This is an optimization exercise on Yosys and OpenROAD, whose aim is small area, a short achievable clock period and few clock cycles per item, not a production implementation.
At most, simulation tests tie the RTL to the original design; equivalence was not proved.
Some runs may be left out. An edit can pass the tests and still lose a function that they never use.
The RTL of runs 2, 4 and 5 was laid out without a check of its function.

===== config.mk =====
export PLATFORM = sky130hd
export DESIGN_NAME = pe_core_v3
export DESIGN_NICKNAME = pe_core_v3
export VERILOG_FILES = /design/flow/design.v
export SDC_FILE = /design/flow/constraint.sdc
export NUM_CORES = 4
export LEC_CHECK = 0
export CAP_MARGIN = 35
export CORE_MARGIN = 2
export CORE_UTILIZATION = 35
export SLEW_MARGIN = 35

===== constraint.sdc =====
create_clock -name core_clock -period 65.0 [get_ports {clk}]
set_input_delay 13.0000 -clock core_clock [delete_from_list [all_inputs] [get_ports {clk}]]
set_output_delay 13.0000 -clock core_clock [all_outputs]
set_load 0.01 [all_outputs]

===== design.v =====
`timescale 1ns/1ps
module pe_core_v3 (
    input clk,
    input rst_n,
    input [31:0] opcode,       
    input [31:0] op1,
    input [31:0] op2,
    input [31:0] op3,
    input valid_in,
    output reg [31:0] result_out,
    output reg result_valid
);
    reg [31:0] pipeline_opcode;
    reg [31:0] pipeline_op1, pipeline_op2, pipeline_op3;
    reg pipeline_valid;
    localparam OPC_ARITH = 7'b0000001;
    localparam OPC_FPU   = 7'b0000010;
    localparam OPC_COMP  = 7'b0010000;
    always @(posedge clk or negedge rst_n) begin
        if (!rst_n) begin
            pipeline_opcode <= 0;
            pipeline_op1 <= 0;
            pipeline_op2 <= 0;
            pipeline_op3 <= 0;
            pipeline_valid <= 0;
        end else begin
            pipeline_opcode <= opcode;
            pipeline_op1 <= op1;
            pipeline_op2 <= op2;
            pipeline_op3 <= op3;
            pipeline_valid <= valid_in;
        end
    end
    always @(posedge clk or negedge rst_n) begin
        if (!rst_n) begin
            result_valid <= 0;
            result_out <= 0;
        end else begin
            if (pipeline_valid) begin
                result_valid <= 1;
                case (pipeline_opcode[31:25])
                    OPC_ARITH: begin
                        case (pipeline_opcode[24:20])
                            5'b00001: result_out <= pipeline_op1 + pipeline_op2;            
                            5'b00010: result_out <= pipeline_op1 - pipeline_op2;            
                            5'b00011: result_out <= pipeline_op1 * pipeline_op2;            
                            5'b00100: result_out <= (pipeline_op2 == 32'd0) ? 32'hFFFFFFFF : pipeline_op1 / pipeline_op2;   
                            5'b00101: result_out <= pipeline_op1 * pipeline_op2 + pipeline_op3;   
                            5'b00110: result_out <= pipeline_op1 * pipeline_op2 + pipeline_op3;   
                            5'b01001: result_out <= pipeline_op1 & pipeline_op2;            
                            5'b01010: result_out <= pipeline_op1 | pipeline_op2;            
                            5'b01011: result_out <= pipeline_op1 ^ pipeline_op2;            
                            5'b01100: result_out <= pipeline_op1 << pipeline_op2[4:0];     
                            5'b01101: result_out <= pipeline_op1 >> pipeline_op2[4:0];     
                            default:  result_out <= 0;
                        endcase
                    end
                    OPC_FPU: begin
                        case (pipeline_opcode[24:20])
                            5'b00001: result_out <= pipeline_op1 * pipeline_op2 + pipeline_op3;   
                            5'b01011: result_out <= (pipeline_op1[31]) ? 32'd0 : pipeline_op1;   
                            5'b01101: result_out <= (pipeline_op1[31]) ? -pipeline_op1 : pipeline_op1;   
                            5'b01110: result_out <= -pipeline_op1;   
                            5'b10000: result_out <= (pipeline_op1 < pipeline_op2) ? pipeline_op1 : pipeline_op2;   
                            5'b10001: result_out <= (pipeline_op1 > pipeline_op2) ? pipeline_op1 : pipeline_op2;   
                            default:  result_out <= 0;
                        endcase
                    end
                    OPC_COMP: begin
                        case (pipeline_opcode[24:20])
                            5'b00001: result_out <= (pipeline_op1 == pipeline_op2) ? 32'd1 : 32'd0;   
                            5'b00010: result_out <= (pipeline_op1 != pipeline_op2) ? 32'd1 : 32'd0;   
                            5'b00011: result_out <= (pipeline_op1 < pipeline_op2) ? 32'd1 : 32'd0;   
                            5'b00100: result_out <= (pipeline_op1 <= pipeline_op2) ? 32'd1 : 32'd0;   
                            5'b00101: result_out <= (pipeline_op1 > pipeline_op2) ? 32'd1 : 32'd0;   
                            5'b00110: result_out <= (pipeline_op1 >= pipeline_op2) ? 32'd1 : 32'd0;   
                            default:  result_out <= 0;
                        endcase
                    end
                    default: begin
                        result_valid <= 0;
                        result_out <= 0;
                    end
                endcase
            end else begin
                result_valid <= 0;
                result_out <= 0;
            end
        end
    end
endmodule

===== run.sh =====
#!/bin/bash
# synth_recipe.tcl (not shown) runs the flow's synth.tcl, then flattens the netlist and writes it again
# the make line also repeats each setting of config.mk as NAME=value (left out here)
make -C /OpenROAD-flow-scripts/flow DESIGN_CONFIG=/design/flow/config.mk WORK_HOME=/design/flow/orfs CLKGATE_MAP_FILE= SYNTH_SCRIPT=/design/flow/synth_recipe.tcl finish

==> results.sh, run 1 <==
export IMPL_setup_viol=0
export IMPL_crit_path_start="pipeline_op2[29]"
export IMPL_antenna_left=0
export IMPL_wl_met3_mm=32.9
export IMPL_cp_depth=330
export IMPL_antenna_found_initial=23
export IMPL_clock_latency_ns=0.53
export IMPL_r2r_cells=330
export IMPL_routabilityCongestion=1.12
export IMPL_hold_path_depth=3
export IMPL_h_tree_depth=4
export IMPL_cp_common_cell="buf_4"
export IMPL_grt_busiest_layer="met2"
export IMPL_grt_pass1_vias=71200
export IMPL_path_clk_slew_ns=0.07
export IMPL_floorplan_initialDensity=0.353
export IMPL_postCtsHoldBufs=0
export IMPL_min_period_over_period=0.981
export IMPL_dr_pass1_iters=9
export IMPL_die_h_um=417
export IMPL_cts_repair_resized=301
export IMPL_finalCriticalPeriod_ns=63.75
export IMPL_path_max_fanout=8
export IMPL_max_freq_ghz=0.0157
export IMPL_synth_compound_area_frac=0.260
export IMPL_grt_max_degree=79
export IMPL_synth_seq_cells=142
export IMPL_outcome="complete, no violations"
export IMPL_syn_inst=8191
export IMPL_rsz0062_at_grt="true"
export IMPL_finClkSkew_ns=0.0323
export IMPL_drive_gt1_frac=0.309
export IMPL_crit_path_end="result_out[0]"
export IMPL_synth_xor_area_frac=0.0673
export IMPL_dieArea_mm2=0.174
export IMPL_gr_usage_all_layers=0.361
export IMPL_worstHoldStart="pipeline_opcode[26]"
export IMPL_synth_main_ff_cell="dfrtp_1"
export IMPL_yosysSeqAreaShare=0.0594
export IMPL_numCtsBuffers=17
export IMPL_cp_start_kind="flop"
export IMPL_routed_via_count=73600
export IMPL_routedWlPerCell_um=26.1
export IMPL_ys_types=101
export IMPL_synth_top_family_by_area="adder cells"
export IMPL_die_x_um=417
export IMPL_ff2ff_setup_slack_ns=1.25
export IMPL_hpwlAfterDp_mm=253
export IMPL_wirelength_met1_mm=131
export IMPL_place_ws_ns=-5.53
export IMPL_final_common_cell="buf_4"
export IMPL_wl_mm=328
export IMPL_root_buffer="clkbuf_16"
export IMPL_grt_pass1_wl_mm=468
export IMPL_global_route_usage_met2=0.553
export IMPL_drc=0
export IMPL_synthAdderAreaFrac=0.301
export IMPL_hold_class="reg -> reg"
export IMPL_port_buffers=143
export IMPL_path_buf_inv=72
export IMPL_fin_ws_ns=1.25
export IMPL_r2r_start="pipeline_op2[29]"
export IMPL_holdWs_ns=0.713
export IMPL_synth_edff_count=0
export IMPL_r2r_end="result_out[0]"
export IMPL_tightestPinTransition_ns=1.17
export IMPL_cts_sinks=142
export IMPL_fin_setup_tns_ns=0
export IMPL_hold_viol_final=0
export IMPL_nNetsFinal=11600
export IMPL_met2_length_mm=140
export IMPL_slew_viol_final=0
export IMPL_via_per_inst=5.86
export IMPL_cp_slowest_cell="or3_4"
export IMPL_synth_fp_nets=9517
export IMPL_use_met1=0.464
export IMPL_synth_avg_cell_area_um2=7.31
export IMPL_slowest_delay_ns=0.50
export IMPL_syn_cell_area_mm2=0.0598
export IMPL_synth_simple_area_share=0.203
export IMPL_crit_type="reg -> reg"
export IMPL_holdPathEnd="result_out[0]"
export IMPL_areaGrowthSynthToFinish_pct=43.1
export IMPL_cp_arrival_ns=64.16
export IMPL_cp_data_required_time_ns=65.42
export IMPL_synthArstFlopShare=1.00
export IMPL_dr_first_iter_drc_count=6926
export IMPL_yosysWarningCount=1
export IMPL_highest_layer="met5"
export IMPL_cts_tree="yes"
export IMPL_clockBufferDepth=2
export IMPL_synthMuxAreaShare=0.0375
export IMPL_overflow=0
export IMPL_use_met3=0.0841
export IMPL_max_slew_margin=0.211
export IMPL_drv_cap=0
export IMPL_end_kind="flop"
export IMPL_cp_top_family="compound AO/OA/AOI/OAI gates"
export IMPL_post_cts_buffers=98
export IMPL_layout_common_cells="2,273 x buf_4, 987 x nand2_1, 764 x nor2_1"
Testbench counts for the RTL of run 1, summed over its fixed seeds: cycles 160,006, items 160,000.
run 1: synthesized netlist by cell type, drive strengths merged, types with 68 or more instances:
| library cell | count | share of area |
|---|---|---|
| nand2 | 1011 | 0.063 |
| nor2 | 811 | 0.051 |
| ha | 784 | 0.16 |
| inv | 699 | 0.044 |
| a21oi | 610 | 0.051 |
| o21ai | 488 | 0.041 |
| fa | 411 | 0.14 |
| clkbuf | 331 | 0.021 |
| xnor2 | 297 | 0.043 |
| a21o | 202 | 0.025 |
| nor3 | 191 | 0.016 |
| xor2 | 163 | 0.024 |
| o21a | 143 | 0.018 |
| dfrtp | 142 | 0.059 |
| nand3 | 140 | 0.012 |
| mux2i | 110 | 0.018 |
| o211ai | 103 | 0.013 |
| a31oi | 95 | 0.0099 |
| buf | 86 | 0.0057 |
| or3 | 84 | 0.0088 |
| o21bai | 78 | 0.0098 |
| a211oi | 75 | 0.0097 |
| nor2b | 69 | 0.0072 |
| nand4 | 68 | 0.0071 |
run 1: per-stage QoR:
stage,cell area (µm²),instances
6_report,85600,12500
5_1_grt,85600,12500
4_1_cts,81600,12400
3_5_place_dp,78800,12200
3_3_place_gp,78700,12200
2_1_floorplan,60200,8191
run 1: flip-flops by register name (all words and copies together), names as in the netlist:
signal	cells
pipeline_op1	32
pipeline_op2	32
pipeline_op3	32
pipeline_opcode	12
pipeline_valid	1
result_out	32
result_valid	1
run 1: cell families (layout without fill, tap and decap cells):
kind of cell	Yosys count	after routing
AND/OR/NAND/NOR	2705	2705
AO/OA/AOI/OAI	2362	2365
adder cells (fa/ha/maj)	1195	1195
buffers and inverters	1135	3253
XOR/XNOR	460	460
multiplexers	192	192
flip-flops	142	142
other	0	15
run 1: cell type report:
cell class	instances	area, µm²
flip-flops and latches	142	3560
fillers	16400	84000
clock buffers	17	425
inverters	718	2700
well taps	2218	2780
multi-input cells	6917	56200
clock inverters	15	193
diodes	15	37.5
repair buffers	2503	19800
Figure 1. Top view of the die (run 1).
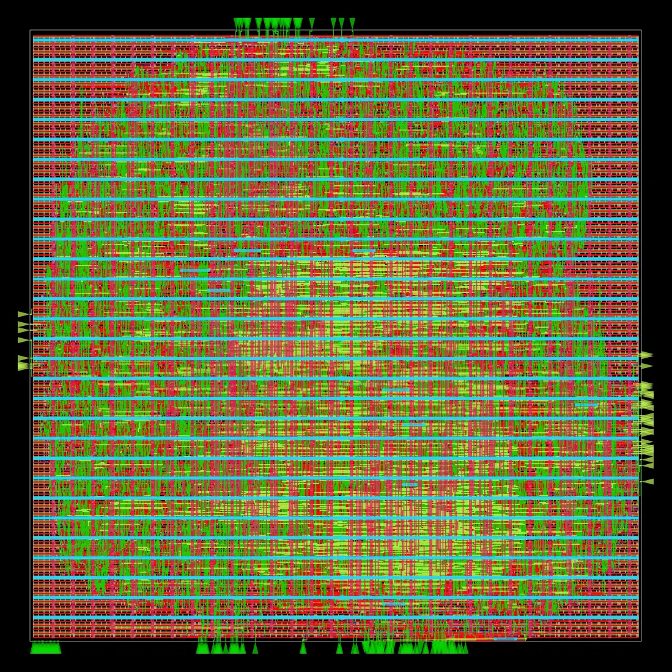
IO Pins: 164
Core Rows: 151

Figure 2. Nets reached from selected ports (run 1).
(1.5 px per µm)
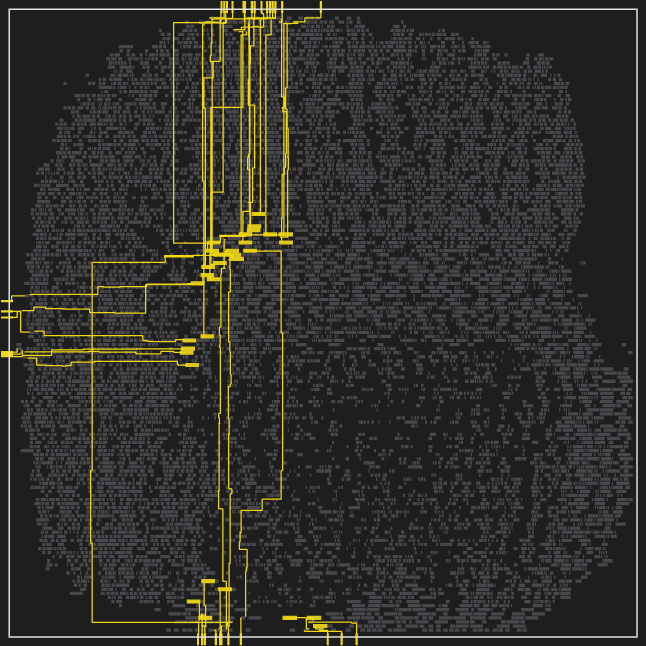
yellow -> op2  # direction input, edge 15 north, 11 south, 6 west, end cells 32, wire 5,120 µm

Figure 3. Placement by cell class (run 1).
(2 px per µm)
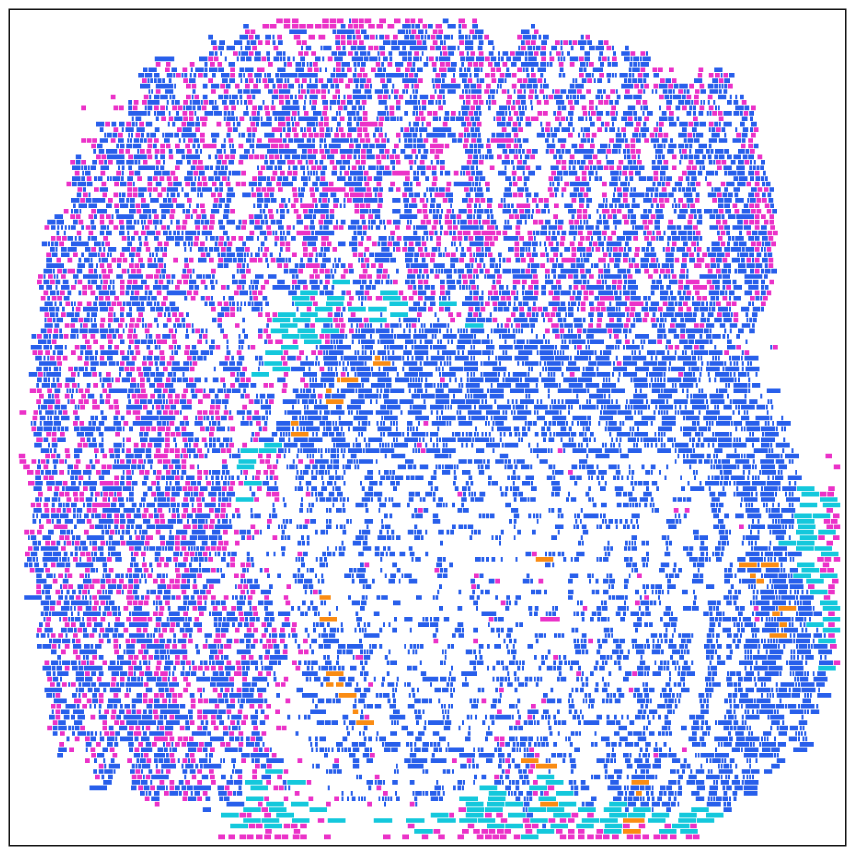
magenta -> other buffers and delay cells  # cells 2,503, share of their area 24%
orange -> clock drivers and dummy loads  # cells 32, share of their area 0.75%
cyan -> flip-flops  # cells 142, share of their area 4.3%
blue -> all other logic  # cells 7,635, share of their area 71%
fin area: 0.0856 mm²
core area: 0.170 mm²
fraction of area in registers: 0.0416
post-layout util: 0.505

## Run 2: files that changed since run 1, shown whole
==> design.v <==
`timescale 1ns/1ps
module pe_divrow #(parameter W = 2) (
    input  [W-2:0] r,
    input          abit,
    input  [31:0]  b,
    output         q,
    output [W-1:0] rn
);
    wire [W-1:0] t = {r, abit};
    wire [W:0] d = {1'b0, t} - {1'b0, b[W-1:0]};
    generate
        if (W == 32) begin : full
            assign q = ~d[W];
        end else begin : part
            assign q = ~d[W] & ~|b[31:W];
        end
    endgenerate
    assign rn = q ? d[W-1:0] : t;
endmodule
module pe_core_v3 (
    input clk,
    input rst_n,
    input [31:0] opcode,
    input [31:0] op1,
    input [31:0] op2,
    input [31:0] op3,
    input valid_in,
    output reg [31:0] result_out,
    output reg result_valid
);
    reg        v0;
    reg [11:0] op0;
    reg [31:0] a0, b0, c0;
    always @(posedge clk or negedge rst_n)
        if (!rst_n) v0 <= 1'b0;
        else        v0 <= valid_in;
    always @(posedge clk) begin
        op0 <= opcode[31:20];
        a0  <= op1;
        b0  <= op2;
        c0  <= op3;
    end
    wire [6:0] cls = op0[11:5];
    wire [4:0] fn  = op0[4:0];
    wire c_ar  = (cls == 7'b0000001);
    wire c_fp  = (cls == 7'b0000010);
    wire c_cmp = (cls == 7'b0010000);
    wire vld1  = v0 & (c_ar | c_fp | c_cmp);
    wire isdiv1 = c_ar & (fn == 5'b00100);
    wire mul_only = c_ar & (fn == 5'b00011);
    wire [31:0] mac = a0 * b0 + (mul_only ? 32'd0 : c0);
    wire [32:0] sb  = {1'b0, a0} - {1'b0, b0};
    wire [31:0] sum = a0 + b0;
    wire [31:0] neg = 32'd0 - a0;
    wire lt = sb[32];
    wire eq = (sb[31:0] == 32'd0);
    reg  [31:0] oth;
    always @* begin
        oth = 32'd0;
        case (1'b1)
            c_ar: case (fn)
                5'b00001: oth = sum;
                5'b00010: oth = sb[31:0];
                5'b00011: oth = mac;    
                5'b00101: oth = mac;
                5'b00110: oth = mac;
                5'b01001: oth = a0 & b0;
                5'b01010: oth = a0 | b0;
                5'b01011: oth = a0 ^ b0;
                5'b01100: oth = a0 << b0[4:0];
                5'b01101: oth = a0 >> b0[4:0];
                default:  oth = 32'd0;
            endcase
            c_fp: case (fn)
                5'b00001: oth = mac;
                5'b01011: oth = a0[31] ? 32'd0 : a0;
                5'b01101: oth = a0[31] ? neg : a0;
                5'b01110: oth = neg;
                5'b10000: oth = lt ? a0 : b0;
                5'b10001: oth = lt ? b0 : a0;
                default:  oth = 32'd0;
            endcase
            c_cmp: case (fn)
                5'b00001: oth = {31'd0, eq};
                5'b00010: oth = {31'd0, ~eq};
                5'b00011: oth = {31'd0, lt};
                5'b00100: oth = {31'd0, lt | eq};
                5'b00101: oth = {31'd0, ~lt & ~eq};
                5'b00110: oth = {31'd0, ~lt};
                default:  oth = 32'd0;
            endcase
            default: oth = 32'd0;
        endcase
    end
    wire q_31; wire [0:0] rn_31;
    assign q_31 = ~|b0[31:1] & (a0[31] | ~b0[0]);
    assign rn_31 = q_31 ? (a0[31] ^ b0[0]) : a0[31];
    wire [31:0] aq_31 = {a0[30:0], q_31};
    wire q_30; wire [1:0] rn_30;
    pe_divrow #(.W(2)) row_30 (.r(rn_31), .abit(aq_31[31]), .b(b0), .q(q_30), .rn(rn_30));
    wire [31:0] aq_30 = {aq_31[30:0], q_30};
    wire q_29; wire [2:0] rn_29;
    pe_divrow #(.W(3)) row_29 (.r(rn_30), .abit(aq_30[31]), .b(b0), .q(q_29), .rn(rn_29));
    wire [31:0] aq_29 = {aq_30[30:0], q_29};
    wire q_28; wire [3:0] rn_28;
    pe_divrow #(.W(4)) row_28 (.r(rn_29), .abit(aq_29[31]), .b(b0), .q(q_28), .rn(rn_28));
    wire [31:0] aq_28 = {aq_29[30:0], q_28};
    wire q_27; wire [4:0] rn_27;
    pe_divrow #(.W(5)) row_27 (.r(rn_28), .abit(aq_28[31]), .b(b0), .q(q_27), .rn(rn_27));
    wire [31:0] aq_27 = {aq_28[30:0], q_27};
    wire q_26; wire [5:0] rn_26;
    pe_divrow #(.W(6)) row_26 (.r(rn_27), .abit(aq_27[31]), .b(b0), .q(q_26), .rn(rn_26));
    wire [31:0] aq_26 = {aq_27[30:0], q_26};
    wire q_25; wire [6:0] rn_25;
    pe_divrow #(.W(7)) row_25 (.r(rn_26), .abit(aq_26[31]), .b(b0), .q(q_25), .rn(rn_25));
    wire [31:0] aq_25 = {aq_26[30:0], q_25};
    wire q_24; wire [7:0] rn_24;
    pe_divrow #(.W(8)) row_24 (.r(rn_25), .abit(aq_25[31]), .b(b0), .q(q_24), .rn(rn_24));
    wire [31:0] aq_24 = {aq_25[30:0], q_24};
    reg [7:0] R1; reg [31:0] AQ1, B1; reg isd1; reg v1;
    always @(posedge clk or negedge rst_n)
        if (!rst_n) v1 <= 1'b0;
        else        v1 <= vld1;
    always @(posedge clk) begin
        R1 <= rn_24;
        AQ1 <= aq_24;
        B1 <= (isdiv1 ? b0 : oth);
        isd1 <= isdiv1;
    end
    wire q_23; wire [8:0] rn_23;
    pe_divrow #(.W(9)) row_23 (.r(R1), .abit(AQ1[31]), .b(B1), .q(q_23), .rn(rn_23));
    wire [31:0] aq_23 = {AQ1[30:0], q_23};
    wire q_22; wire [9:0] rn_22;
    pe_divrow #(.W(10)) row_22 (.r(rn_23), .abit(aq_23[31]), .b(B1), .q(q_22), .rn(rn_22));
    wire [31:0] aq_22 = {aq_23[30:0], q_22};
    wire q_21; wire [10:0] rn_21;
    pe_divrow #(.W(11)) row_21 (.r(rn_22), .abit(aq_22[31]), .b(B1), .q(q_21), .rn(rn_21));
    wire [31:0] aq_21 = {aq_22[30:0], q_21};
    wire q_20; wire [11:0] rn_20;
    pe_divrow #(.W(12)) row_20 (.r(rn_21), .abit(aq_21[31]), .b(B1), .q(q_20), .rn(rn_20));
    wire [31:0] aq_20 = {aq_21[30:0], q_20};
    wire q_19; wire [12:0] rn_19;
    pe_divrow #(.W(13)) row_19 (.r(rn_20), .abit(aq_20[31]), .b(B1), .q(q_19), .rn(rn_19));
    wire [31:0] aq_19 = {aq_20[30:0], q_19};
    wire q_18; wire [13:0] rn_18;
    pe_divrow #(.W(14)) row_18 (.r(rn_19), .abit(aq_19[31]), .b(B1), .q(q_18), .rn(rn_18));
    wire [31:0] aq_18 = {aq_19[30:0], q_18};
    reg [13:0] R2; reg [31:0] AQ2, B2; reg isd2; reg v2;
    always @(posedge clk or negedge rst_n)
        if (!rst_n) v2 <= 1'b0;
        else        v2 <= v1;
    always @(posedge clk) begin
        R2 <= rn_18;
        AQ2 <= aq_18;
        B2 <= B1;
        isd2 <= isd1;
    end
    wire q_17; wire [14:0] rn_17;
    pe_divrow #(.W(15)) row_17 (.r(R2), .abit(AQ2[31]), .b(B2), .q(q_17), .rn(rn_17));
    wire [31:0] aq_17 = {AQ2[30:0], q_17};
    wire q_16; wire [15:0] rn_16;
    pe_divrow #(.W(16)) row_16 (.r(rn_17), .abit(aq_17[31]), .b(B2), .q(q_16), .rn(rn_16));
    wire [31:0] aq_16 = {aq_17[30:0], q_16};
    wire q_15; wire [16:0] rn_15;
    pe_divrow #(.W(17)) row_15 (.r(rn_16), .abit(aq_16[31]), .b(B2), .q(q_15), .rn(rn_15));
    wire [31:0] aq_15 = {aq_16[30:0], q_15};
    wire q_14; wire [17:0] rn_14;
    pe_divrow #(.W(18)) row_14 (.r(rn_15), .abit(aq_15[31]), .b(B2), .q(q_14), .rn(rn_14));
    wire [31:0] aq_14 = {aq_15[30:0], q_14};
    wire q_13; wire [18:0] rn_13;
    pe_divrow #(.W(19)) row_13 (.r(rn_14), .abit(aq_14[31]), .b(B2), .q(q_13), .rn(rn_13));
    wire [31:0] aq_13 = {aq_14[30:0], q_13};
    reg [18:0] R3; reg [31:0] AQ3, B3; reg isd3; reg v3;
    always @(posedge clk or negedge rst_n)
        if (!rst_n) v3 <= 1'b0;
        else        v3 <= v2;
    always @(posedge clk) begin
        R3 <= rn_13;
        AQ3 <= aq_13;
        B3 <= B2;
        isd3 <= isd2;
    end
    wire q_12; wire [19:0] rn_12;
    pe_divrow #(.W(20)) row_12 (.r(R3), .abit(AQ3[31]), .b(B3), .q(q_12), .rn(rn_12));
    wire [31:0] aq_12 = {AQ3[30:0], q_12};
    wire q_11; wire [20:0] rn_11;
    pe_divrow #(.W(21)) row_11 (.r(rn_12), .abit(aq_12[31]), .b(B3), .q(q_11), .rn(rn_11));
    wire [31:0] aq_11 = {aq_12[30:0], q_11};
    wire q_10; wire [21:0] rn_10;
    pe_divrow #(.W(22)) row_10 (.r(rn_11), .abit(aq_11[31]), .b(B3), .q(q_10), .rn(rn_10));
    wire [31:0] aq_10 = {aq_11[30:0], q_10};
    wire q_9; wire [22:0] rn_9;
    pe_divrow #(.W(23)) row_9 (.r(rn_10), .abit(aq_10[31]), .b(B3), .q(q_9), .rn(rn_9));
    wire [31:0] aq_9 = {aq_10[30:0], q_9};
    wire q_8; wire [23:0] rn_8;
    pe_divrow #(.W(24)) row_8 (.r(rn_9), .abit(aq_9[31]), .b(B3), .q(q_8), .rn(rn_8));
    wire [31:0] aq_8 = {aq_9[30:0], q_8};
    reg [23:0] R4; reg [31:0] AQ4, B4; reg isd4; reg v4;
    always @(posedge clk or negedge rst_n)
        if (!rst_n) v4 <= 1'b0;
        else        v4 <= v3;
    always @(posedge clk) begin
        R4 <= rn_8;
        AQ4 <= aq_8;
        B4 <= B3;
        isd4 <= isd3;
    end
    wire q_7; wire [24:0] rn_7;
    pe_divrow #(.W(25)) row_7 (.r(R4), .abit(AQ4[31]), .b(B4), .q(q_7), .rn(rn_7));
    wire [31:0] aq_7 = {AQ4[30:0], q_7};
    wire q_6; wire [25:0] rn_6;
    pe_divrow #(.W(26)) row_6 (.r(rn_7), .abit(aq_7[31]), .b(B4), .q(q_6), .rn(rn_6));
    wire [31:0] aq_6 = {aq_7[30:0], q_6};
    wire q_5; wire [26:0] rn_5;
    pe_divrow #(.W(27)) row_5 (.r(rn_6), .abit(aq_6[31]), .b(B4), .q(q_5), .rn(rn_5));
    wire [31:0] aq_5 = {aq_6[30:0], q_5};
    wire q_4; wire [27:0] rn_4;
    pe_divrow #(.W(28)) row_4 (.r(rn_5), .abit(aq_5[31]), .b(B4), .q(q_4), .rn(rn_4));
    wire [31:0] aq_4 = {aq_5[30:0], q_4};
    reg [27:0] R5; reg [31:0] AQ5, B5; reg isd5; reg v5;
    always @(posedge clk or negedge rst_n)
        if (!rst_n) v5 <= 1'b0;
        else        v5 <= v4;
    always @(posedge clk) begin
        R5 <= rn_4;
        AQ5 <= aq_4;
        B5 <= B4;
        isd5 <= isd4;
    end
    wire q_3; wire [28:0] rn_3;
    pe_divrow #(.W(29)) row_3 (.r(R5), .abit(AQ5[31]), .b(B5), .q(q_3), .rn(rn_3));
    wire [31:0] aq_3 = {AQ5[30:0], q_3};
    wire q_2; wire [29:0] rn_2;
    pe_divrow #(.W(30)) row_2 (.r(rn_3), .abit(aq_3[31]), .b(B5), .q(q_2), .rn(rn_2));
    wire [31:0] aq_2 = {aq_3[30:0], q_2};
    wire q_1; wire [30:0] rn_1;
    pe_divrow #(.W(31)) row_1 (.r(rn_2), .abit(aq_2[31]), .b(B5), .q(q_1), .rn(rn_1));
    wire [31:0] aq_1 = {aq_2[30:0], q_1};
    wire q_0; wire [31:0] rn_0;
    pe_divrow #(.W(32)) row_0 (.r(rn_1), .abit(aq_1[31]), .b(B5), .q(q_0), .rn(rn_0));
    wire [31:0] aq_0 = {aq_1[30:0], q_0};
    always @(posedge clk or negedge rst_n)
        if (!rst_n) result_valid <= 1'b0;
        else        result_valid <= v5;
    always @(posedge clk)
        result_out <= isd5 ? aq_0 : B5;
endmodule
==> config.mk <==
export PLATFORM = sky130hd
export DESIGN_NAME = pe_core_v3
export DESIGN_NICKNAME = pe_core_v3
export VERILOG_FILES = /design/flow/design.v
export SDC_FILE = /design/flow/constraint.sdc
export NUM_CORES = 4
export LEC_CHECK = 0
export ABC_CLOCK_PERIOD_IN_PS = 12000
export CAP_MARGIN = 35
export CORE_MARGIN = 2
export CORE_UTILIZATION = 50
export SLEW_MARGIN = 35
Figure 4. Clock tree after CTS (run 2).
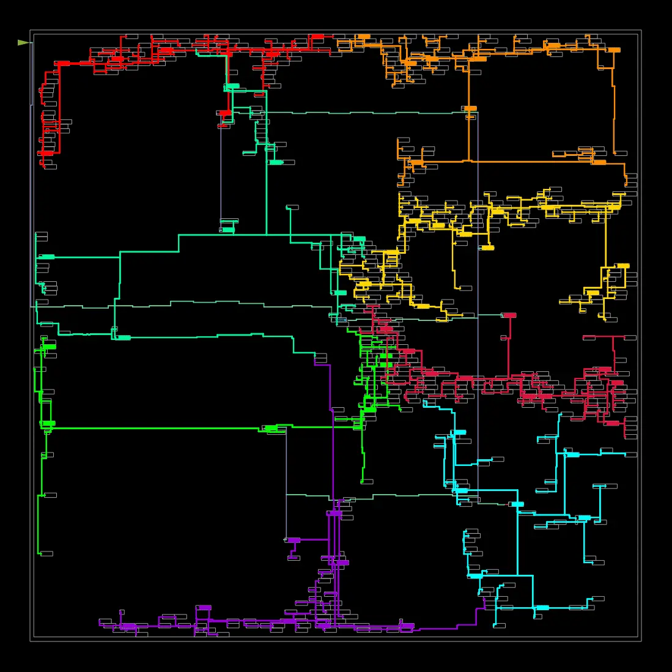
number of sequential cells: 565
clk sink count: 565
H-tree levels: 3
Clock Tree Root: clkbuf_16
CTS Buf Count: 68

Figure 5. Signal wires on met2 (run 2).
(1 px per µm)
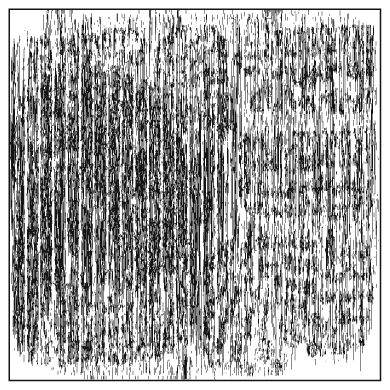
longest straight run = 194 µm
share of all routed wire = 47%
wire length on this layer = 116 mm

==> run 2 against run 1 <==
Compared with the run above: die area fell by 22%; critical path depth is 260 lower; design area is 15% lower; hold slack worse by 0.41 ns; worst setup slack improved by 46 ns.
==> results.sh, run 2 <==
export IMPL_ys_types=98
export IMPL_routed_via_count=60300
export IMPL_floorplan_initialDensity=0.502
export IMPL_path_clk_slew_ns=0.06
export IMPL_cp_common_cell="o21ai_0"
export IMPL_synthArstFlopShare=0.0124
export IMPL_via_per_inst=6.04
export IMPL_cp_arrival_ns=18.53
export IMPL_max_freq_ghz=0.0557
export IMPL_dr_first_iter_drc_count=4908
export IMPL_overflow=0
export IMPL_clockBufferDepth=3
export IMPL_drive_gt1_frac=0.0787
export IMPL_routedWlPerCell_um=24.9
export IMPL_grt_pass1_vias=60100
export IMPL_use_met3=0.0722
export IMPL_postCtsHoldBufs=0
export IMPL_tightestPinTransition_ns=1.01
export IMPL_syn_cell_area_mm2=0.0669
export IMPL_max_slew_margin=0.322
export IMPL_cts_tree="yes"
export IMPL_path_max_fanout=16
export IMPL_end_kind="flop"
export IMPL_clock_latency_ns=0.74
export IMPL_finalCriticalPeriod_ns=17.95
export IMPL_die_h_um=370
export IMPL_core_mm2=0.133
export IMPL_slew_viol_final=0
export IMPL_synth_most_common_cell="inv_1"
export IMPL_finalNonFillerCells=9977
export IMPL_hold_viol_final=0
export IMPL_yosysSeqAreaShare=0.170
export IMPL_cp_slowest_cell="a221oi_1"
export IMPL_die_x_um=370
export IMPL_yosysTopAreaCellShare=0.167
export IMPL_worstHoldStart="AQ2[10]"
export IMPL_wl_mm=248
export IMPL_nNetsFinal=9506
export IMPL_grt_busiest_layer="met2"
export IMPL_holdWs_ns=0.305
export IMPL_ff2ff_setup_slack_ns=47.05
export IMPL_r2r_cells=70
export IMPL_cts_repair_resized=0
export IMPL_synth_main_ff_cell="dfxtp_1"
export IMPL_r2r_start="B1[1]"
export IMPL_syn_inst=8124
export IMPL_synth_seq_cells=565
export IMPL_fin_setup_tns_ns=0
export IMPL_finClkSkew_ns=0.0600
export IMPL_synth_avg_cell_area_um2=8.23
export IMPL_gr_usage_all_layers=0.360
export IMPL_port_buffers=143
export IMPL_use_met1=0.405
export IMPL_yosysWarningCount=1
export IMPL_hpwlAfterDp_mm=193
export IMPL_cp_start_kind="flop"
export IMPL_areaGrowthSynthToFinish_pct=8.87
export IMPL_cp_data_required_time_ns=65.58
export IMPL_outcome="complete, no violations"
export IMPL_hold_class="reg -> reg"
export IMPL_antenna_left=0
export IMPL_drv_cap=0
export IMPL_rsz0062_at_grt="false"
export IMPL_boundaryPins=164
export IMPL_crit_type="reg -> reg"
export IMPL_post_cts_buffers=0
export IMPL_post_synth_top_area_cell="dfxtp_1"
export IMPL_antenna_found_initial=17
export IMPL_holdPathEnd="AQ3[15]"
export IMPL_min_period_over_period=0.276
export IMPL_final_common_cell="inv_1"
export IMPL_dieArea_mm2=0.137
export IMPL_synth_common_cells="885 x inv_1, 771 x nand2_1, 758 x ha_1"
export IMPL_grt_pass1_wl_mm=370
export IMPL_routabilityCongestion=1.04
export IMPL_grt_max_degree=75
export IMPL_layout_common_cells="884 x inv_1, 771 x nand2_1, 758 x ha_1"
export IMPL_drc=0
-- run 2: cell count changes in the layout (fill, tap and decap cells not counted), moves of 113 or more --
cell / before / now
buf_4: 2273 / 117
dfxtp_1: 0 / 547
nand2_1: 987 / 771
mux2_2: 52 / 266
inv_1: 676 / 884
dfrtp_1: 133 / 7
nor2_1: 764 / 651
-- run 2: worst max-delay path by stage --
stage / startpoint / end / slack, ns / cells after the start
floorplan: B1[1] / R2[3] / 50.06 / 73
detailed placement: B1[1] / R2[5] / 47.41 / 70
finish: B1[1] / R2[5] / 47.05 / 70
global placement: B1[1] / R2[5] / 47.44 / 70
CTS: B1[1] / R2[5] / 47.25 / 70
global route: B1[1] / R2[5] / 45.30 / 70
-- run 2: area by class of cell --
type | instances | area (µm²)
Clock inverter | 35 | 487
Antenna cell | 10 | 25.0
Sequential cell | 565 | 11400
Fill cell | 12700 | 60300
Tap cell | 1768 | 2210
Multi-Input combinational cell | 6332 | 51100
Inverter | 916 | 3440
Timing Repair Buffer | 264 | 2350
Clock buffer | 87 | 1890
-- run 2: logic make-up after synthesis --
kind of cell,after synthesis,synth area share
buffers and inverters,1227,0.0696
and+or+nand+nor,2218,0.152
xor gates and xnor gates,473,0.0619
adders and majority gates,1228,0.282
muxes,408,0.0690
DFF,565,0.170
AOI/OAI and AO/OA,2005,0.196
-- run 2: stage by stage --
step	instance area (µm²)	worst slack [ns]
3_3_place_gp	70300	47.44
6_report	72800	47.05
5_1_grt	72800	45.30
2_1_floorplan	66900	50.06
4_1_cts	72800	47.25
3_5_place_dp	70400	47.41
-- run 2: metal layers --
layer / vias to the layer above / routed length (µm)
li1: 28200 / -
met1: 28700 / 92900
met2: 2457 / 116000
met3: 908 / 17800
met4: 14 / 21300
met5: - / 83
-- run 2: worst max-delay path, delay by kind of cell, from the launching register on --
kind | cells | cell delay, ns
AO/OA/AOI/OAI | 46 | 11.35
multiplexers | 2 | 0.72
adder cells (fa/ha/maj) | 6 | 2.22
buffers and inverters | 7 | 1.54
flip-flops | 1 | 0.60
AND/OR/NAND/NOR | 9 | 1.32
==> run 3: too many edits to list; what changed since run 2 <==
design.v: 247 -> 2658 lines; modules unchanged: 0
  pe_divrow1: new, 4 lines
  pe_divrow2: new, 10 lines
  pe_divrow3: new, 12 lines
  pe_divrow4: new, 16 lines
  pe_divrow5: new, 18 lines
  pe_divrow6: new, 22 lines
  pe_divrow7: new, 26 lines
  pe_divrow8: new, 32 lines
  pe_divrow9: new, 34 lines
  pe_divrow10: new, 38 lines
  pe_divrow11: new, 42 lines
  pe_divrow12: new, 48 lines
  pe_divrow13: new, 52 lines
  pe_divrow14: new, 58 lines
  pe_divrow15: new, 64 lines
  pe_divrow16: new, 72 lines
  pe_divrow17: new, 74 lines
  pe_divrow18: new, 78 lines
  pe_divrow19: new, 82 lines
  pe_divrow20: new, 88 lines
  pe_divrow21: new, 92 lines
  pe_divrow22: new, 98 lines
  pe_divrow23: new, 104 lines
  pe_divrow24: new, 112 lines
  pe_divrow25: new, 116 lines
  pe_divrow26: new, 122 lines
  pe_divrow27: new, 128 lines
  pe_divrow28: new, 136 lines
  pe_divrow29: new, 142 lines
  pe_divrow30: new, 150 lines
  and 4 more new or edited modules
  removed: pe_divrow
==> module pe_divrow1 as of run 3 <==
module pe_divrow1 (input r, input abit, input [31:0] b, output q, output rn);
  assign q = ~|b[31:1] & (abit | ~b[0]);
  assign rn = q ? (abit ^ b[0]) : abit;
endmodule
==> module pe_divrow27 as of run 3 <==
module pe_divrow27 (input [25:0] r, input abit, input [31:0] b, output q, output [26:0] rn);
  wire [26:0] t = {r, abit};
  wire [26:0] g0 = ~t & b[26:0];
  wire [26:0] p0 = ~(t ^ b[26:0]);
  wire G0 = g0[1] | (p0[1] & g0[0]);
  wire P0 = p0[1] & p0[0];
  wire G1 = g0[3] | (p0[3] & g0[2]);
  wire P1 = p0[3] & p0[2];
  wire G2 = g0[5] | (p0[5] & g0[4]);
  wire P2 = p0[5] & p0[4];
  wire G3 = g0[7] | (p0[7] & g0[6]);
  wire P3 = p0[7] & p0[6];
  wire G4 = g0[9] | (p0[9] & g0[8]);
  wire P4 = p0[9] & p0[8];
  wire G5 = g0[11] | (p0[11] & g0[10]);
  wire P5 = p0[11] & p0[10];
  wire G6 = g0[13] | (p0[13] & g0[12]);
  wire P6 = p0[13] & p0[12];
  wire G7 = g0[15] | (p0[15] & g0[14]);
  wire P7 = p0[15] & p0[14];
  wire G8 = g0[17] | (p0[17] & g0[16]);
  wire P8 = p0[17] & p0[16];
  wire G9 = g0[19] | (p0[19] & g0[18]);
  wire P9 = p0[19] & p0[18];
  wire G10 = g0[21] | (p0[21] & g0[20]);
  wire P10 = p0[21] & p0[20];
  wire G11 = g0[23] | (p0[23] & g0[22]);
  wire P11 = p0[23] & p0[22];
  wire G12 = g0[25] | (p0[25] & g0[24]);
  wire P12 = p0[25] & p0[24];
  wire G13 = g0[2] | (p0[2] & G0);
  wire P13 = p0[2] & P0;
  wire G14 = G1 | (P1 & G0);
  wire P14 = P1 & P0;
  wire G15 = g0[6] | (p0[6] & G2);
  wire P15 = p0[6] & P2;
  wire G16 = G3 | (P3 & G2);
  wire P16 = P3 & P2;
  wire G17 = g0[10] | (p0[10] & G4);
  wire P17 = p0[10] & P4;
  wire G18 = G5 | (P5 & G4);
  wire P18 = P5 & P4;
  wire G19 = g0[14] | (p0[14] & G6);
  wire P19 = p0[14] & P6;
  wire G20 = G7 | (P7 & G6);
  wire P20 = P7 & P6;
  wire G21 = g0[18] | (p0[18] & G8);
  wire P21 = p0[18] & P8;
  wire G22 = G9 | (P9 & G8);
  wire P22 = P9 & P8;
  wire G23 = g0[22] | (p0[22] & G10);
  wire P23 = p0[22] & P10;
  wire G24 = G11 | (P11 & G10);
  wire P24 = P11 & P10;
  wire G25 = g0[26] | (p0[26] & G12);
  wire P25 = p0[26] & P12;
  wire G26 = g0[4] | (p0[4] & G14);
  wire P26 = p0[4] & P14;
  wire G27 = G2 | (P2 & G14);
  wire P27 = P2 & P14;
  wire G28 = G15 | (P15 & G14);
  wire P28 = P15 & P14;
  wire G29 = G16 | (P16 & G14);
  wire P29 = P16 & P14;
  wire G30 = g0[12] | (p0[12] & G18);
  wire P30 = p0[12] & P18;
  wire G31 = G6 | (P6 & G18);
  wire P31 = P6 & P18;
  wire G32 = G19 | (P19 & G18);
  wire P32 = P19 & P18;
  wire G33 = G20 | (P20 & G18);
  wire P33 = P20 & P18;
  wire G34 = g0[20] | (p0[20] & G22);
  wire P34 = p0[20] & P22;
  wire G35 = G10 | (P10 & G22);
  wire P35 = P10 & P22;
  wire G36 = G23 | (P23 & G22);
  wire P36 = P23 & P22;
  wire G37 = G24 | (P24 & G22);
  wire P37 = P24 & P22;
  wire G38 = g0[8] | (p0[8] & G29);
  wire P38 = p0[8] & P29;
  wire G39 = G4 | (P4 & G29);
  wire P39 = P4 & P29;
  wire G40 = G17 | (P17 & G29);
  wire P40 = P17 & P29;
  wire G41 = G18 | (P18 & G29);
  wire P41 = P18 & P29;
  wire G42 = G30 | (P30 & G29);
  wire P42 = P30 & P29;
  wire G43 = G31 | (P31 & G29);
  wire P43 = P31 & P29;
  wire G44 = G32 | (P32 & G29);
  wire P44 = P32 & P29;
  wire G45 = G33 | (P33 & G29);
  wire P45 = P33 & P29;
  wire G46 = g0[24] | (p0[24] & G37);
  wire P46 = p0[24] & P37;
  wire G47 = G12 | (P12 & G37);
  wire P47 = P12 & P37;
  wire G48 = G25 | (P25 & G37);
  wire P48 = P25 & P37;
  wire G49 = g0[16] | (p0[16] & G45);
  wire P49 = p0[16] & P45;
  wire G50 = G8 | (P8 & G45);
  wire P50 = P8 & P45;
  wire G51 = G21 | (P21 & G45);
  wire P51 = P21 & P45;
  wire G52 = G22 | (P22 & G45);
  wire P52 = P22 & P45;
  wire G53 = G34 | (P34 & G45);
  wire P53 = P34 & P45;
  wire G54 = G35 | (P35 & G45);
  wire P54 = P35 & P45;
  wire G55 = G36 | (P36 & G45);
  wire P55 = P36 & P45;
  wire G56 = G37 | (P37 & G45);
  wire P56 = P37 & P45;
  wire G57 = G46 | (P46 & G45);
  wire P57 = P46 & P45;
  wire G58 = G47 | (P47 & G45);
  wire P58 = P47 & P45;
  wire G59 = G48 | (P48 & G45);
  wire P59 = P48 & P45;
  wire [26:0] c = {G58, G57, G56, G55, G54, G53, G52, G51, G50, G49, G45, G44, G43, G42, G41, G40, G39, G38, G29, G28, G27, G26, G14, G13, G0, g0[0], 1'b0};
  assign q = ~G59 & ~|b[31:27];
  assign rn = q ? (t ^ b[26:0] ^ c) : t;
endmodule
==> module pe_divrow9 as of run 3 <==
module pe_divrow9 (input [7:0] r, input abit, input [31:0] b, output q, output [8:0] rn);
  wire [8:0] t = {r, abit};
  wire [8:0] g0 = ~t & b[8:0];
  wire [8:0] p0 = ~(t ^ b[8:0]);
  wire G0 = g0[1] | (p0[1] & g0[0]);
  wire P0 = p0[1] & p0[0];
  wire G1 = g0[3] | (p0[3] & g0[2]);
  wire P1 = p0[3] & p0[2];
  wire G2 = g0[5] | (p0[5] & g0[4]);
  wire P2 = p0[5] & p0[4];
  wire G3 = g0[7] | (p0[7] & g0[6]);
  wire P3 = p0[7] & p0[6];
  wire G4 = g0[2] | (p0[2] & G0);
  wire P4 = p0[2] & P0;
  wire G5 = G1 | (P1 & G0);
  wire P5 = P1 & P0;
  wire G6 = g0[6] | (p0[6] & G2);
  wire P6 = p0[6] & P2;
  wire G7 = G3 | (P3 & G2);
  wire P7 = P3 & P2;
  wire G8 = g0[4] | (p0[4] & G5);
  wire P8 = p0[4] & P5;
  wire G9 = G2 | (P2 & G5);
  wire P9 = P2 & P5;
  wire G10 = G6 | (P6 & G5);
  wire P10 = P6 & P5;
  wire G11 = G7 | (P7 & G5);
  wire P11 = P7 & P5;
  wire G12 = g0[8] | (p0[8] & G11);
  wire P12 = p0[8] & P11;
  wire [8:0] c = {G11, G10, G9, G8, G5, G4, G0, g0[0], 1'b0};
  assign q = ~G12 & ~|b[31:9];
  assign rn = q ? (t ^ b[8:0] ^ c) : t;
endmodule
==> module pe_divrow11 as of run 3 <==
module pe_divrow11 (input [9:0] r, input abit, input [31:0] b, output q, output [10:0] rn);
  wire [10:0] t = {r, abit};
  wire [10:0] g0 = ~t & b[10:0];
  wire [10:0] p0 = ~(t ^ b[10:0]);
  wire G0 = g0[1] | (p0[1] & g0[0]);
  wire P0 = p0[1] & p0[0];
  wire G1 = g0[3] | (p0[3] & g0[2]);
  wire P1 = p0[3] & p0[2];
  wire G2 = g0[5] | (p0[5] & g0[4]);
  wire P2 = p0[5] & p0[4];
  wire G3 = g0[7] | (p0[7] & g0[6]);
  wire P3 = p0[7] & p0[6];
  wire G4 = g0[9] | (p0[9] & g0[8]);
  wire P4 = p0[9] & p0[8];
  wire G5 = g0[2] | (p0[2] & G0);
  wire P5 = p0[2] & P0;
  wire G6 = G1 | (P1 & G0);
  wire P6 = P1 & P0;
  wire G7 = g0[6] | (p0[6] & G2);
  wire P7 = p0[6] & P2;
  wire G8 = G3 | (P3 & G2);
  wire P8 = P3 & P2;
  wire G9 = g0[10] | (p0[10] & G4);
  wire P9 = p0[10] & P4;
  wire G10 = g0[4] | (p0[4] & G6);
  wire P10 = p0[4] & P6;
  wire G11 = G2 | (P2 & G6);
  wire P11 = P2 & P6;
  wire G12 = G7 | (P7 & G6);
  wire P12 = P7 & P6;
  wire G13 = G8 | (P8 & G6);
  wire P13 = P8 & P6;
  wire G14 = g0[8] | (p0[8] & G13);
  wire P14 = p0[8] & P13;
  wire G15 = G4 | (P4 & G13);
  wire P15 = P4 & P13;
  wire G16 = G9 | (P9 & G13);
  wire P16 = P9 & P13;
  wire [10:0] c = {G15, G14, G13, G12, G11, G10, G6, G5, G0, g0[0], 1'b0};
  assign q = ~G16 & ~|b[31:11];
  assign rn = q ? (t ^ b[10:0] ^ c) : t;
endmodule
==> module pe_divrow23 as of run 3 <==
module pe_divrow23 (input [21:0] r, input abit, input [31:0] b, output q, output [22:0] rn);
  wire [22:0] t = {r, abit};
  wire [22:0] g0 = ~t & b[22:0];
  wire [22:0] p0 = ~(t ^ b[22:0]);
  wire G0 = g0[1] | (p0[1] & g0[0]);
  wire P0 = p0[1] & p0[0];
  wire G1 = g0[3] | (p0[3] & g0[2]);
  wire P1 = p0[3] & p0[2];
  wire G2 = g0[5] | (p0[5] & g0[4]);
  wire P2 = p0[5] & p0[4];
  wire G3 = g0[7] | (p0[7] & g0[6]);
  wire P3 = p0[7] & p0[6];
  wire G4 = g0[9] | (p0[9] & g0[8]);
  wire P4 = p0[9] & p0[8];
  wire G5 = g0[11] | (p0[11] & g0[10]);
  wire P5 = p0[11] & p0[10];
  wire G6 = g0[13] | (p0[13] & g0[12]);
  wire P6 = p0[13] & p0[12];
  wire G7 = g0[15] | (p0[15] & g0[14]);
  wire P7 = p0[15] & p0[14];
  wire G8 = g0[17] | (p0[17] & g0[16]);
  wire P8 = p0[17] & p0[16];
  wire G9 = g0[19] | (p0[19] & g0[18]);
  wire P9 = p0[19] & p0[18];
  wire G10 = g0[21] | (p0[21] & g0[20]);
  wire P10 = p0[21] & p0[20];
  wire G11 = g0[2] | (p0[2] & G0);
  wire P11 = p0[2] & P0;
  wire G12 = G1 | (P1 & G0);
  wire P12 = P1 & P0;
  wire G13 = g0[6] | (p0[6] & G2);
  wire P13 = p0[6] & P2;
  wire G14 = G3 | (P3 & G2);
  wire P14 = P3 & P2;
  wire G15 = g0[10] | (p0[10] & G4);
  wire P15 = p0[10] & P4;
  wire G16 = G5 | (P5 & G4);
  wire P16 = P5 & P4;
  wire G17 = g0[14] | (p0[14] & G6);
  wire P17 = p0[14] & P6;
  wire G18 = G7 | (P7 & G6);
  wire P18 = P7 & P6;
  wire G19 = g0[18] | (p0[18] & G8);
  wire P19 = p0[18] & P8;
  wire G20 = G9 | (P9 & G8);
  wire P20 = P9 & P8;
  wire G21 = g0[22] | (p0[22] & G10);
  wire P21 = p0[22] & P10;
  wire G22 = g0[4] | (p0[4] & G12);
  wire P22 = p0[4] & P12;
  wire G23 = G2 | (P2 & G12);
  wire P23 = P2 & P12;
  wire G24 = G13 | (P13 & G12);
  wire P24 = P13 & P12;
  wire G25 = G14 | (P14 & G12);
  wire P25 = P14 & P12;
  wire G26 = g0[12] | (p0[12] & G16);
  wire P26 = p0[12] & P16;
  wire G27 = G6 | (P6 & G16);
  wire P27 = P6 & P16;
  wire G28 = G17 | (P17 & G16);
  wire P28 = P17 & P16;
  wire G29 = G18 | (P18 & G16);
  wire P29 = P18 & P16;
  wire G30 = g0[20] | (p0[20] & G20);
  wire P30 = p0[20] & P20;
  wire G31 = G10 | (P10 & G20);
  wire P31 = P10 & P20;
  wire G32 = G21 | (P21 & G20);
  wire P32 = P21 & P20;
  wire G33 = g0[8] | (p0[8] & G25);
  wire P33 = p0[8] & P25;
  wire G34 = G4 | (P4 & G25);
  wire P34 = P4 & P25;
  wire G35 = G15 | (P15 & G25);
  wire P35 = P15 & P25;
  wire G36 = G16 | (P16 & G25);
  wire P36 = P16 & P25;
  wire G37 = G26 | (P26 & G25);
  wire P37 = P26 & P25;
  wire G38 = G27 | (P27 & G25);
  wire P38 = P27 & P25;
  wire G39 = G28 | (P28 & G25);
  wire P39 = P28 & P25;
  wire G40 = G29 | (P29 & G25);
  wire P40 = P29 & P25;
  wire G41 = g0[16] | (p0[16] & G40);
  wire P41 = p0[16] & P40;
  wire G42 = G8 | (P8 & G40);
  wire P42 = P8 & P40;
  wire G43 = G19 | (P19 & G40);
  wire P43 = P19 & P40;
  wire G44 = G20 | (P20 & G40);
  wire P44 = P20 & P40;
  wire G45 = G30 | (P30 & G40);
  wire P45 = P30 & P40;
  wire G46 = G31 | (P31 & G40);
  wire P46 = P31 & P40;
  wire G47 = G32 | (P32 & G40);
  wire P47 = P32 & P40;
  wire [22:0] c = {G46, G45, G44, G43, G42, G41, G40, G39, G38, G37, G36, G35, G34, G33, G25, G24, G23, G22, G12, G11, G0, g0[0], 1'b0};
  assign q = ~G47 & ~|b[31:23];
  assign rn = q ? (t ^ b[22:0] ^ c) : t;
endmodule
==> module pe_divrow21 as of run 3 <==
module pe_divrow21 (input [19:0] r, input abit, input [31:0] b, output q, output [20:0] rn);
  wire [20:0] t = {r, abit};
  wire [20:0] g0 = ~t & b[20:0];
  wire [20:0] p0 = ~(t ^ b[20:0]);
  wire G0 = g0[1] | (p0[1] & g0[0]);
  wire P0 = p0[1] & p0[0];
  wire G1 = g0[3] | (p0[3] & g0[2]);
  wire P1 = p0[3] & p0[2];
  wire G2 = g0[5] | (p0[5] & g0[4]);
  wire P2 = p0[5] & p0[4];
  wire G3 = g0[7] | (p0[7] & g0[6]);
  wire P3 = p0[7] & p0[6];
  wire G4 = g0[9] | (p0[9] & g0[8]);
  wire P4 = p0[9] & p0[8];
  wire G5 = g0[11] | (p0[11] & g0[10]);
  wire P5 = p0[11] & p0[10];
  wire G6 = g0[13] | (p0[13] & g0[12]);
  wire P6 = p0[13] & p0[12];
  wire G7 = g0[15] | (p0[15] & g0[14]);
  wire P7 = p0[15] & p0[14];
  wire G8 = g0[17] | (p0[17] & g0[16]);
  wire P8 = p0[17] & p0[16];
  wire G9 = g0[19] | (p0[19] & g0[18]);
  wire P9 = p0[19] & p0[18];
  wire G10 = g0[2] | (p0[2] & G0);
  wire P10 = p0[2] & P0;
  wire G11 = G1 | (P1 & G0);
  wire P11 = P1 & P0;
  wire G12 = g0[6] | (p0[6] & G2);
  wire P12 = p0[6] & P2;
  wire G13 = G3 | (P3 & G2);
  wire P13 = P3 & P2;
  wire G14 = g0[10] | (p0[10] & G4);
  wire P14 = p0[10] & P4;
  wire G15 = G5 | (P5 & G4);
  wire P15 = P5 & P4;
  wire G16 = g0[14] | (p0[14] & G6);
  wire P16 = p0[14] & P6;
  wire G17 = G7 | (P7 & G6);
  wire P17 = P7 & P6;
  wire G18 = g0[18] | (p0[18] & G8);
  wire P18 = p0[18] & P8;
  wire G19 = G9 | (P9 & G8);
  wire P19 = P9 & P8;
  wire G20 = g0[4] | (p0[4] & G11);
  wire P20 = p0[4] & P11;
  wire G21 = G2 | (P2 & G11);
  wire P21 = P2 & P11;
  wire G22 = G12 | (P12 & G11);
  wire P22 = P12 & P11;
  wire G23 = G13 | (P13 & G11);
  wire P23 = P13 & P11;
  wire G24 = g0[12] | (p0[12] & G15);
  wire P24 = p0[12] & P15;
  wire G25 = G6 | (P6 & G15);
  wire P25 = P6 & P15;
  wire G26 = G16 | (P16 & G15);
  wire P26 = P16 & P15;
  wire G27 = G17 | (P17 & G15);
  wire P27 = P17 & P15;
  wire G28 = g0[20] | (p0[20] & G19);
  wire P28 = p0[20] & P19;
  wire G29 = g0[8] | (p0[8] & G23);
  wire P29 = p0[8] & P23;
  wire G30 = G4 | (P4 & G23);
  wire P30 = P4 & P23;
  wire G31 = G14 | (P14 & G23);
  wire P31 = P14 & P23;
  wire G32 = G15 | (P15 & G23);
  wire P32 = P15 & P23;
  wire G33 = G24 | (P24 & G23);
  wire P33 = P24 & P23;
  wire G34 = G25 | (P25 & G23);
  wire P34 = P25 & P23;
  wire G35 = G26 | (P26 & G23);
  wire P35 = P26 & P23;
  wire G36 = G27 | (P27 & G23);
  wire P36 = P27 & P23;
  wire G37 = g0[16] | (p0[16] & G36);
  wire P37 = p0[16] & P36;
  wire G38 = G8 | (P8 & G36);
  wire P38 = P8 & P36;
  wire G39 = G18 | (P18 & G36);
  wire P39 = P18 & P36;
  wire G40 = G19 | (P19 & G36);
  wire P40 = P19 & P36;
  wire G41 = G28 | (P28 & G36);
  wire P41 = P28 & P36;
  wire [20:0] c = {G40, G39, G38, G37, G36, G35, G34, G33, G32, G31, G30, G29, G23, G22, G21, G20, G11, G10, G0, g0[0], 1'b0};
  assign q = ~G41 & ~|b[31:21];
  assign rn = q ? (t ^ b[20:0] ^ c) : t;
endmodule
==> module pe_divrow3 as of run 3 <==
module pe_divrow3 (input [1:0] r, input abit, input [31:0] b, output q, output [2:0] rn);
  wire [2:0] t = {r, abit};
  wire [2:0] g0 = ~t & b[2:0];
  wire [2:0] p0 = ~(t ^ b[2:0]);
  wire G0 = g0[1] | (p0[1] & g0[0]);
  wire P0 = p0[1] & p0[0];
  wire G1 = g0[2] | (p0[2] & G0);
  wire P1 = p0[2] & P0;
  wire [2:0] c = {G0, g0[0], 1'b0};
  assign q = ~G1 & ~|b[31:3];
  assign rn = q ? (t ^ b[2:0] ^ c) : t;
endmodule
==> module pe_divrow2 as of run 3 <==
module pe_divrow2 (input [0:0] r, input abit, input [31:0] b, output q, output [1:0] rn);
  wire [1:0] t = {r, abit};
  wire [1:0] g0 = ~t & b[1:0];
  wire [1:0] p0 = ~(t ^ b[1:0]);
  wire G0 = g0[1] | (p0[1] & g0[0]);
  wire P0 = p0[1] & p0[0];
  wire [1:0] c = {g0[0], 1'b0};
  assign q = ~G0 & ~|b[31:2];
  assign rn = q ? (t ^ b[1:0] ^ c) : t;
endmodule
--- a/config.mk
+++ b/config.mk
@@ -6,5 +6,4 @@
 export NUM_CORES = 4
 export LEC_CHECK = 0
-export ABC_CLOCK_PERIOD_IN_PS = 12000
 export CAP_MARGIN = 35
 export CORE_MARGIN = 2
Figure 6. Signal wires on met2 (run 3).
(1.5 px per µm)
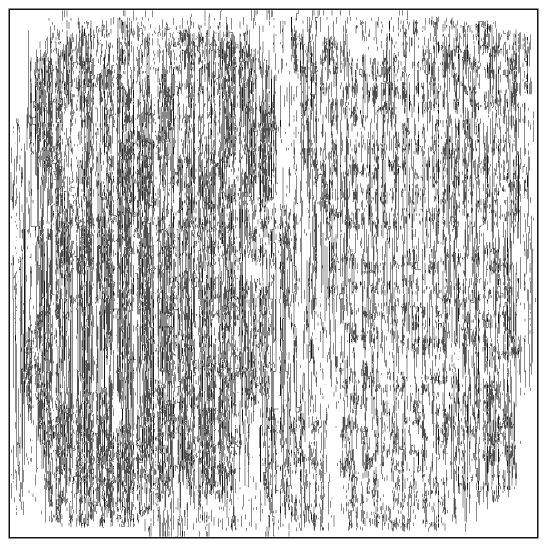
share of all routed wire = 45%
longest straight run = 169 µm
main direction = vertical
DR vias: 51,600
final wirelength: 208 mm
met2 GRT Util: 0.542

Figure 7. Placement by cell class (run 3).
(2 px per µm)
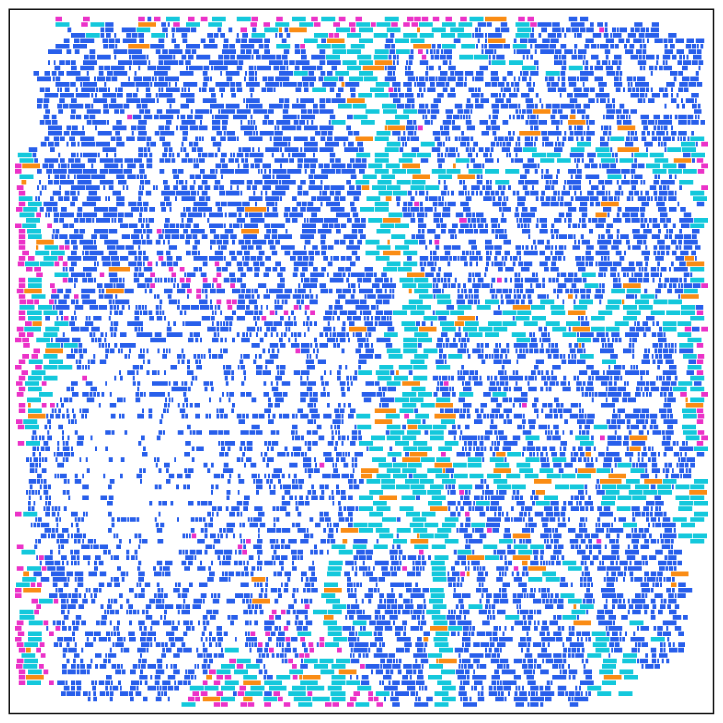
cyan -> flip-flops  # cells 646, share of their area 20%
blue -> all other logic  # cells 5,919, share of their area 72%
orange -> clock drivers and dummy loads  # cells 126, share of their area 3.9%
magenta -> other buffers and delay cells  # cells 270, share of their area 3.7%
fin area: 0.0661 mm²
Core Rows: 127
core area: 0.120 mm²
fraction of area in registers: 0.196

==> run 3 against run 2 <==
Compared with the run above: wire length decreased by 16%; first-iteration DRC count decreased by 14%.
==> results.sh, run 3 <==
export IMPL_yosysTopAreaCellShare=0.212
export IMPL_synth_seq_cells=646
export IMPL_boundaryPins=164
export IMPL_port_buffers=143
export IMPL_dpl_instance_area_mm2=0.0636
export IMPL_hpwlAfterDp_mm=159
export IMPL_nNetsFinal=8122
export IMPL_clockBufferDepth=3
export IMPL_gr_usage_all_layers=0.335
export IMPL_dr_pass1_iters=6
export IMPL_final_common_cell="ha_1"
export IMPL_synth_main_ff_cell="dfxtp_1"
export IMPL_die_x_um=351
export IMPL_cp_top_family="compound AO/OA/AOI/OAI gates"
export IMPL_slew_viol_final=0
export IMPL_path_max_fanout=48
export IMPL_syn_inst=6902
export IMPL_fin_setup_tns_ns=0
export IMPL_finClkSkew_ns=0.0440
export IMPL_dieArea_mm2=0.123
export IMPL_slowest_delay_ns=0.60
export IMPL_die_h_um=351
export IMPL_drv_cap=0
export IMPL_synthArstFlopShare=0.0124
export IMPL_floorplan_initialDensity=0.503
export IMPL_grt_pass1_vias=51300
export IMPL_drc=0
export IMPL_min_period_over_period=0.235
export IMPL_h_tree_depth=3
export IMPL_post_synth_top_area_cell="dfxtp_1"
export IMPL_hold_path_depth=0
export IMPL_grt_pass1_wl_mm=314
export IMPL_worstHoldStart="AQ1[12]"
export IMPL_drive_gt1_frac=0.0746
export IMPL_numCtsBuffers=71
export IMPL_cp_start_kind="flop"
export IMPL_place_ws_ns=49.84
export IMPL_synth_fp_nets=8116
export IMPL_root_buffer="clkbuf_16"
export IMPL_synth_common_cells="728 x ha_1, 638 x dfxtp_1, 567 x inv_1"
export IMPL_path_clk_slew_ns=0.06
export IMPL_use_met1=0.417
export IMPL_r2r_end="R6[4]"
export IMPL_cp_slowest_cell="a211oi_1"
export IMPL_hold_viol_final=0
export IMPL_postCtsHoldBufs=0
export IMPL_yosysWarningCount=2
export IMPL_synth_avg_cell_area_um2=8.74
export IMPL_ff2ff_setup_slack_ns=49.74
export IMPL_clock_latency_ns=0.68
export IMPL_crit_type="reg -> reg"
export IMPL_max_slew_margin=0.321
export IMPL_hold_class="reg -> reg"
export IMPL_overflow=0
export IMPL_fin_ws_ns=49.74
export IMPL_tightestPinTransition_ns=1.01
export IMPL_cp_data_required_time_ns=65.55
export IMPL_finalCriticalPeriod_ns=15.26
export IMPL_grt_max_degree=58
export IMPL_yosysSeqAreaShare=0.215
export IMPL_r2r_cells=53
export IMPL_syn_cell_area_mm2=0.0603
export IMPL_post_cts_buffers=0
export IMPL_path_buf_inv=9
export IMPL_end_kind="flop"
export IMPL_antenna_found_initial=14
export IMPL_r2r_start="AQ5[31]"
export IMPL_cp_arrival_ns=15.82
export IMPL_cts_tree="yes"
export IMPL_rsz0062_at_grt="false"
export IMPL_areaGrowthSynthToFinish_pct=9.57
export IMPL_max_freq_ghz=0.0655
export IMPL_routabilityCongestion=1.07
export IMPL_layout_common_cells="728 x ha_1, 631 x dfxtp_1, 566 x inv_1"
export IMPL_antenna_left=0
export IMPL_setup_viol=0
export IMPL_synth_area_leaders="dfxtp_1 21%, ha_1 15%, fa_1 12%"
export IMPL_synth_most_common_cell="ha_1"
export IMPL_routedWlPerCell_um=24.2
export IMPL_grt_busiest_layer="met2"
export IMPL_ys_types=89
export IMPL_outcome="complete, no violations"
export IMPL_cts_repair_resized=0
export IMPL_via_per_inst=6.02
export IMPL_dr_first_iter_drc_count=4213
export IMPL_synth_edff_count=0
export IMPL_cts_sinks=646
export IMPL_holdPathEnd="AQ2[16]"
export IMPL_use_met3=0.0509
Testbench counts for the RTL of run 3, summed over its fixed seeds: cycles 160,054, items 160,000.
## run 3: cell types whose count changed in the layout (fill, tap and decap cells not counted), sizes merged, moves of 30 or more
| cell | delta |
|---|---|
| a21oi | -70 |
| a22oi | +197 |
| dfxtp | +80 |
| fa | -115 |
| ha | -30 |
| inv | -325 |
| mux2 | -88 |
| nand2 | -365 |
| nand3 | -57 |
| nor2 | -134 |
| o211ai | -36 |
| o21a | -32 |
| o21ai | -66 |
| xor2 | +139 |
## run 3: area by class of cell
class                      count  area [µm²]
fill                       11200       53700
multi-input combinational   5338       44000
sequential                   646       13000
timing repair buffer         270        2390
inverter                     581        2180
tap                         1612        2020
clock buffer                  89        1950
clock inverter                37         529
antenna                        5        12.5
## run 3: cells by family after synthesis
| kind of cell | count (synthesis) | share of synthesized area |
|---|---|---|
| AOI/OAI and AO/OA | 1832 | 0.198 |
| and+or+nand+nor | 1524 | 0.118 |
| adders and majority gates | 1083 | 0.269 |
| buffers and inverters | 918 | 0.0574 |
| DFF | 646 | 0.215 |
| xor gates and xnor gates | 586 | 0.0851 |
| muxes | 313 | 0.0575 |
## run 3: layer usage
layer  part of all wire  wire [µm]  vias to the layer above
li1                   -          -                    24300
met1               0.41      84700                    24800
met2               0.45      93300                     2000
met3              0.070      14400                      563
met4              0.073      15200                        8
met5            0.00024         49                        -
## run 3: worst max path at each step
| stage | start | cells past startpoint | endpoint |
|---|---|---|---|
| 6_report | AQ5[31] | 53 | R6[4] |
| 2_1_floorplan | result_valid | 0 | result_valid |
| 4_1_cts | B5[0] | 51 | R6[4] |
| 3_3_place_gp | B5[0] | 51 | R6[4] |
| 5_1_grt | B5[0] | 52 | R6[4] |
| 3_5_place_dp | B5[0] | 51 | R6[4] |
## run 3: stage by stage
step	std cells	hold WS, ns	util
floorplan	6902	0.310	-
global placement	8446	0.310	0.531
detailed placement	8446	0.312	0.531
CTS	8572	0.290	0.551
global route	8574	0.291	0.552
finish	8578	0.300	0.552
## Run 4: large edit since run 3, in outline
design.v: 2658 -> 2706 lines; modules unchanged: 0
  pe_divrow1: edited, 4 -> 4 lines
  pe_divrow2: edited, 10 -> 10 lines
  pe_divrow3: edited, 12 -> 12 lines
  pe_divrow4: edited, 16 -> 16 lines
  pe_divrow5: edited, 18 -> 18 lines
  pe_divrow6: edited, 22 -> 22 lines
  pe_divrow7: edited, 26 -> 26 lines
  pe_divrow8: edited, 32 -> 32 lines
  pe_divrow9: edited, 34 -> 34 lines
  pe_divrow10: edited, 38 -> 38 lines
  pe_divrow11: edited, 42 -> 42 lines
  pe_divrow12: edited, 48 -> 48 lines
  pe_divrow13: edited, 52 -> 52 lines
  pe_divrow14: edited, 58 -> 58 lines
  pe_divrow15: edited, 64 -> 64 lines
  pe_divrow16: edited, 72 -> 72 lines
  pe_divrow17: edited, 74 -> 74 lines
  pe_divrow18: edited, 78 -> 78 lines
  pe_divrow19: edited, 82 -> 82 lines
  pe_divrow20: edited, 88 -> 88 lines
  pe_divrow21: edited, 92 -> 92 lines
  pe_divrow22: edited, 98 -> 98 lines
  pe_divrow23: edited, 104 -> 104 lines
  pe_divrow24: edited, 112 -> 112 lines
  pe_divrow25: edited, 116 -> 116 lines
  pe_divrow26: edited, 122 -> 122 lines
  pe_divrow27: edited, 128 -> 128 lines
  pe_divrow28: edited, 136 -> 136 lines
  pe_divrow29: edited, 142 -> 142 lines
  pe_divrow30: edited, 150 -> 150 lines
  and 4 more new or edited modules
==> module pe_divrow14 as of run 4 <==
module pe_divrow14 (input [12:0] r, input abit, input [31:0] b, input hz, output q, output [13:0] rn);
  wire [13:0] t = {r, abit};
  wire [13:0] g0 = ~t & b[13:0];
  wire [13:0] p0 = ~(t ^ b[13:0]);
  wire G0 = g0[1] | (p0[1] & g0[0]);
  wire P0 = p0[1] & p0[0];
  wire G1 = g0[3] | (p0[3] & g0[2]);
  wire P1 = p0[3] & p0[2];
  wire G2 = g0[5] | (p0[5] & g0[4]);
  wire P2 = p0[5] & p0[4];
  wire G3 = g0[7] | (p0[7] & g0[6]);
  wire P3 = p0[7] & p0[6];
  wire G4 = g0[9] | (p0[9] & g0[8]);
  wire P4 = p0[9] & p0[8];
  wire G5 = g0[11] | (p0[11] & g0[10]);
  wire P5 = p0[11] & p0[10];
  wire G6 = g0[13] | (p0[13] & g0[12]);
  wire P6 = p0[13] & p0[12];
  wire G7 = g0[2] | (p0[2] & G0);
  wire P7 = p0[2] & P0;
  wire G8 = G1 | (P1 & G0);
  wire P8 = P1 & P0;
  wire G9 = g0[6] | (p0[6] & G2);
  wire P9 = p0[6] & P2;
  wire G10 = G3 | (P3 & G2);
  wire P10 = P3 & P2;
  wire G11 = g0[10] | (p0[10] & G4);
  wire P11 = p0[10] & P4;
  wire G12 = G5 | (P5 & G4);
  wire P12 = P5 & P4;
  wire G13 = g0[4] | (p0[4] & G8);
  wire P13 = p0[4] & P8;
  wire G14 = G2 | (P2 & G8);
  wire P14 = P2 & P8;
  wire G15 = G9 | (P9 & G8);
  wire P15 = P9 & P8;
  wire G16 = G10 | (P10 & G8);
  wire P16 = P10 & P8;
  wire G17 = g0[12] | (p0[12] & G12);
  wire P17 = p0[12] & P12;
  wire G18 = G6 | (P6 & G12);
  wire P18 = P6 & P12;
  wire G19 = g0[8] | (p0[8] & G16);
  wire P19 = p0[8] & P16;
  wire G20 = G4 | (P4 & G16);
  wire P20 = P4 & P16;
  wire G21 = G11 | (P11 & G16);
  wire P21 = P11 & P16;
  wire G22 = G12 | (P12 & G16);
  wire P22 = P12 & P16;
  wire G23 = G17 | (P17 & G16);
  wire P23 = P17 & P16;
  wire G24 = G18 | (P18 & G16);
  wire P24 = P18 & P16;
  wire [13:0] c = {G23, G22, G21, G20, G19, G16, G15, G14, G13, G8, G7, G0, g0[0], 1'b0};
  assign q = ~G24 & hz;
  assign rn = q ? (t ^ b[13:0] ^ c) : t;
endmodule
==> module pe_divrow3 as of run 4 <==
module pe_divrow3 (input [1:0] r, input abit, input [31:0] b, input hz, output q, output [2:0] rn);
  wire [2:0] t = {r, abit};
  wire [2:0] g0 = ~t & b[2:0];
  wire [2:0] p0 = ~(t ^ b[2:0]);
  wire G0 = g0[1] | (p0[1] & g0[0]);
  wire P0 = p0[1] & p0[0];
  wire G1 = g0[2] | (p0[2] & G0);
  wire P1 = p0[2] & P0;
  wire [2:0] c = {G0, g0[0], 1'b0};
  assign q = ~G1 & hz;
  assign rn = q ? (t ^ b[2:0] ^ c) : t;
endmodule
==> module pe_divrow13 as of run 4 <==
module pe_divrow13 (input [11:0] r, input abit, input [31:0] b, input hz, output q, output [12:0] rn);
  wire [12:0] t = {r, abit};
  wire [12:0] g0 = ~t & b[12:0];
  wire [12:0] p0 = ~(t ^ b[12:0]);
  wire G0 = g0[1] | (p0[1] & g0[0]);
  wire P0 = p0[1] & p0[0];
  wire G1 = g0[3] | (p0[3] & g0[2]);
  wire P1 = p0[3] & p0[2];
  wire G2 = g0[5] | (p0[5] & g0[4]);
  wire P2 = p0[5] & p0[4];
  wire G3 = g0[7] | (p0[7] & g0[6]);
  wire P3 = p0[7] & p0[6];
  wire G4 = g0[9] | (p0[9] & g0[8]);
  wire P4 = p0[9] & p0[8];
  wire G5 = g0[11] | (p0[11] & g0[10]);
  wire P5 = p0[11] & p0[10];
  wire G6 = g0[2] | (p0[2] & G0);
  wire P6 = p0[2] & P0;
  wire G7 = G1 | (P1 & G0);
  wire P7 = P1 & P0;
  wire G8 = g0[6] | (p0[6] & G2);
  wire P8 = p0[6] & P2;
  wire G9 = G3 | (P3 & G2);
  wire P9 = P3 & P2;
  wire G10 = g0[10] | (p0[10] & G4);
  wire P10 = p0[10] & P4;
  wire G11 = G5 | (P5 & G4);
  wire P11 = P5 & P4;
  wire G12 = g0[4] | (p0[4] & G7);
  wire P12 = p0[4] & P7;
  wire G13 = G2 | (P2 & G7);
  wire P13 = P2 & P7;
  wire G14 = G8 | (P8 & G7);
  wire P14 = P8 & P7;
  wire G15 = G9 | (P9 & G7);
  wire P15 = P9 & P7;
  wire G16 = g0[12] | (p0[12] & G11);
  wire P16 = p0[12] & P11;
  wire G17 = g0[8] | (p0[8] & G15);
  wire P17 = p0[8] & P15;
  wire G18 = G4 | (P4 & G15);
  wire P18 = P4 & P15;
  wire G19 = G10 | (P10 & G15);
  wire P19 = P10 & P15;
  wire G20 = G11 | (P11 & G15);
  wire P20 = P11 & P15;
  wire G21 = G16 | (P16 & G15);
  wire P21 = P16 & P15;
  wire [12:0] c = {G20, G19, G18, G17, G15, G14, G13, G12, G7, G6, G0, g0[0], 1'b0};
  assign q = ~G21 & hz;
  assign rn = q ? (t ^ b[12:0] ^ c) : t;
endmodule
==> module pe_divrow16 as of run 4 <==
module pe_divrow16 (input [14:0] r, input abit, input [31:0] b, input hz, output q, output [15:0] rn);
  wire [15:0] t = {r, abit};
  wire [15:0] g0 = ~t & b[15:0];
  wire [15:0] p0 = ~(t ^ b[15:0]);
  wire G0 = g0[1] | (p0[1] & g0[0]);
  wire P0 = p0[1] & p0[0];
  wire G1 = g0[3] | (p0[3] & g0[2]);
  wire P1 = p0[3] & p0[2];
  wire G2 = g0[5] | (p0[5] & g0[4]);
  wire P2 = p0[5] & p0[4];
  wire G3 = g0[7] | (p0[7] & g0[6]);
  wire P3 = p0[7] & p0[6];
  wire G4 = g0[9] | (p0[9] & g0[8]);
  wire P4 = p0[9] & p0[8];
  wire G5 = g0[11] | (p0[11] & g0[10]);
  wire P5 = p0[11] & p0[10];
  wire G6 = g0[13] | (p0[13] & g0[12]);
  wire P6 = p0[13] & p0[12];
  wire G7 = g0[15] | (p0[15] & g0[14]);
  wire P7 = p0[15] & p0[14];
  wire G8 = g0[2] | (p0[2] & G0);
  wire P8 = p0[2] & P0;
  wire G9 = G1 | (P1 & G0);
  wire P9 = P1 & P0;
  wire G10 = g0[6] | (p0[6] & G2);
  wire P10 = p0[6] & P2;
  wire G11 = G3 | (P3 & G2);
  wire P11 = P3 & P2;
  wire G12 = g0[10] | (p0[10] & G4);
  wire P12 = p0[10] & P4;
  wire G13 = G5 | (P5 & G4);
  wire P13 = P5 & P4;
  wire G14 = g0[14] | (p0[14] & G6);
  wire P14 = p0[14] & P6;
  wire G15 = G7 | (P7 & G6);
  wire P15 = P7 & P6;
  wire G16 = g0[4] | (p0[4] & G9);
  wire P16 = p0[4] & P9;
  wire G17 = G2 | (P2 & G9);
  wire P17 = P2 & P9;
  wire G18 = G10 | (P10 & G9);
  wire P18 = P10 & P9;
  wire G19 = G11 | (P11 & G9);
  wire P19 = P11 & P9;
  wire G20 = g0[12] | (p0[12] & G13);
  wire P20 = p0[12] & P13;
  wire G21 = G6 | (P6 & G13);
  wire P21 = P6 & P13;
  wire G22 = G14 | (P14 & G13);
  wire P22 = P14 & P13;
  wire G23 = G15 | (P15 & G13);
  wire P23 = P15 & P13;
  wire G24 = g0[8] | (p0[8] & G19);
  wire P24 = p0[8] & P19;
  wire G25 = G4 | (P4 & G19);
  wire P25 = P4 & P19;
  wire G26 = G12 | (P12 & G19);
  wire P26 = P12 & P19;
  wire G27 = G13 | (P13 & G19);
  wire P27 = P13 & P19;
  wire G28 = G20 | (P20 & G19);
  wire P28 = P20 & P19;
  wire G29 = G21 | (P21 & G19);
  wire P29 = P21 & P19;
  wire G30 = G22 | (P22 & G19);
  wire P30 = P22 & P19;
  wire G31 = G23 | (P23 & G19);
  wire P31 = P23 & P19;
  wire [15:0] c = {G30, G29, G28, G27, G26, G25, G24, G19, G18, G17, G16, G9, G8, G0, g0[0], 1'b0};
  assign q = ~G31 & hz;
  assign rn = q ? (t ^ b[15:0] ^ c) : t;
endmodule
==> module pe_divrow7 as of run 4 <==
module pe_divrow7 (input [5:0] r, input abit, input [31:0] b, input hz, output q, output [6:0] rn);
  wire [6:0] t = {r, abit};
  wire [6:0] g0 = ~t & b[6:0];
  wire [6:0] p0 = ~(t ^ b[6:0]);
  wire G0 = g0[1] | (p0[1] & g0[0]);
  wire P0 = p0[1] & p0[0];
  wire G1 = g0[3] | (p0[3] & g0[2]);
  wire P1 = p0[3] & p0[2];
  wire G2 = g0[5] | (p0[5] & g0[4]);
  wire P2 = p0[5] & p0[4];
  wire G3 = g0[2] | (p0[2] & G0);
  wire P3 = p0[2] & P0;
  wire G4 = G1 | (P1 & G0);
  wire P4 = P1 & P0;
  wire G5 = g0[6] | (p0[6] & G2);
  wire P5 = p0[6] & P2;
  wire G6 = g0[4] | (p0[4] & G4);
  wire P6 = p0[4] & P4;
  wire G7 = G2 | (P2 & G4);
  wire P7 = P2 & P4;
  wire G8 = G5 | (P5 & G4);
  wire P8 = P5 & P4;
  wire [6:0] c = {G7, G6, G4, G3, G0, g0[0], 1'b0};
  assign q = ~G8 & hz;
  assign rn = q ? (t ^ b[6:0] ^ c) : t;
endmodule
==> module pe_mac as of run 4 <==
module pe_mac (input [31:0] a, input [31:0] b, input [31:0] c, input ci, output [31:0] y);
  wire [32:0] bx = {b, 1'b0};
  wire [32:0] ax = {a, 1'b0};
  wire [31:0] pp [0:15];
  wire [31:0] negv;
  genvar j, k;
  generate for (j = 0; j < 16; j = j + 1) begin : g
    wire b0 = bx[2*j], b1 = bx[2*j+1], b2 = bx[2*j+2];
    wire one = b0 ^ b1;
    wire two = (b2 & ~b1 & ~b0) | (~b2 & b1 & b0);
    wire neg = b2 & ~(b1 & b0);
    wire [31:0] sel;
    for (k = 0; k < 32; k = k + 1) begin : s
      assign sel[k] = ((one & ax[k+1]) | (two & ax[k])) ^ neg;
    end
    assign pp[j] = sel << (2*j);
    assign negv[2*j] = neg;
    if (j == 0) begin : c0
      assign negv[1] = 1'b0;
    end else begin : cn
      assign negv[2*j+1] = 1'b0;
    end
  end endgenerate
  assign y = pp[0] + pp[1] + pp[2] + pp[3] + pp[4] + pp[5] + pp[6] + pp[7]
           + pp[8] + pp[9] + pp[10] + pp[11] + pp[12] + pp[13] + pp[14] + pp[15]
           + negv + c + {31'd0, ci};
endmodule
==> module pe_divrow8 as of run 4 <==
module pe_divrow8 (input [6:0] r, input abit, input [31:0] b, input hz, output q, output [7:0] rn);
  wire [7:0] t = {r, abit};
  wire [7:0] g0 = ~t & b[7:0];
  wire [7:0] p0 = ~(t ^ b[7:0]);
  wire G0 = g0[1] | (p0[1] & g0[0]);
  wire P0 = p0[1] & p0[0];
  wire G1 = g0[3] | (p0[3] & g0[2]);
  wire P1 = p0[3] & p0[2];
  wire G2 = g0[5] | (p0[5] & g0[4]);
  wire P2 = p0[5] & p0[4];
  wire G3 = g0[7] | (p0[7] & g0[6]);
  wire P3 = p0[7] & p0[6];
  wire G4 = g0[2] | (p0[2] & G0);
  wire P4 = p0[2] & P0;
  wire G5 = G1 | (P1 & G0);
  wire P5 = P1 & P0;
  wire G6 = g0[6] | (p0[6] & G2);
  wire P6 = p0[6] & P2;
  wire G7 = G3 | (P3 & G2);
  wire P7 = P3 & P2;
  wire G8 = g0[4] | (p0[4] & G5);
  wire P8 = p0[4] & P5;
  wire G9 = G2 | (P2 & G5);
  wire P9 = P2 & P5;
  wire G10 = G6 | (P6 & G5);
  wire P10 = P6 & P5;
  wire G11 = G7 | (P7 & G5);
  wire P11 = P7 & P5;
  wire [7:0] c = {G10, G9, G8, G5, G4, G0, g0[0], 1'b0};
  assign q = ~G11 & hz;
  assign rn = q ? (t ^ b[7:0] ^ c) : t;
endmodule
==> module pe_divrow2 as of run 4 <==
module pe_divrow2 (input [0:0] r, input abit, input [31:0] b, input hz, output q, output [1:0] rn);
  wire [1:0] t = {r, abit};
  wire [1:0] g0 = ~t & b[1:0];
  wire [1:0] p0 = ~(t ^ b[1:0]);
  wire G0 = g0[1] | (p0[1] & g0[0]);
  wire P0 = p0[1] & p0[0];
  wire [1:0] c = {g0[0], 1'b0};
  assign q = ~G0 & hz;
  assign rn = q ? (t ^ b[1:0] ^ c) : t;
endmodule
==> module pe_divrow9 as of run 4 <==
module pe_divrow9 (input [7:0] r, input abit, input [31:0] b, input hz, output q, output [8:0] rn);
  wire [8:0] t = {r, abit};
  wire [8:0] g0 = ~t & b[8:0];
  wire [8:0] p0 = ~(t ^ b[8:0]);
  wire G0 = g0[1] | (p0[1] & g0[0]);
  wire P0 = p0[1] & p0[0];
  wire G1 = g0[3] | (p0[3] & g0[2]);
  wire P1 = p0[3] & p0[2];
  wire G2 = g0[5] | (p0[5] & g0[4]);
  wire P2 = p0[5] & p0[4];
  wire G3 = g0[7] | (p0[7] & g0[6]);
  wire P3 = p0[7] & p0[6];
  wire G4 = g0[2] | (p0[2] & G0);
  wire P4 = p0[2] & P0;
  wire G5 = G1 | (P1 & G0);
  wire P5 = P1 & P0;
  wire G6 = g0[6] | (p0[6] & G2);
  wire P6 = p0[6] & P2;
  wire G7 = G3 | (P3 & G2);
  wire P7 = P3 & P2;
  wire G8 = g0[4] | (p0[4] & G5);
  wire P8 = p0[4] & P5;
  wire G9 = G2 | (P2 & G5);
  wire P9 = P2 & P5;
  wire G10 = G6 | (P6 & G5);
  wire P10 = P6 & P5;
  wire G11 = G7 | (P7 & G5);
  wire P11 = P7 & P5;
  wire G12 = g0[8] | (p0[8] & G11);
  wire P12 = p0[8] & P11;
  wire [8:0] c = {G11, G10, G9, G8, G5, G4, G0, g0[0], 1'b0};
  assign q = ~G12 & hz;
  assign rn = q ? (t ^ b[8:0] ^ c) : t;
endmodule
==> module pe_divrow1 as of run 4 <==
module pe_divrow1 (input r, input abit, input [31:0] b, input hz, output q, output rn);
  assign q = hz & (abit | ~b[0]);
  assign rn = q ? (abit ^ b[0]) : abit;
endmodule
--- a/config.mk
+++ b/config.mk
@@ -8,4 +8,4 @@
 export CAP_MARGIN = 35
 export CORE_MARGIN = 2
-export CORE_UTILIZATION = 50
+export CORE_UTILIZATION = 55
 export SLEW_MARGIN = 35
Figure 8. Nets reached from selected ports (run 4).
(2 px per µm)
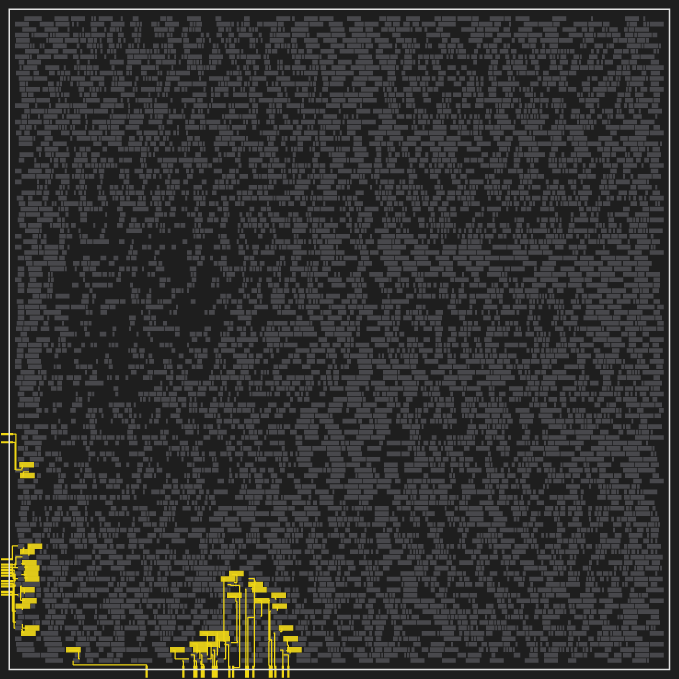
yellow -> op2  # direction input, edge 19 south, 13 west, end cells 32, wire 763 µm

Figure 9. Clock tree after CTS (run 4).
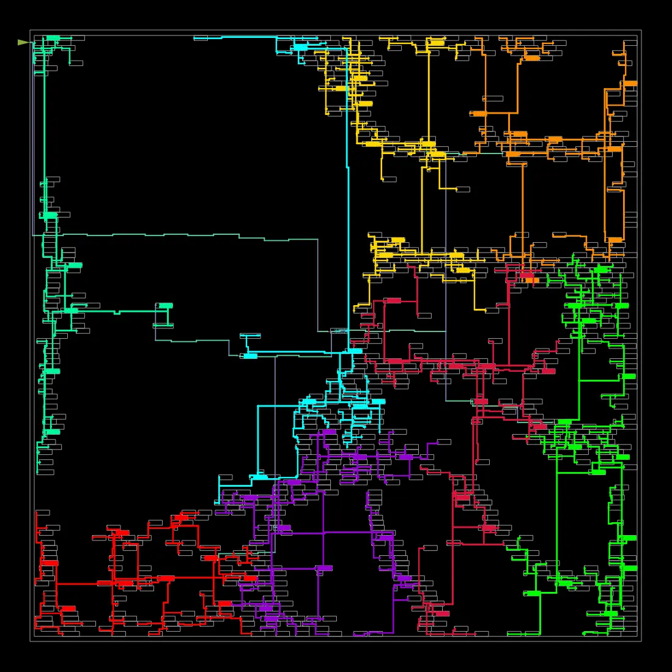
clk sink count: 734
CTS Buf Count: 80
number of sequential cells: 734

==> run 4 against run 3 <==
Compared with the run above: global-route usage is 0.42 points higher; wire length is 11% lower; register-to-register slack better by 0.66 ns; highest routed layer unchanged; design area is 2.2% lower; non-clock buffer count is 15 higher; critical endpoint is now R5[8]; hold slack hardly changed; flip-flop and latch count is 88 higher; fmax is 4.5% higher; core utilization is 6.3 points higher.
==> results.sh, run 4 <==
export IMPL_outcome="complete, no violations"
export IMPL_dr_first_iter_drc_count=3504
export IMPL_grt_pass1_wl_mm=279
export IMPL_clock_latency_ns=0.69
export IMPL_hpwlAfterDp_mm=146
export IMPL_overflow=0
export IMPL_fin_setup_tns_ns=0
export IMPL_layout_common_cells="724 x dfxtp_1, 707 x ha_1, 631 x inv_1"
export IMPL_cp_common_cell="a21oi_1"
export IMPL_areaGrowthSynthToFinish_pct=11.0
export IMPL_end_kind="flop"
export IMPL_cp_data_required_time_ns=65.58
export IMPL_finalCriticalPeriod_ns=14.60
export IMPL_synth_area_leaders="dfxtp_1 25%, ha_1 15%, fa_1 12%"
export IMPL_root_buffer="clkbuf_16"
export IMPL_cts_tree="yes"
export IMPL_min_period_over_period=0.225
export IMPL_final_common_cell="dfxtp_1"
export IMPL_clockBufferDepth=3
export IMPL_core_mm2=0.105
export IMPL_dieArea_mm2=0.108
export IMPL_finClkSkew_ns=0.0325
export IMPL_nNetsFinal=7758
export IMPL_synth_fp_nets=7624
export IMPL_drc=0
export IMPL_post_synth_top_area_cell="dfxtp_1"
export IMPL_floorplan_initialDensity=0.554
export IMPL_routed_via_count=47000
export IMPL_synth_common_cells="725 x dfxtp_1, 707 x ha_1, 631 x inv_1"
export IMPL_die_x_um=329
export IMPL_crit_type="reg -> reg"
export IMPL_antenna_found_initial=14
export IMPL_drv_cap=0
export IMPL_path_max_fanout=27
export IMPL_ys_types=93
export IMPL_via_per_inst=5.86
export IMPL_fillCellCount=9284
export IMPL_rows=119
export IMPL_finalNonFillerCells=8022
export IMPL_drive_gt1_frac=0.0766
export IMPL_slowest_delay_ns=0.63
export IMPL_gr_usage_all_layers=0.339
export IMPL_ff2ff_setup_slack_ns=50.40
export IMPL_port_buffers=143
export IMPL_yosysWarningCount=2
export IMPL_synth_seq_cells=734
export IMPL_grt_max_degree=69
export IMPL_cp_arrival_ns=15.18
export IMPL_setup_viol=0
export IMPL_tightestPinTransition_ns=1.02
export IMPL_cp_slowest_cell="o41ai_1"
export IMPL_hold_class="reg -> reg"
export IMPL_routedWlPerCell_um=22.9
export IMPL_synthArstFlopShare=0.0123
export IMPL_place_ws_ns=50.55
export IMPL_cp_start_kind="flop"
export IMPL_post_cts_buffers=0
export IMPL_postCtsHoldBufs=0
export IMPL_fin_ws_ns=50.40
export IMPL_synth_most_common_cell="dfxtp_1"
export IMPL_yosysTopAreaCellShare=0.249
export IMPL_synth_avg_cell_area_um2=9.05
export IMPL_wl_mm=184
export IMPL_syn_inst=6433
export IMPL_max_freq_ghz=0.0685
export IMPL_boundaryPins=164
export IMPL_rsz0062_at_grt="false"
export IMPL_synth_main_ff_cell="dfxtp_1"
export IMPL_antenna_left=0
export IMPL_holdWs_ns=0.300
export IMPL_cts_repair_resized=0
export IMPL_h_tree_depth=3
export IMPL_hold_viol_final=0
export IMPL_max_slew_margin=0.299
export IMPL_grt_pass1_vias=46600
export IMPL_yosysSeqAreaShare=0.253
export IMPL_synth_edff_count=0
export IMPL_placedCellCount=7876
export IMPL_slew_viol_final=0
export IMPL_path_clk_slew_ns=0.06
export IMPL_die_h_um=329
export IMPL_dr_pass1_iters=7
export IMPL_routabilityCongestion=1.06
export IMPL_syn_cell_area_mm2=0.0582
run 4: final cells by class:
class                      count  area (µm²)  area share
tap                         1391        1740      0.0269
timing repair buffer         285        2510      0.0388
inverter                     642        2410      0.0373
multi-input combinational   4824       40500       0.626
clock inverter                40         539     0.00834
sequential                   734       14700       0.228
clock buffer                 105        2240      0.0346
antenna                        1        2.50   0.0000387
run 4: worst max-delay path: cells and delay by family (launching register included):
| kind | cells | cell delay, ns |
|---|---|---|
| simple gates | 5 | 0.81 |
| compound gates | 32 | 8.85 |
| buf+inv | 6 | 1.78 |
| flops | 1 | 0.44 |
| mux | 3 | 1.09 |
| fa+ha+maj | 4 | 1.46 |
run 4: kinds of logic (layout without fill, tap and decap cells):
group / Yosys count / after routing / synth area share
xor gates and xnor gates: 616 / 616 / 0.0938
AOI/OAI and AO/OA: 1493 / 1493 / 0.161
muxes: 306 / 306 / 0.0555
DFF: 734 / 734 / 0.253
adders and majority gates: 1060 / 1060 / 0.273
buffers and inverters: 875 / 1072 / 0.0566
other: 0 / 1 / 0
and+or+nand+nor: 1349 / 1349 / 0.107
run 4: per-stage QoR:
stage / utilization / instance area (µm²)
global route: 0.615 / 64600
floorplan: - / 58200
global placement: 0.588 / 61800
CTS: 0.615 / 64600
finish: 0.615 / 64600
detailed placement: 0.588 / 61800
run 4: per-layer routing:
| layer | vias to the layer above | wire [µm] | track usage | share of wire |
|---|---|---|---|---|
| met2 | 1686 | 85300 | 0.571 | 0.46 |
| li1 | 22400 | - | - | - |
| met3 | 572 | 12300 | 0.0584 | 0.067 |
| met5 | - | 71 | 0 | 0.00039 |
| met4 | 10 | 13800 | 0.215 | 0.075 |
| met1 | 22400 | 72400 | 0.400 | 0.39 |
run 4: path summary, 6_finish.rpt:
| path | startpoint | to | cells after the start |
|---|---|---|---|
| setup / recovery | B4[1] | R5[8] | 50 |
| hold / removal | AQ1[8] | AQ2[12] | 0 |
| setup reg to reg | B4[1] | R5[8] | 50 |
| hold reg to reg | AQ1[8] | AQ2[12] | 0 |
| max in group asynchronous | rst_n | v2 | 1 |
| min in group asynchronous | rst_n | v0 | 1 |
==> run 4 -> run 5 <==
==> flow/run.sh (new file) <==
#!/bin/bash
set -euo pipefail
bash standard.sh "BUFFER_PORTS_ARGS=-buffer_cell sky130_fd_sc_hd__buf_2" \
  "SETUP_SLACK_MARGIN=50.9" finish > standard_flow.log 2>&1
==> standard.sh (new file) <==
#!/bin/bash
# synth_recipe.tcl (not shown) runs the flow's synth.tcl, then flattens the netlist and writes it again
# the make line also repeats each setting of config.mk as NAME=value (left out here)
make -C /OpenROAD-flow-scripts/flow DESIGN_CONFIG=/design/flow/config.mk WORK_HOME=/design/flow/orfs CLKGATE_MAP_FILE= SYNTH_SCRIPT=/design/flow/synth_recipe.tcl "${@:-finish}"
removed: run.sh
Figure 10. Clock tree after CTS (run 5).
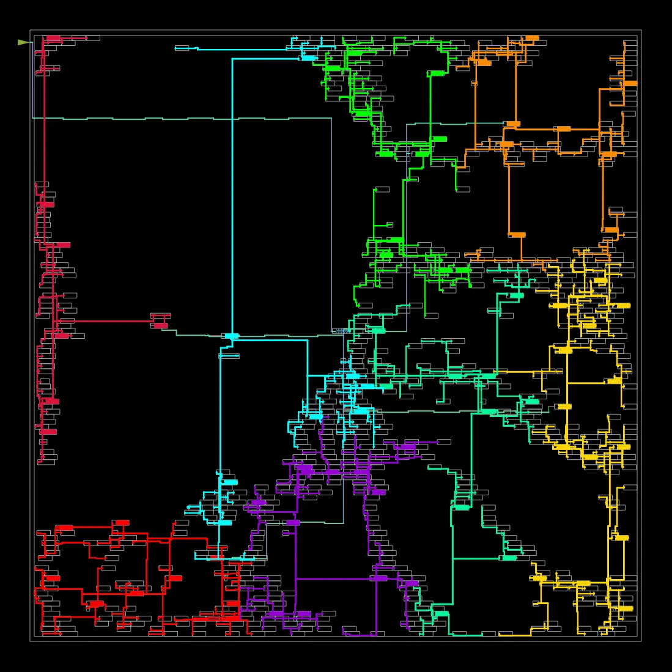
CTS Buf Count: 81

Figure 11. Nets reached from selected ports (run 5).
(2 px per µm)
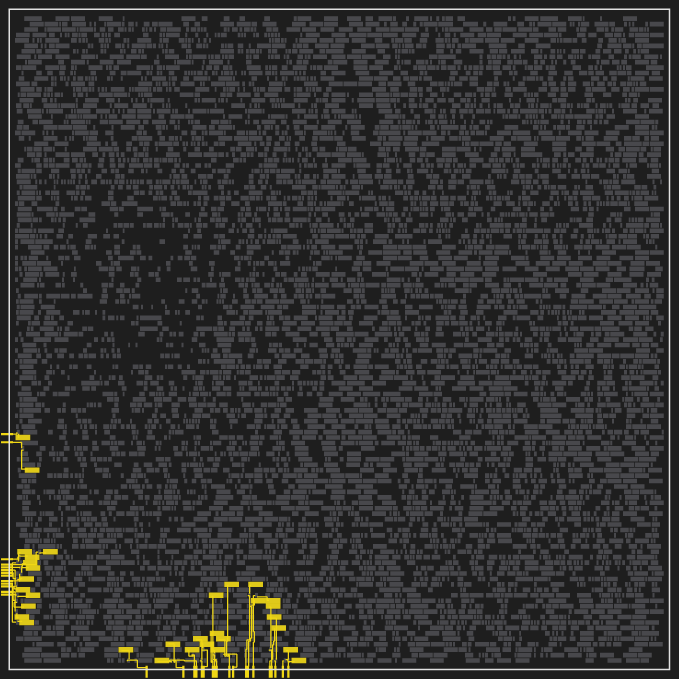
yellow -> op2  # direction input, edge 19 south, 13 west, end cells 32, wire 664 µm
Port Buffer Count: 143

==> run 5 against run 4 <==
Compared with the run above: synthesized cell count unchanged; design area fell by 0.56%; register-to-register slack improved by 1.5 ns; fmax increased by 3.0%; core utilization decreased by 0.35 points; flip-flop and latch count unchanged; die area unchanged; hold slack got worse by 0.0023 ns; wire length is 0.71% higher; area after synthesis did not move; cell count increased by 0.22%; critical endpoint is now result_valid.
==> results.sh, run 5 <==
export IMPL_cts_sinks=734
export IMPL_core_mm2=0.105
export IMPL_synth_simple_area_share=0.107
export IMPL_synthArstFlopShare=0.0123
export IMPL_hpwlAfterDp_mm=146
export IMPL_post_synth_top_area_cell="dfxtp_1"
export IMPL_cp_start_kind="flop"
export IMPL_synth_xor_area_frac=0.0938
export IMPL_root_buffer="clkbuf_16"
export IMPL_setup_viol=0
export IMPL_synth_top_family_by_area="adder cells"
export IMPL_fin_setup_tns_ns=0
export IMPL_gr_usage_all_layers=0.342
export IMPL_synthMuxAreaShare=0.0555
export IMPL_nNetsFinal=7770
export IMPL_hold_viol_final=0
export IMPL_path_max_fanout=1
export IMPL_synth_fp_nets=7624
export IMPL_antenna_found_initial=13
export IMPL_cts_tree="yes"
export IMPL_via_per_inst=5.84
export IMPL_areaGrowthSynthToFinish_pct=10.4
export IMPL_min_period_over_period=0.218
export IMPL_floorplan_initialDensity=0.554
export IMPL_multi_input_area_mm2=0.0405
export IMPL_synth_common_cells="725 x dfxtp_1, 707 x ha_1, 631 x inv_1"
export IMPL_dpl_instance_area_mm2=0.0611
export IMPL_clockBufferDepth=3
export IMPL_slew_viol_final=0
export IMPL_synth_area_leaders="dfxtp_1 25%, ha_1 15%, fa_1 12%"
export IMPL_routedWlPerCell_um=23.1
export IMPL_syn_inst=6433
export IMPL_clock_latency_ns=0.71
export IMPL_yosysWarningCount=2
export IMPL_fin_area_mm2=0.0643
export IMPL_path_buf_inv=1
export IMPL_ys_types=93
export IMPL_h_tree_depth=3
export IMPL_cp_cell_sequence="buf_6"
export IMPL_cp_top_family="flip-flops"
export IMPL_final_common_cell="dfxtp_1"
export IMPL_grt_max_degree=69
export IMPL_fillCellCount=9284
export IMPL_dr_first_iter_drc_count=3727
export IMPL_drive_gt1_frac=0.105
export IMPL_cp_slowest_cell="dfrtp_1"
export IMPL_synth_main_ff_cell="dfxtp_1"
export IMPL_finClkSkew_ns=0.0501
export IMPL_postCtsHoldBufs=0
export IMPL_yosysSeqAreaShare=0.253
export IMPL_cp_data_required_time_ns=52.00
export IMPL_hold_class="reg -> reg"
export IMPL_synthAdderAreaFrac=0.273
export IMPL_syn_cell_area_mm2=0.0582
export IMPL_seq_area_mm2=0.0148
export IMPL_max_freq_ghz=0.0705
export IMPL_antenna_left=0
export IMPL_tightestPinTransition_ns=0.989
export IMPL_routed_via_count=46900
export IMPL_cp_arrival_ns=1.18
export IMPL_path_clk_slew_ns=0.06
export IMPL_overflow=0
export IMPL_dr_pass1_iters=7
export IMPL_synth_compound_area_frac=0.161
export IMPL_finalCriticalPeriod_ns=14.18
export IMPL_rows=119
export IMPL_die_h_um=329
export IMPL_dieArea_mm2=0.108
export IMPL_crit_type="reg -> out"
export IMPL_end_kind="output pin"
export IMPL_slowest_delay_ns=0.39
export IMPL_yosysTopAreaCellShare=0.249
export IMPL_drc=0
export IMPL_max_slew_margin=0.322
export IMPL_synth_edff_count=0
export IMPL_routabilityCongestion=1.03
export IMPL_wl_mm=185
export IMPL_drv_cap=0
export IMPL_synth_seq_cells=734
export IMPL_grt_pass1_vias=46600
export IMPL_outcome="complete, no violations"
export IMPL_die_x_um=329
export IMPL_layout_common_cells="710 x dfxtp_1, 706 x ha_1, 630 x inv_1"
export IMPL_grt_pass1_wl_mm=280
export IMPL_synth_most_common_cell="dfxtp_1"
export IMPL_rsz0062_at_grt="true"
export IMPL_boundaryPins=164
export IMPL_synth_avg_cell_area_um2=9.05
run 5: cell counts after synthesis:
Identical to the previous run, type by type.
run 5: cell type report:
class | instances | area share
Antenna cell | 2 | 0.0000779
Clock buffer | 96 | 0.0338
Clock inverter | 55 | 0.00987
Inverter | 642 | 0.0376
Multi-Input combinational cell | 4825 | 0.631
Sequential cell | 734 | 0.230
Tap cell | 1391 | 0.0271
Timing Repair Buffer | 295 | 0.0312
run 5: kinds of logic (layout without fill, tap and decap cells):
group | Yosys count | after routing
xor gates and xnor gates | 616 | 616
AOI/OAI and AO/OA | 1493 | 1494
adders and majority gates | 1060 | 1060
and+or+nand+nor | 1349 | 1349
other | 0 | 2
DFF | 734 | 734
buffers and inverters | 875 | 1088
muxes | 306 | 306
run 5: repair_timing:
item / in CTS / in global routing
gates cloned: 1 / 0
pin swaps: 1 / 4
resized for setup: 16 / 25
setup buffers: 0 / 10
setup endpoints to repair: 56 / 77
run 5: layer usage:
| metal | up-vias | share of wire | GRT usage |
|---|---|---|---|
| li1 | 22400 | - | - |
| met5 | - | 0.00016 | 0 |
| met2 | 1669 | 0.46 | 0.574 |
| met1 | 22300 | 0.39 | 0.406 |
| met3 | 546 | 0.068 | 0.0594 |
| met4 | 4 | 0.076 | 0.215 |
run 5: worst paths after layout:
| kind | start | depth (start not counted) | end | slack (ns) |
|---|---|---|---|---|
| max in group asynchronous | rst_n | 1 | v0 | 52.62 |
| worst min-delay path | AQ1[23] | 0 | AQ2[27] | 0.30 |
| worst max register to register | B3[0] | 56 | R4[18] | 51.91 |
| worst max-delay path | result_valid | 1 | result_valid | 50.82 |
| min in group asynchronous | rst_n | 1 | result_valid | 12.18 |
| worst min register to register | AQ1[23] | 0 | AQ2[27] | 0.30 |
run 5: stage by stage:
stage | std cells | util | worst slack, ns | hold slack [ns]
final | 8040 | 0.611 | 50.82 | 0.298
after global routing | 8038 | 0.611 | 50.76 | 0.323
after CTS | 8027 | 0.609 | 50.78 | 0.297
after detailed placement | 7875 | 0.581 | 50.61 | 0.312
after global placement | 7874 | 0.581 | 50.82 | 0.310
after floorplan | 6433 | - | 51.62 | 0.310
==> run 5 -> run 6 <==
--- a/design.v
+++ b/design.v
@@ -2500,6 +2500,7 @@
     wire [31:0] oth = ({32{s_mac}} & mac) | ({32{f_shr}} & mac_rev)
                     | ({32{f_and}} & (a0 & b0)) | ({32{f_or}} & (a0 | b0)) | ({32{f_xor}} & (a0 ^ b0))
                     | ({32{s_a}} & a0) | ({32{s_b}} & b0) | {31'd0, cmp};
+    wire hz1_8 = ~|b0[31:8];
     wire hz1_7 = ~|b0[31:7];
     wire hz1_6 = ~|b0[31:6];
     wire hz1_5 = ~|b0[31:5];
@@ -2528,104 +2529,103 @@
     wire q_25; wire [6:0] rn_25;
     pe_divrow7 row_25 (.r(rn_26), .abit(aq_26[31]), .b(b0), .hz(hz1_7), .q(q_25), .rn(rn_25));
     wire [31:0] aq_25 = {aq_26[30:0], q_25};
-    reg [6:0] R1; reg [31:0] AQ1, B1; reg isd1; reg v1;
+    wire q_24; wire [7:0] rn_24;
+    pe_divrow8 row_24 (.r(rn_25), .abit(aq_25[31]), .b(b0), .hz(hz1_8), .q(q_24), .rn(rn_24));
+    wire [31:0] aq_24 = {aq_25[30:0], q_24};
+    reg [7:0] R1; reg [31:0] AQ1, B1; reg isd1; reg v1;
     always @(posedge clk or negedge rst_n)
         if (!rst_n) v1 <= 1'b0;
         else        v1 <= vld1;
     always @(posedge clk) begin
-        R1 <= rn_25;
-        AQ1 <= aq_25;
+        R1 <= rn_24;
+        AQ1 <= aq_24;
         B1 <= (isdiv1 ? b0 : oth);
         isd1 <= isdiv1;
     end
+    wire hz2_12 = ~|B1[31:12];
     wire hz2_11 = ~|B1[31:11];
     wire hz2_10 = ~|B1[31:10];
     wire hz2_9 = ~|B1[31:9];
-    wire hz2_8 = ~|B1[31:8];
-    wire q_24; wire [7:0] rn_24;
-    pe_divrow8 row_24 (.r(R1), .abit(AQ1[31]), .b(B1), .hz(hz2_8), .q(q_24), .rn(rn_24));
-    wire [31:0] aq_24 = {AQ1[30:0], q_24};
     wire q_23; wire [8:0] rn_23;
-    pe_divrow9 row_23 (.r(rn_24), .abit(aq_24[31]), .b(B1), .hz(hz2_9), .q(q_23), .rn(rn_23));
-    wire [31:0] aq_23 = {aq_24[30:0], q_23};
+    pe_divrow9 row_23 (.r(R1), .abit(AQ1[31]), .b(B1), .hz(hz2_9), .q(q_23), .rn(rn_23));
+    wire [31:0] aq_23 = {AQ1[30:0], q_23};
     wire q_22; wire [9:0] rn_22;
     pe_divrow10 row_22 (.r(rn_23), .abit(aq_23[31]), .b(B1), .hz(hz2_10), .q(q_22), .rn(rn_22));
     wire [31:0] aq_22 = {aq_23[30:0], q_22};
     wire q_21; wire [10:0] rn_21;
     pe_divrow11 row_21 (.r(rn_22), .abit(aq_22[31]), .b(B1), .hz(hz2_11), .q(q_21), .rn(rn_21));
     wire [31:0] aq_21 = {aq_22[30:0], q_21};
-    reg [10:0] R2; reg [31:0] AQ2, B2; reg isd2; reg v2;
+    wire q_20; wire [11:0] rn_20;
+    pe_divrow12 row_20 (.r(rn_21), .abit(aq_21[31]), .b(B1), .hz(hz2_12), .q(q_20), .rn(rn_20));
+    wire [31:0] aq_20 = {aq_21[30:0], q_20};
+    reg [11:0] R2; reg [31:0] AQ2, B2; reg isd2; reg v2;
     always @(posedge clk or negedge rst_n)
         if (!rst_n) v2 <= 1'b0;
         else        v2 <= v1;
     always @(posedge clk) begin
-        R2 <= rn_21;
-        AQ2 <= aq_21;
+        R2 <= rn_20;
+        AQ2 <= aq_20;
         B2 <= B1;
         isd2 <= isd1;
     end
+    wire hz3_16 = ~|B2[31:16];
     wire hz3_15 = ~|B2[31:15];
     wire hz3_14 = ~|B2[31:14];
     wire hz3_13 = ~|B2[31:13];
-    wire hz3_12 = ~|B2[31:12];
-    wire q_20; wire [11:0] rn_20;
-    pe_divrow12 row_20 (.r(R2), .abit(AQ2[31]), .b(B2), .hz(hz3_12), .q(q_20), .rn(rn_20));
-    wire [31:0] aq_20 = {AQ2[30:0], q_20};
     wire q_19; wire [12:0] rn_19;
-    pe_divrow13 row_19 (.r(rn_20), .abit(aq_20[31]), .b(B2), .hz(hz3_13), .q(q_19), .rn(rn_19));
-    wire [31:0] aq_19 = {aq_20[30:0], q_19};
+    pe_divrow13 row_19 (.r(R2), .abit(AQ2[31]), .b(B2), .hz(hz3_13), .q(q_19), .rn(rn_19));
+    wire [31:0] aq_19 = {AQ2[30:0], q_19};
     wire q_18; wire [13:0] rn_18;
     pe_divrow14 row_18 (.r(rn_19), .abit(aq_19[31]), .b(B2), .hz(hz3_14), .q(q_18), .rn(rn_18));
     wire [31:0] aq_18 = {aq_19[30:0], q_18};
     wire q_17; wire [14:0] rn_17;
     pe_divrow15 row_17 (.r(rn_18), .abit(aq_18[31]), .b(B2), .hz(hz3_15), .q(q_17), .rn(rn_17));
     wire [31:0] aq_17 = {aq_18[30:0], q_17};
-    reg [14:0] R3; reg [31:0] AQ3, B3; reg isd3; reg v3;
+    wire q_16; wire [15:0] rn_16;
+    pe_divrow16 row_16 (.r(rn_17), .abit(aq_17[31]), .b(B2), .hz(hz3_16), .q(q_16), .rn(rn_16));
+    wire [31:0] aq_16 = {aq_17[30:0], q_16};
+    reg [15:0] R3; reg [31:0] AQ3, B3; reg isd3; reg v3;
     always @(posedge clk or negedge rst_n)
         if (!rst_n) v3 <= 1'b0;
         else        v3 <= v2;
     always @(posedge clk) begin
-        R3 <= rn_17;
-        AQ3 <= aq_17;
+        R3 <= rn_16;
+        AQ3 <= aq_16;
         B3 <= B2;
         isd3 <= isd2;
     end
+    wire hz4_20 = ~|B3[31:20];
     wire hz4_19 = ~|B3[31:19];
     wire hz4_18 = ~|B3[31:18];
     wire hz4_17 = ~|B3[31:17];
-    wire hz4_16 = ~|B3[31:16];
-    wire q_16; wire [15:0] rn_16;
-    pe_divrow16 row_16 (.r(R3), .abit(AQ3[31]), .b(B3), .hz(hz4_16), .q(q_16), .rn(rn_16));
-    wire [31:0] aq_16 = {AQ3[30:0], q_16};
     wire q_15; wire [16:0] rn_15;
-    pe_divrow17 row_15 (.r(rn_16), .abit(aq_16[31]), .b(B3), .hz(hz4_17), .q(q_15), .rn(rn_15));
-    wire [31:0] aq_15 = {aq_16[30:0], q_15};
+    pe_divrow17 row_15 (.r(R3), .abit(AQ3[31]), .b(B3), .hz(hz4_17), .q(q_15), .rn(rn_15));
+    wire [31:0] aq_15 = {AQ3[30:0], q_15};
     wire q_14; wire [17:0] rn_14;
     pe_divrow18 row_14 (.r(rn_15), .abit(aq_15[31]), .b(B3), .hz(hz4_18), .q(q_14), .rn(rn_14));
     wire [31:0] aq_14 = {aq_15[30:0], q_14};
     wire q_13; wire [18:0] rn_13;
     pe_divrow19 row_13 (.r(rn_14), .abit(aq_14[31]), .b(B3), .hz(hz4_19), .q(q_13), .rn(rn_13));
     wire [31:0] aq_13 = {aq_14[30:0], q_13};
-    reg [18:0] R4; reg [31:0] AQ4, B4; reg isd4; reg v4;
+    wire q_12; wire [19:0] rn_12;
+    pe_divrow20 row_12 (.r(rn_13), .abit(aq_13[31]), .b(B3), .hz(hz4_20), .q(q_12), .rn(rn_12));
+    wire [31:0] aq_12 = {aq_13[30:0], q_12};
+    reg [19:0] R4; reg [31:0] AQ4, B4; reg isd4; reg v4;
     always @(posedge clk or negedge rst_n)
         if (!rst_n) v4 <= 1'b0;
         else        v4 <= v3;
     always @(posedge clk) begin
-        R4 <= rn_13;
-        AQ4 <= aq_13;
+        R4 <= rn_12;
+        AQ4 <= aq_12;
         B4 <= B3;
         isd4 <= isd3;
     end
     wire hz5_23 = ~|B4[31:23];
     wire hz5_22 = ~|B4[31:22];
     wire hz5_21 = ~|B4[31:21];
-    wire hz5_20 = ~|B4[31:20];
-    wire q_12; wire [19:0] rn_12;
-    pe_divrow20 row_12 (.r(R4), .abit(AQ4[31]), .b(B4), .hz(hz5_20), .q(q_12), .rn(rn_12));
-    wire [31:0] aq_12 = {AQ4[30:0], q_12};
     wire q_11; wire [20:0] rn_11;
-    pe_divrow21 row_11 (.r(rn_12), .abit(aq_12[31]), .b(B4), .hz(hz5_21), .q(q_11), .rn(rn_11));
-    wire [31:0] aq_11 = {aq_12[30:0], q_11};
+    pe_divrow21 row_11 (.r(R4), .abit(AQ4[31]), .b(B4), .hz(hz5_21), .q(q_11), .rn(rn_11));
+    wire [31:0] aq_11 = {AQ4[30:0], q_11};
     wire q_10; wire [21:0] rn_10;
     pe_divrow22 row_10 (.r(rn_11), .abit(aq_11[31]), .b(B4), .hz(hz5_22), .q(q_10), .rn(rn_10));
     wire [31:0] aq_10 = {aq_11[30:0], q_10};
==> run.sh (new file) <==
#!/bin/bash
# synth_recipe.tcl (not shown) runs the flow's synth.tcl, then flattens the netlist and writes it again
# the make line also repeats each setting of config.mk as NAME=value (left out here)
make -C /OpenROAD-flow-scripts/flow DESIGN_CONFIG=/design/flow/config.mk WORK_HOME=/design/flow/orfs CLKGATE_MAP_FILE= SYNTH_SCRIPT=/design/flow/synth_recipe.tcl finish
--- a/config.mk
+++ b/config.mk
@@ -7,5 +7,6 @@
 export LEC_CHECK = 0
 export CAP_MARGIN = 35
 export CORE_MARGIN = 2
-export CORE_UTILIZATION = 55
+export CORE_UTILIZATION = 70
+export CTS_BUF_LIST = sky130_fd_sc_hd__clkbuf_8
 export SLEW_MARGIN = 35
removed: flow/run.sh
removed: standard.sh
Figure 12. Clock tree after CTS (run 6).
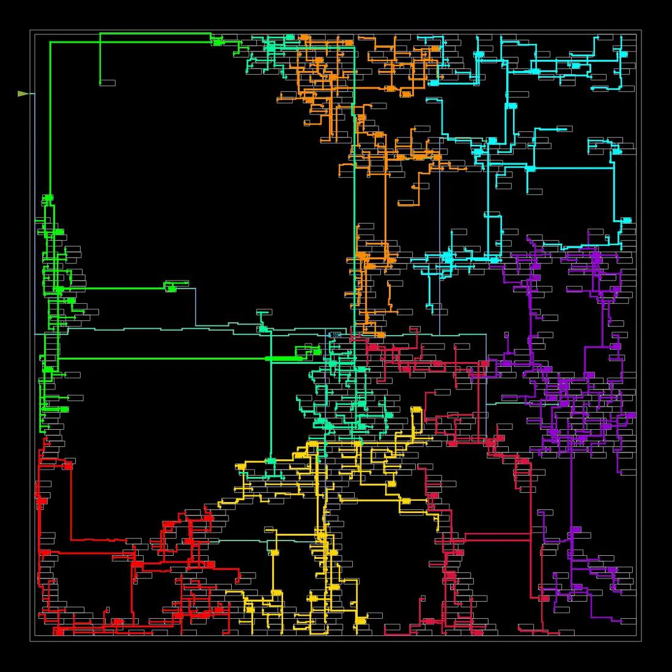
CTS Buf Count: 113
clk sink count: 738
number of sequential cells: 738
Clock Tree Root: clkbuf_8

Figure 13. Signal wires on met2 (run 6).
(1.5 px per µm)
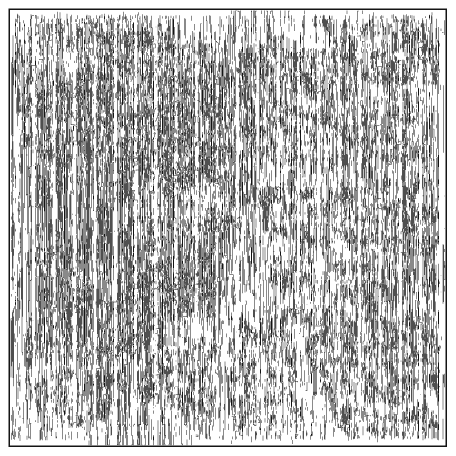
share of all routed wire = 46%
longest straight run = 114 µm
main direction = vertical
wire length on this layer = 79.0 mm
nets with wire on the layer = 6,340

==> run 6 against run 5 <==
Compared with the run above: still clean; clock skew is 0.028 ns higher; die area fell by 22%.
==> results.sh, run 6 <==
export IMPL_hold_path_depth=0
export IMPL_areaGrowthSynthToFinish_pct=9.46
export IMPL_max_slew_margin=0.324
export IMPL_synth_avg_cell_area_um2=9.27
export IMPL_final_common_cell="dfxtp_1"
export IMPL_h_tree_depth=3
export IMPL_multi_input_area_mm2=0.0396
export IMPL_place_ws_ns=51.16
export IMPL_routabilityCongestion=1.03
export IMPL_clockBufferDepth=3
export IMPL_fin_setup_tns_ns=0
export IMPL_min_period_over_period=0.226
export IMPL_post_cts_buffers=0
export IMPL_post_synth_top_area_cell="dfxtp_1"
export IMPL_worstHoldStart="isd3"
export IMPL_syn_cell_area_mm2=0.0574
export IMPL_ys_types=92
export IMPL_grt_max_degree=69
export IMPL_floorplan_initialDensity=0.704
export IMPL_slowest_delay_ns=0.55
export IMPL_drc=0
export IMPL_routedWlPerCell_um=23.0
export IMPL_hpwlAfterDp_mm=131
export IMPL_seq_area_mm2=0.0148
export IMPL_rsz0062_at_grt="false"
export IMPL_r2r_end="R1[5]"
export IMPL_dr_first_iter_drc_count=4005
export IMPL_overflow=0
export IMPL_dpl_instance_area_mm2=0.0601
export IMPL_routed_via_count=46900
export IMPL_core_mm2=0.0816
export IMPL_synth_area_leaders="dfxtp_1 25%, ha_1 15%, fa_1 12%"
export IMPL_dieArea_mm2=0.0843
export IMPL_max_freq_ghz=0.0681
export IMPL_finalCriticalPeriod_ns=14.68
export IMPL_yosysTopAreaCellShare=0.254
export IMPL_grt_pass1_vias=47600
export IMPL_synth_fp_nets=7385
export IMPL_synth_edff_count=0
export IMPL_boundaryPins=164
export IMPL_path_max_fanout=1
export IMPL_fillCellCount=5649
export IMPL_drv_cap=0
export IMPL_hold_class="reg -> reg"
export IMPL_cts_repair_resized=0
export IMPL_port_buffers=143
export IMPL_cp_depth=1
export IMPL_cts_tree="yes"
export IMPL_grt_pass1_wl_mm=266
export IMPL_r2r_cells=50
export IMPL_tightestPinTransition_ns=1.01
export IMPL_synthArstFlopShare=0.0122
export IMPL_slew_viol_final=0
export IMPL_dr_pass1_iters=8
export IMPL_gr_usage_all_layers=0.406
export IMPL_fin_ws_ns=50.32
export IMPL_r2r_start="b0[20]"
export IMPL_synth_common_cells="729 x dfxtp_1, 707 x ha_1, 594 x inv_1"
export IMPL_cp_arrival_ns=1.68
export IMPL_layout_common_cells="728 x dfxtp_1, 707 x ha_1, 613 x inv_1"
export IMPL_path_buf_inv=1
export IMPL_cp_top_family="buffers and inverters"
export IMPL_synth_main_ff_cell="dfxtp_1"
export IMPL_die_h_um=290
export IMPL_cp_start_kind="flop"
export IMPL_yosysSeqAreaShare=0.258
export IMPL_setup_viol=0
export IMPL_fin_area_mm2=0.0628
export IMPL_drive_gt1_frac=0.0797
export IMPL_postCtsHoldBufs=0
export IMPL_synth_most_common_cell="dfxtp_1"
export IMPL_cp_data_required_time_ns=52.00
export IMPL_yosysWarningCount=2
export IMPL_crit_type="reg -> out"
export IMPL_synth_seq_cells=738
export IMPL_via_per_inst=6.27
export IMPL_nNetsFinal=7493
export IMPL_wl_mm=172
export IMPL_antenna_found_initial=13
export IMPL_path_clk_slew_ns=0.07
export IMPL_die_x_um=290
export IMPL_antenna_left=0
export IMPL_hold_viol_final=0
export IMPL_clock_latency_ns=0.86
export IMPL_cp_slowest_cell="clkdlybuf4s50_1"
export IMPL_rows=105
export IMPL_outcome="complete, no violations"
export IMPL_holdPathEnd="isd4"
export IMPL_end_kind="output pin"
export IMPL_syn_inst=6194
export IMPL_cp_cell_sequence="clkdlybuf4s50_1"
export IMPL_ff2ff_setup_slack_ns=51.53
export IMPL_finClkSkew_ns=0.0781
Testbench counts for the RTL of run 6, summed over its fixed seeds: cycles 160,062, items 160,000.
## run 6: logic make-up (layout without fill, tap and decap cells)
logic type,count (synthesis),count (layout),share of synthesized area
compound gates,1503,1503,0.170
simple gates,1205,1205,0.0993
fa+ha+maj,1060,1060,0.277
buf+inv,848,1054,0.0566
flops,738,738,0.258
xor+xnor,578,578,0.0898
mux,262,262,0.0485
other cells,0,7,0
## run 6: per-layer routing
metal | vias up | global-route usage | routed length, µm
met5 | - | 0 | 89
met4 | 14 | 0.337 | 16800
met3 | 789 | 0.0769 | 13100
met2 | 2100 | 0.671 | 79000
met1 | 22300 | 0.457 | 62900
li1 | 21700 | - | -
## run 6: cell type report
class,count,share of cell area
antenna,7,0.000279
clock buffer,144,0.0315
clock inverter,69,0.0116
inverter,606,0.0362
multi-input combinational,4608,0.629
sequential,738,0.236
tap,1070,0.0213
timing repair buffer,235,0.0338
## run 6: stage by stage
step	hold slack (ns)	utilization	instances
finish	0.300	0.770	7477
global route	0.325	0.770	7475
CTS	0.298	0.770	7470
detailed placement	0.312	0.737	7257
global placement	0.310	0.736	7257
floorplan	0.310	-	6194
## run 6: worst max path at each step
stage	from	end	slack, ns
floorplan	result_valid	result_valid	51.62
CTS	result_out[18]	result_out[18]	50.28
global route	result_valid	result_valid	50.26
global placement	result_valid	result_valid	51.15
finish	result_out[18]	result_out[18]	50.32
detailed placement	result_out[9]	result_out[9]	51.16

==> gallery <==
Nets reached from selected ports.
(2 px per µm)
(a)
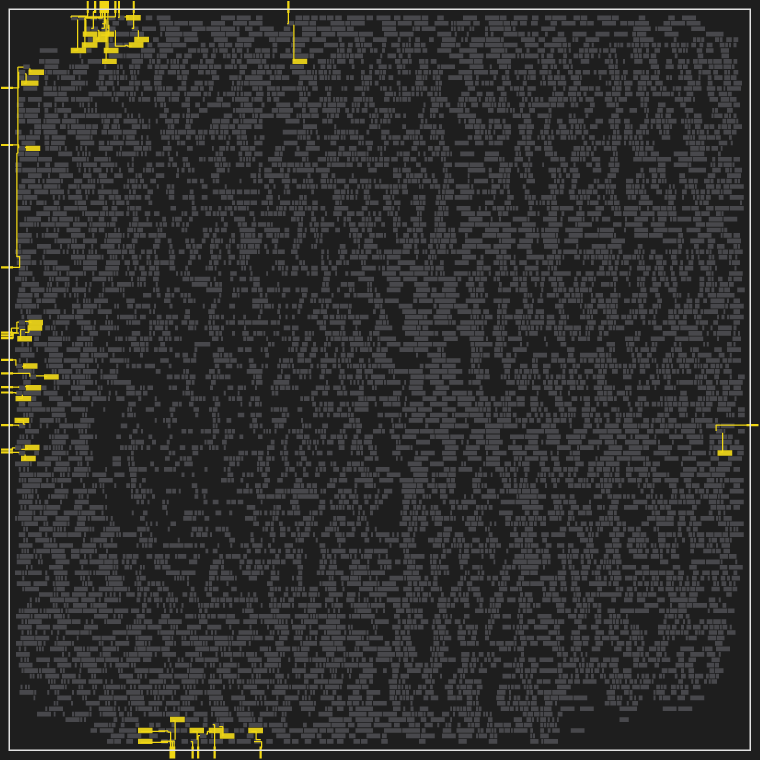
(b)
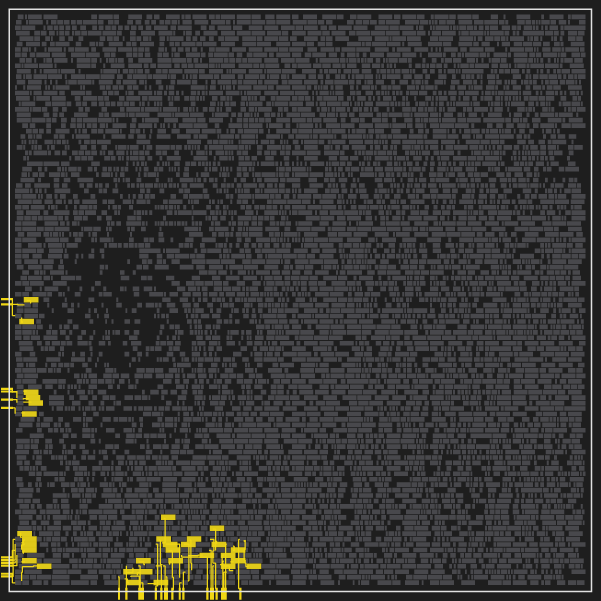
(c)
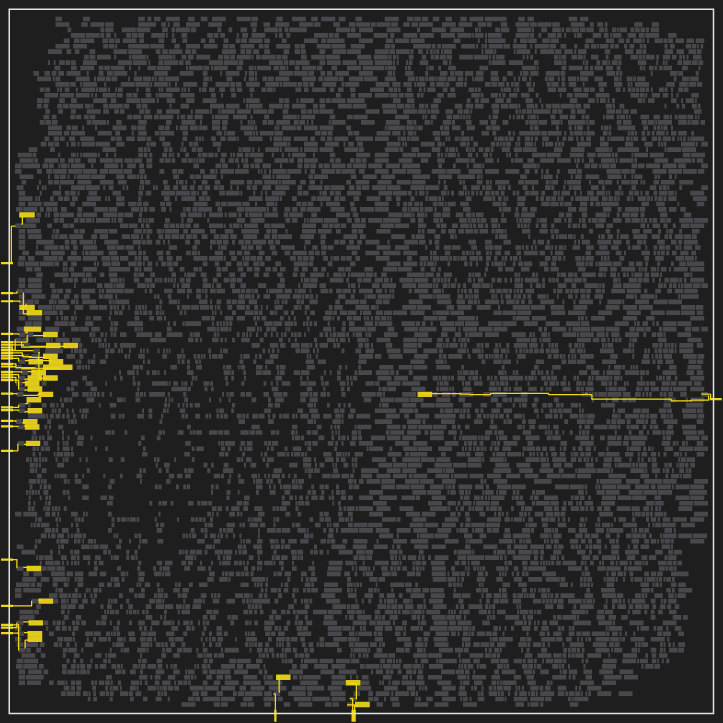
- most cells: (a)
(a) comes from run 2.
(b) comes from run 6.
(c) comes from run 3.

Key to (c):
yellow -> op2  # direction input, edge 28 west, 3 south, 1 east, end cells 32, wire 595 µm


==> layout pictures side by side <==
Signal wires on met2.
Plate I
(1.5 px per µm)
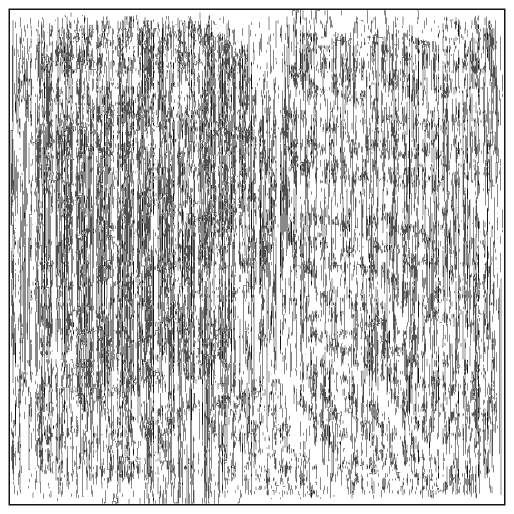
Plate II
(1 px per µm)
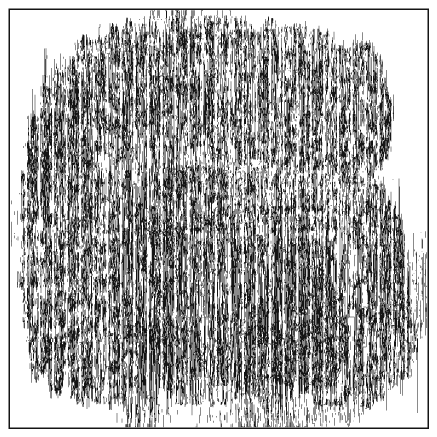
- largest die: Plate II
run 4 -> Plate I
run 1 -> Plate II

-- static timing again, ports no longer ideal --
In the flow no input, the clock included, has a driving cell. The finished layouts below were timed again as built, in two steps. Step 1, drivers: a clkbuf_16 drives clk and a buf_2 each remaining input, both assumed. Step 2 times the ports against the registers' clock, not the clock port: input delays grow and output delays shrink by t, the midpoint of the rising clock arrivals with the driver on. Three values: ideal, step 1, step 2; two values: the first two.
run	t (ns)	setup WS [ns]	worst setup path at the end
run 1	0.574	1.253 / 1.253 / 1.253	register to register
run 2	0.795	47.055 / 47.055 / 47.055	register to register
run 3	0.738	49.737 / 49.737 / 49.737	register to register
run 4	0.752	50.397 / 50.369 / 50.397	register to register
run 5	0.758	50.817 / 50.740 / 51.498	register to output
run 6	0.889	50.317 / 50.246 / 51.134	register to output
After both steps every run listed still meets setup and hold.
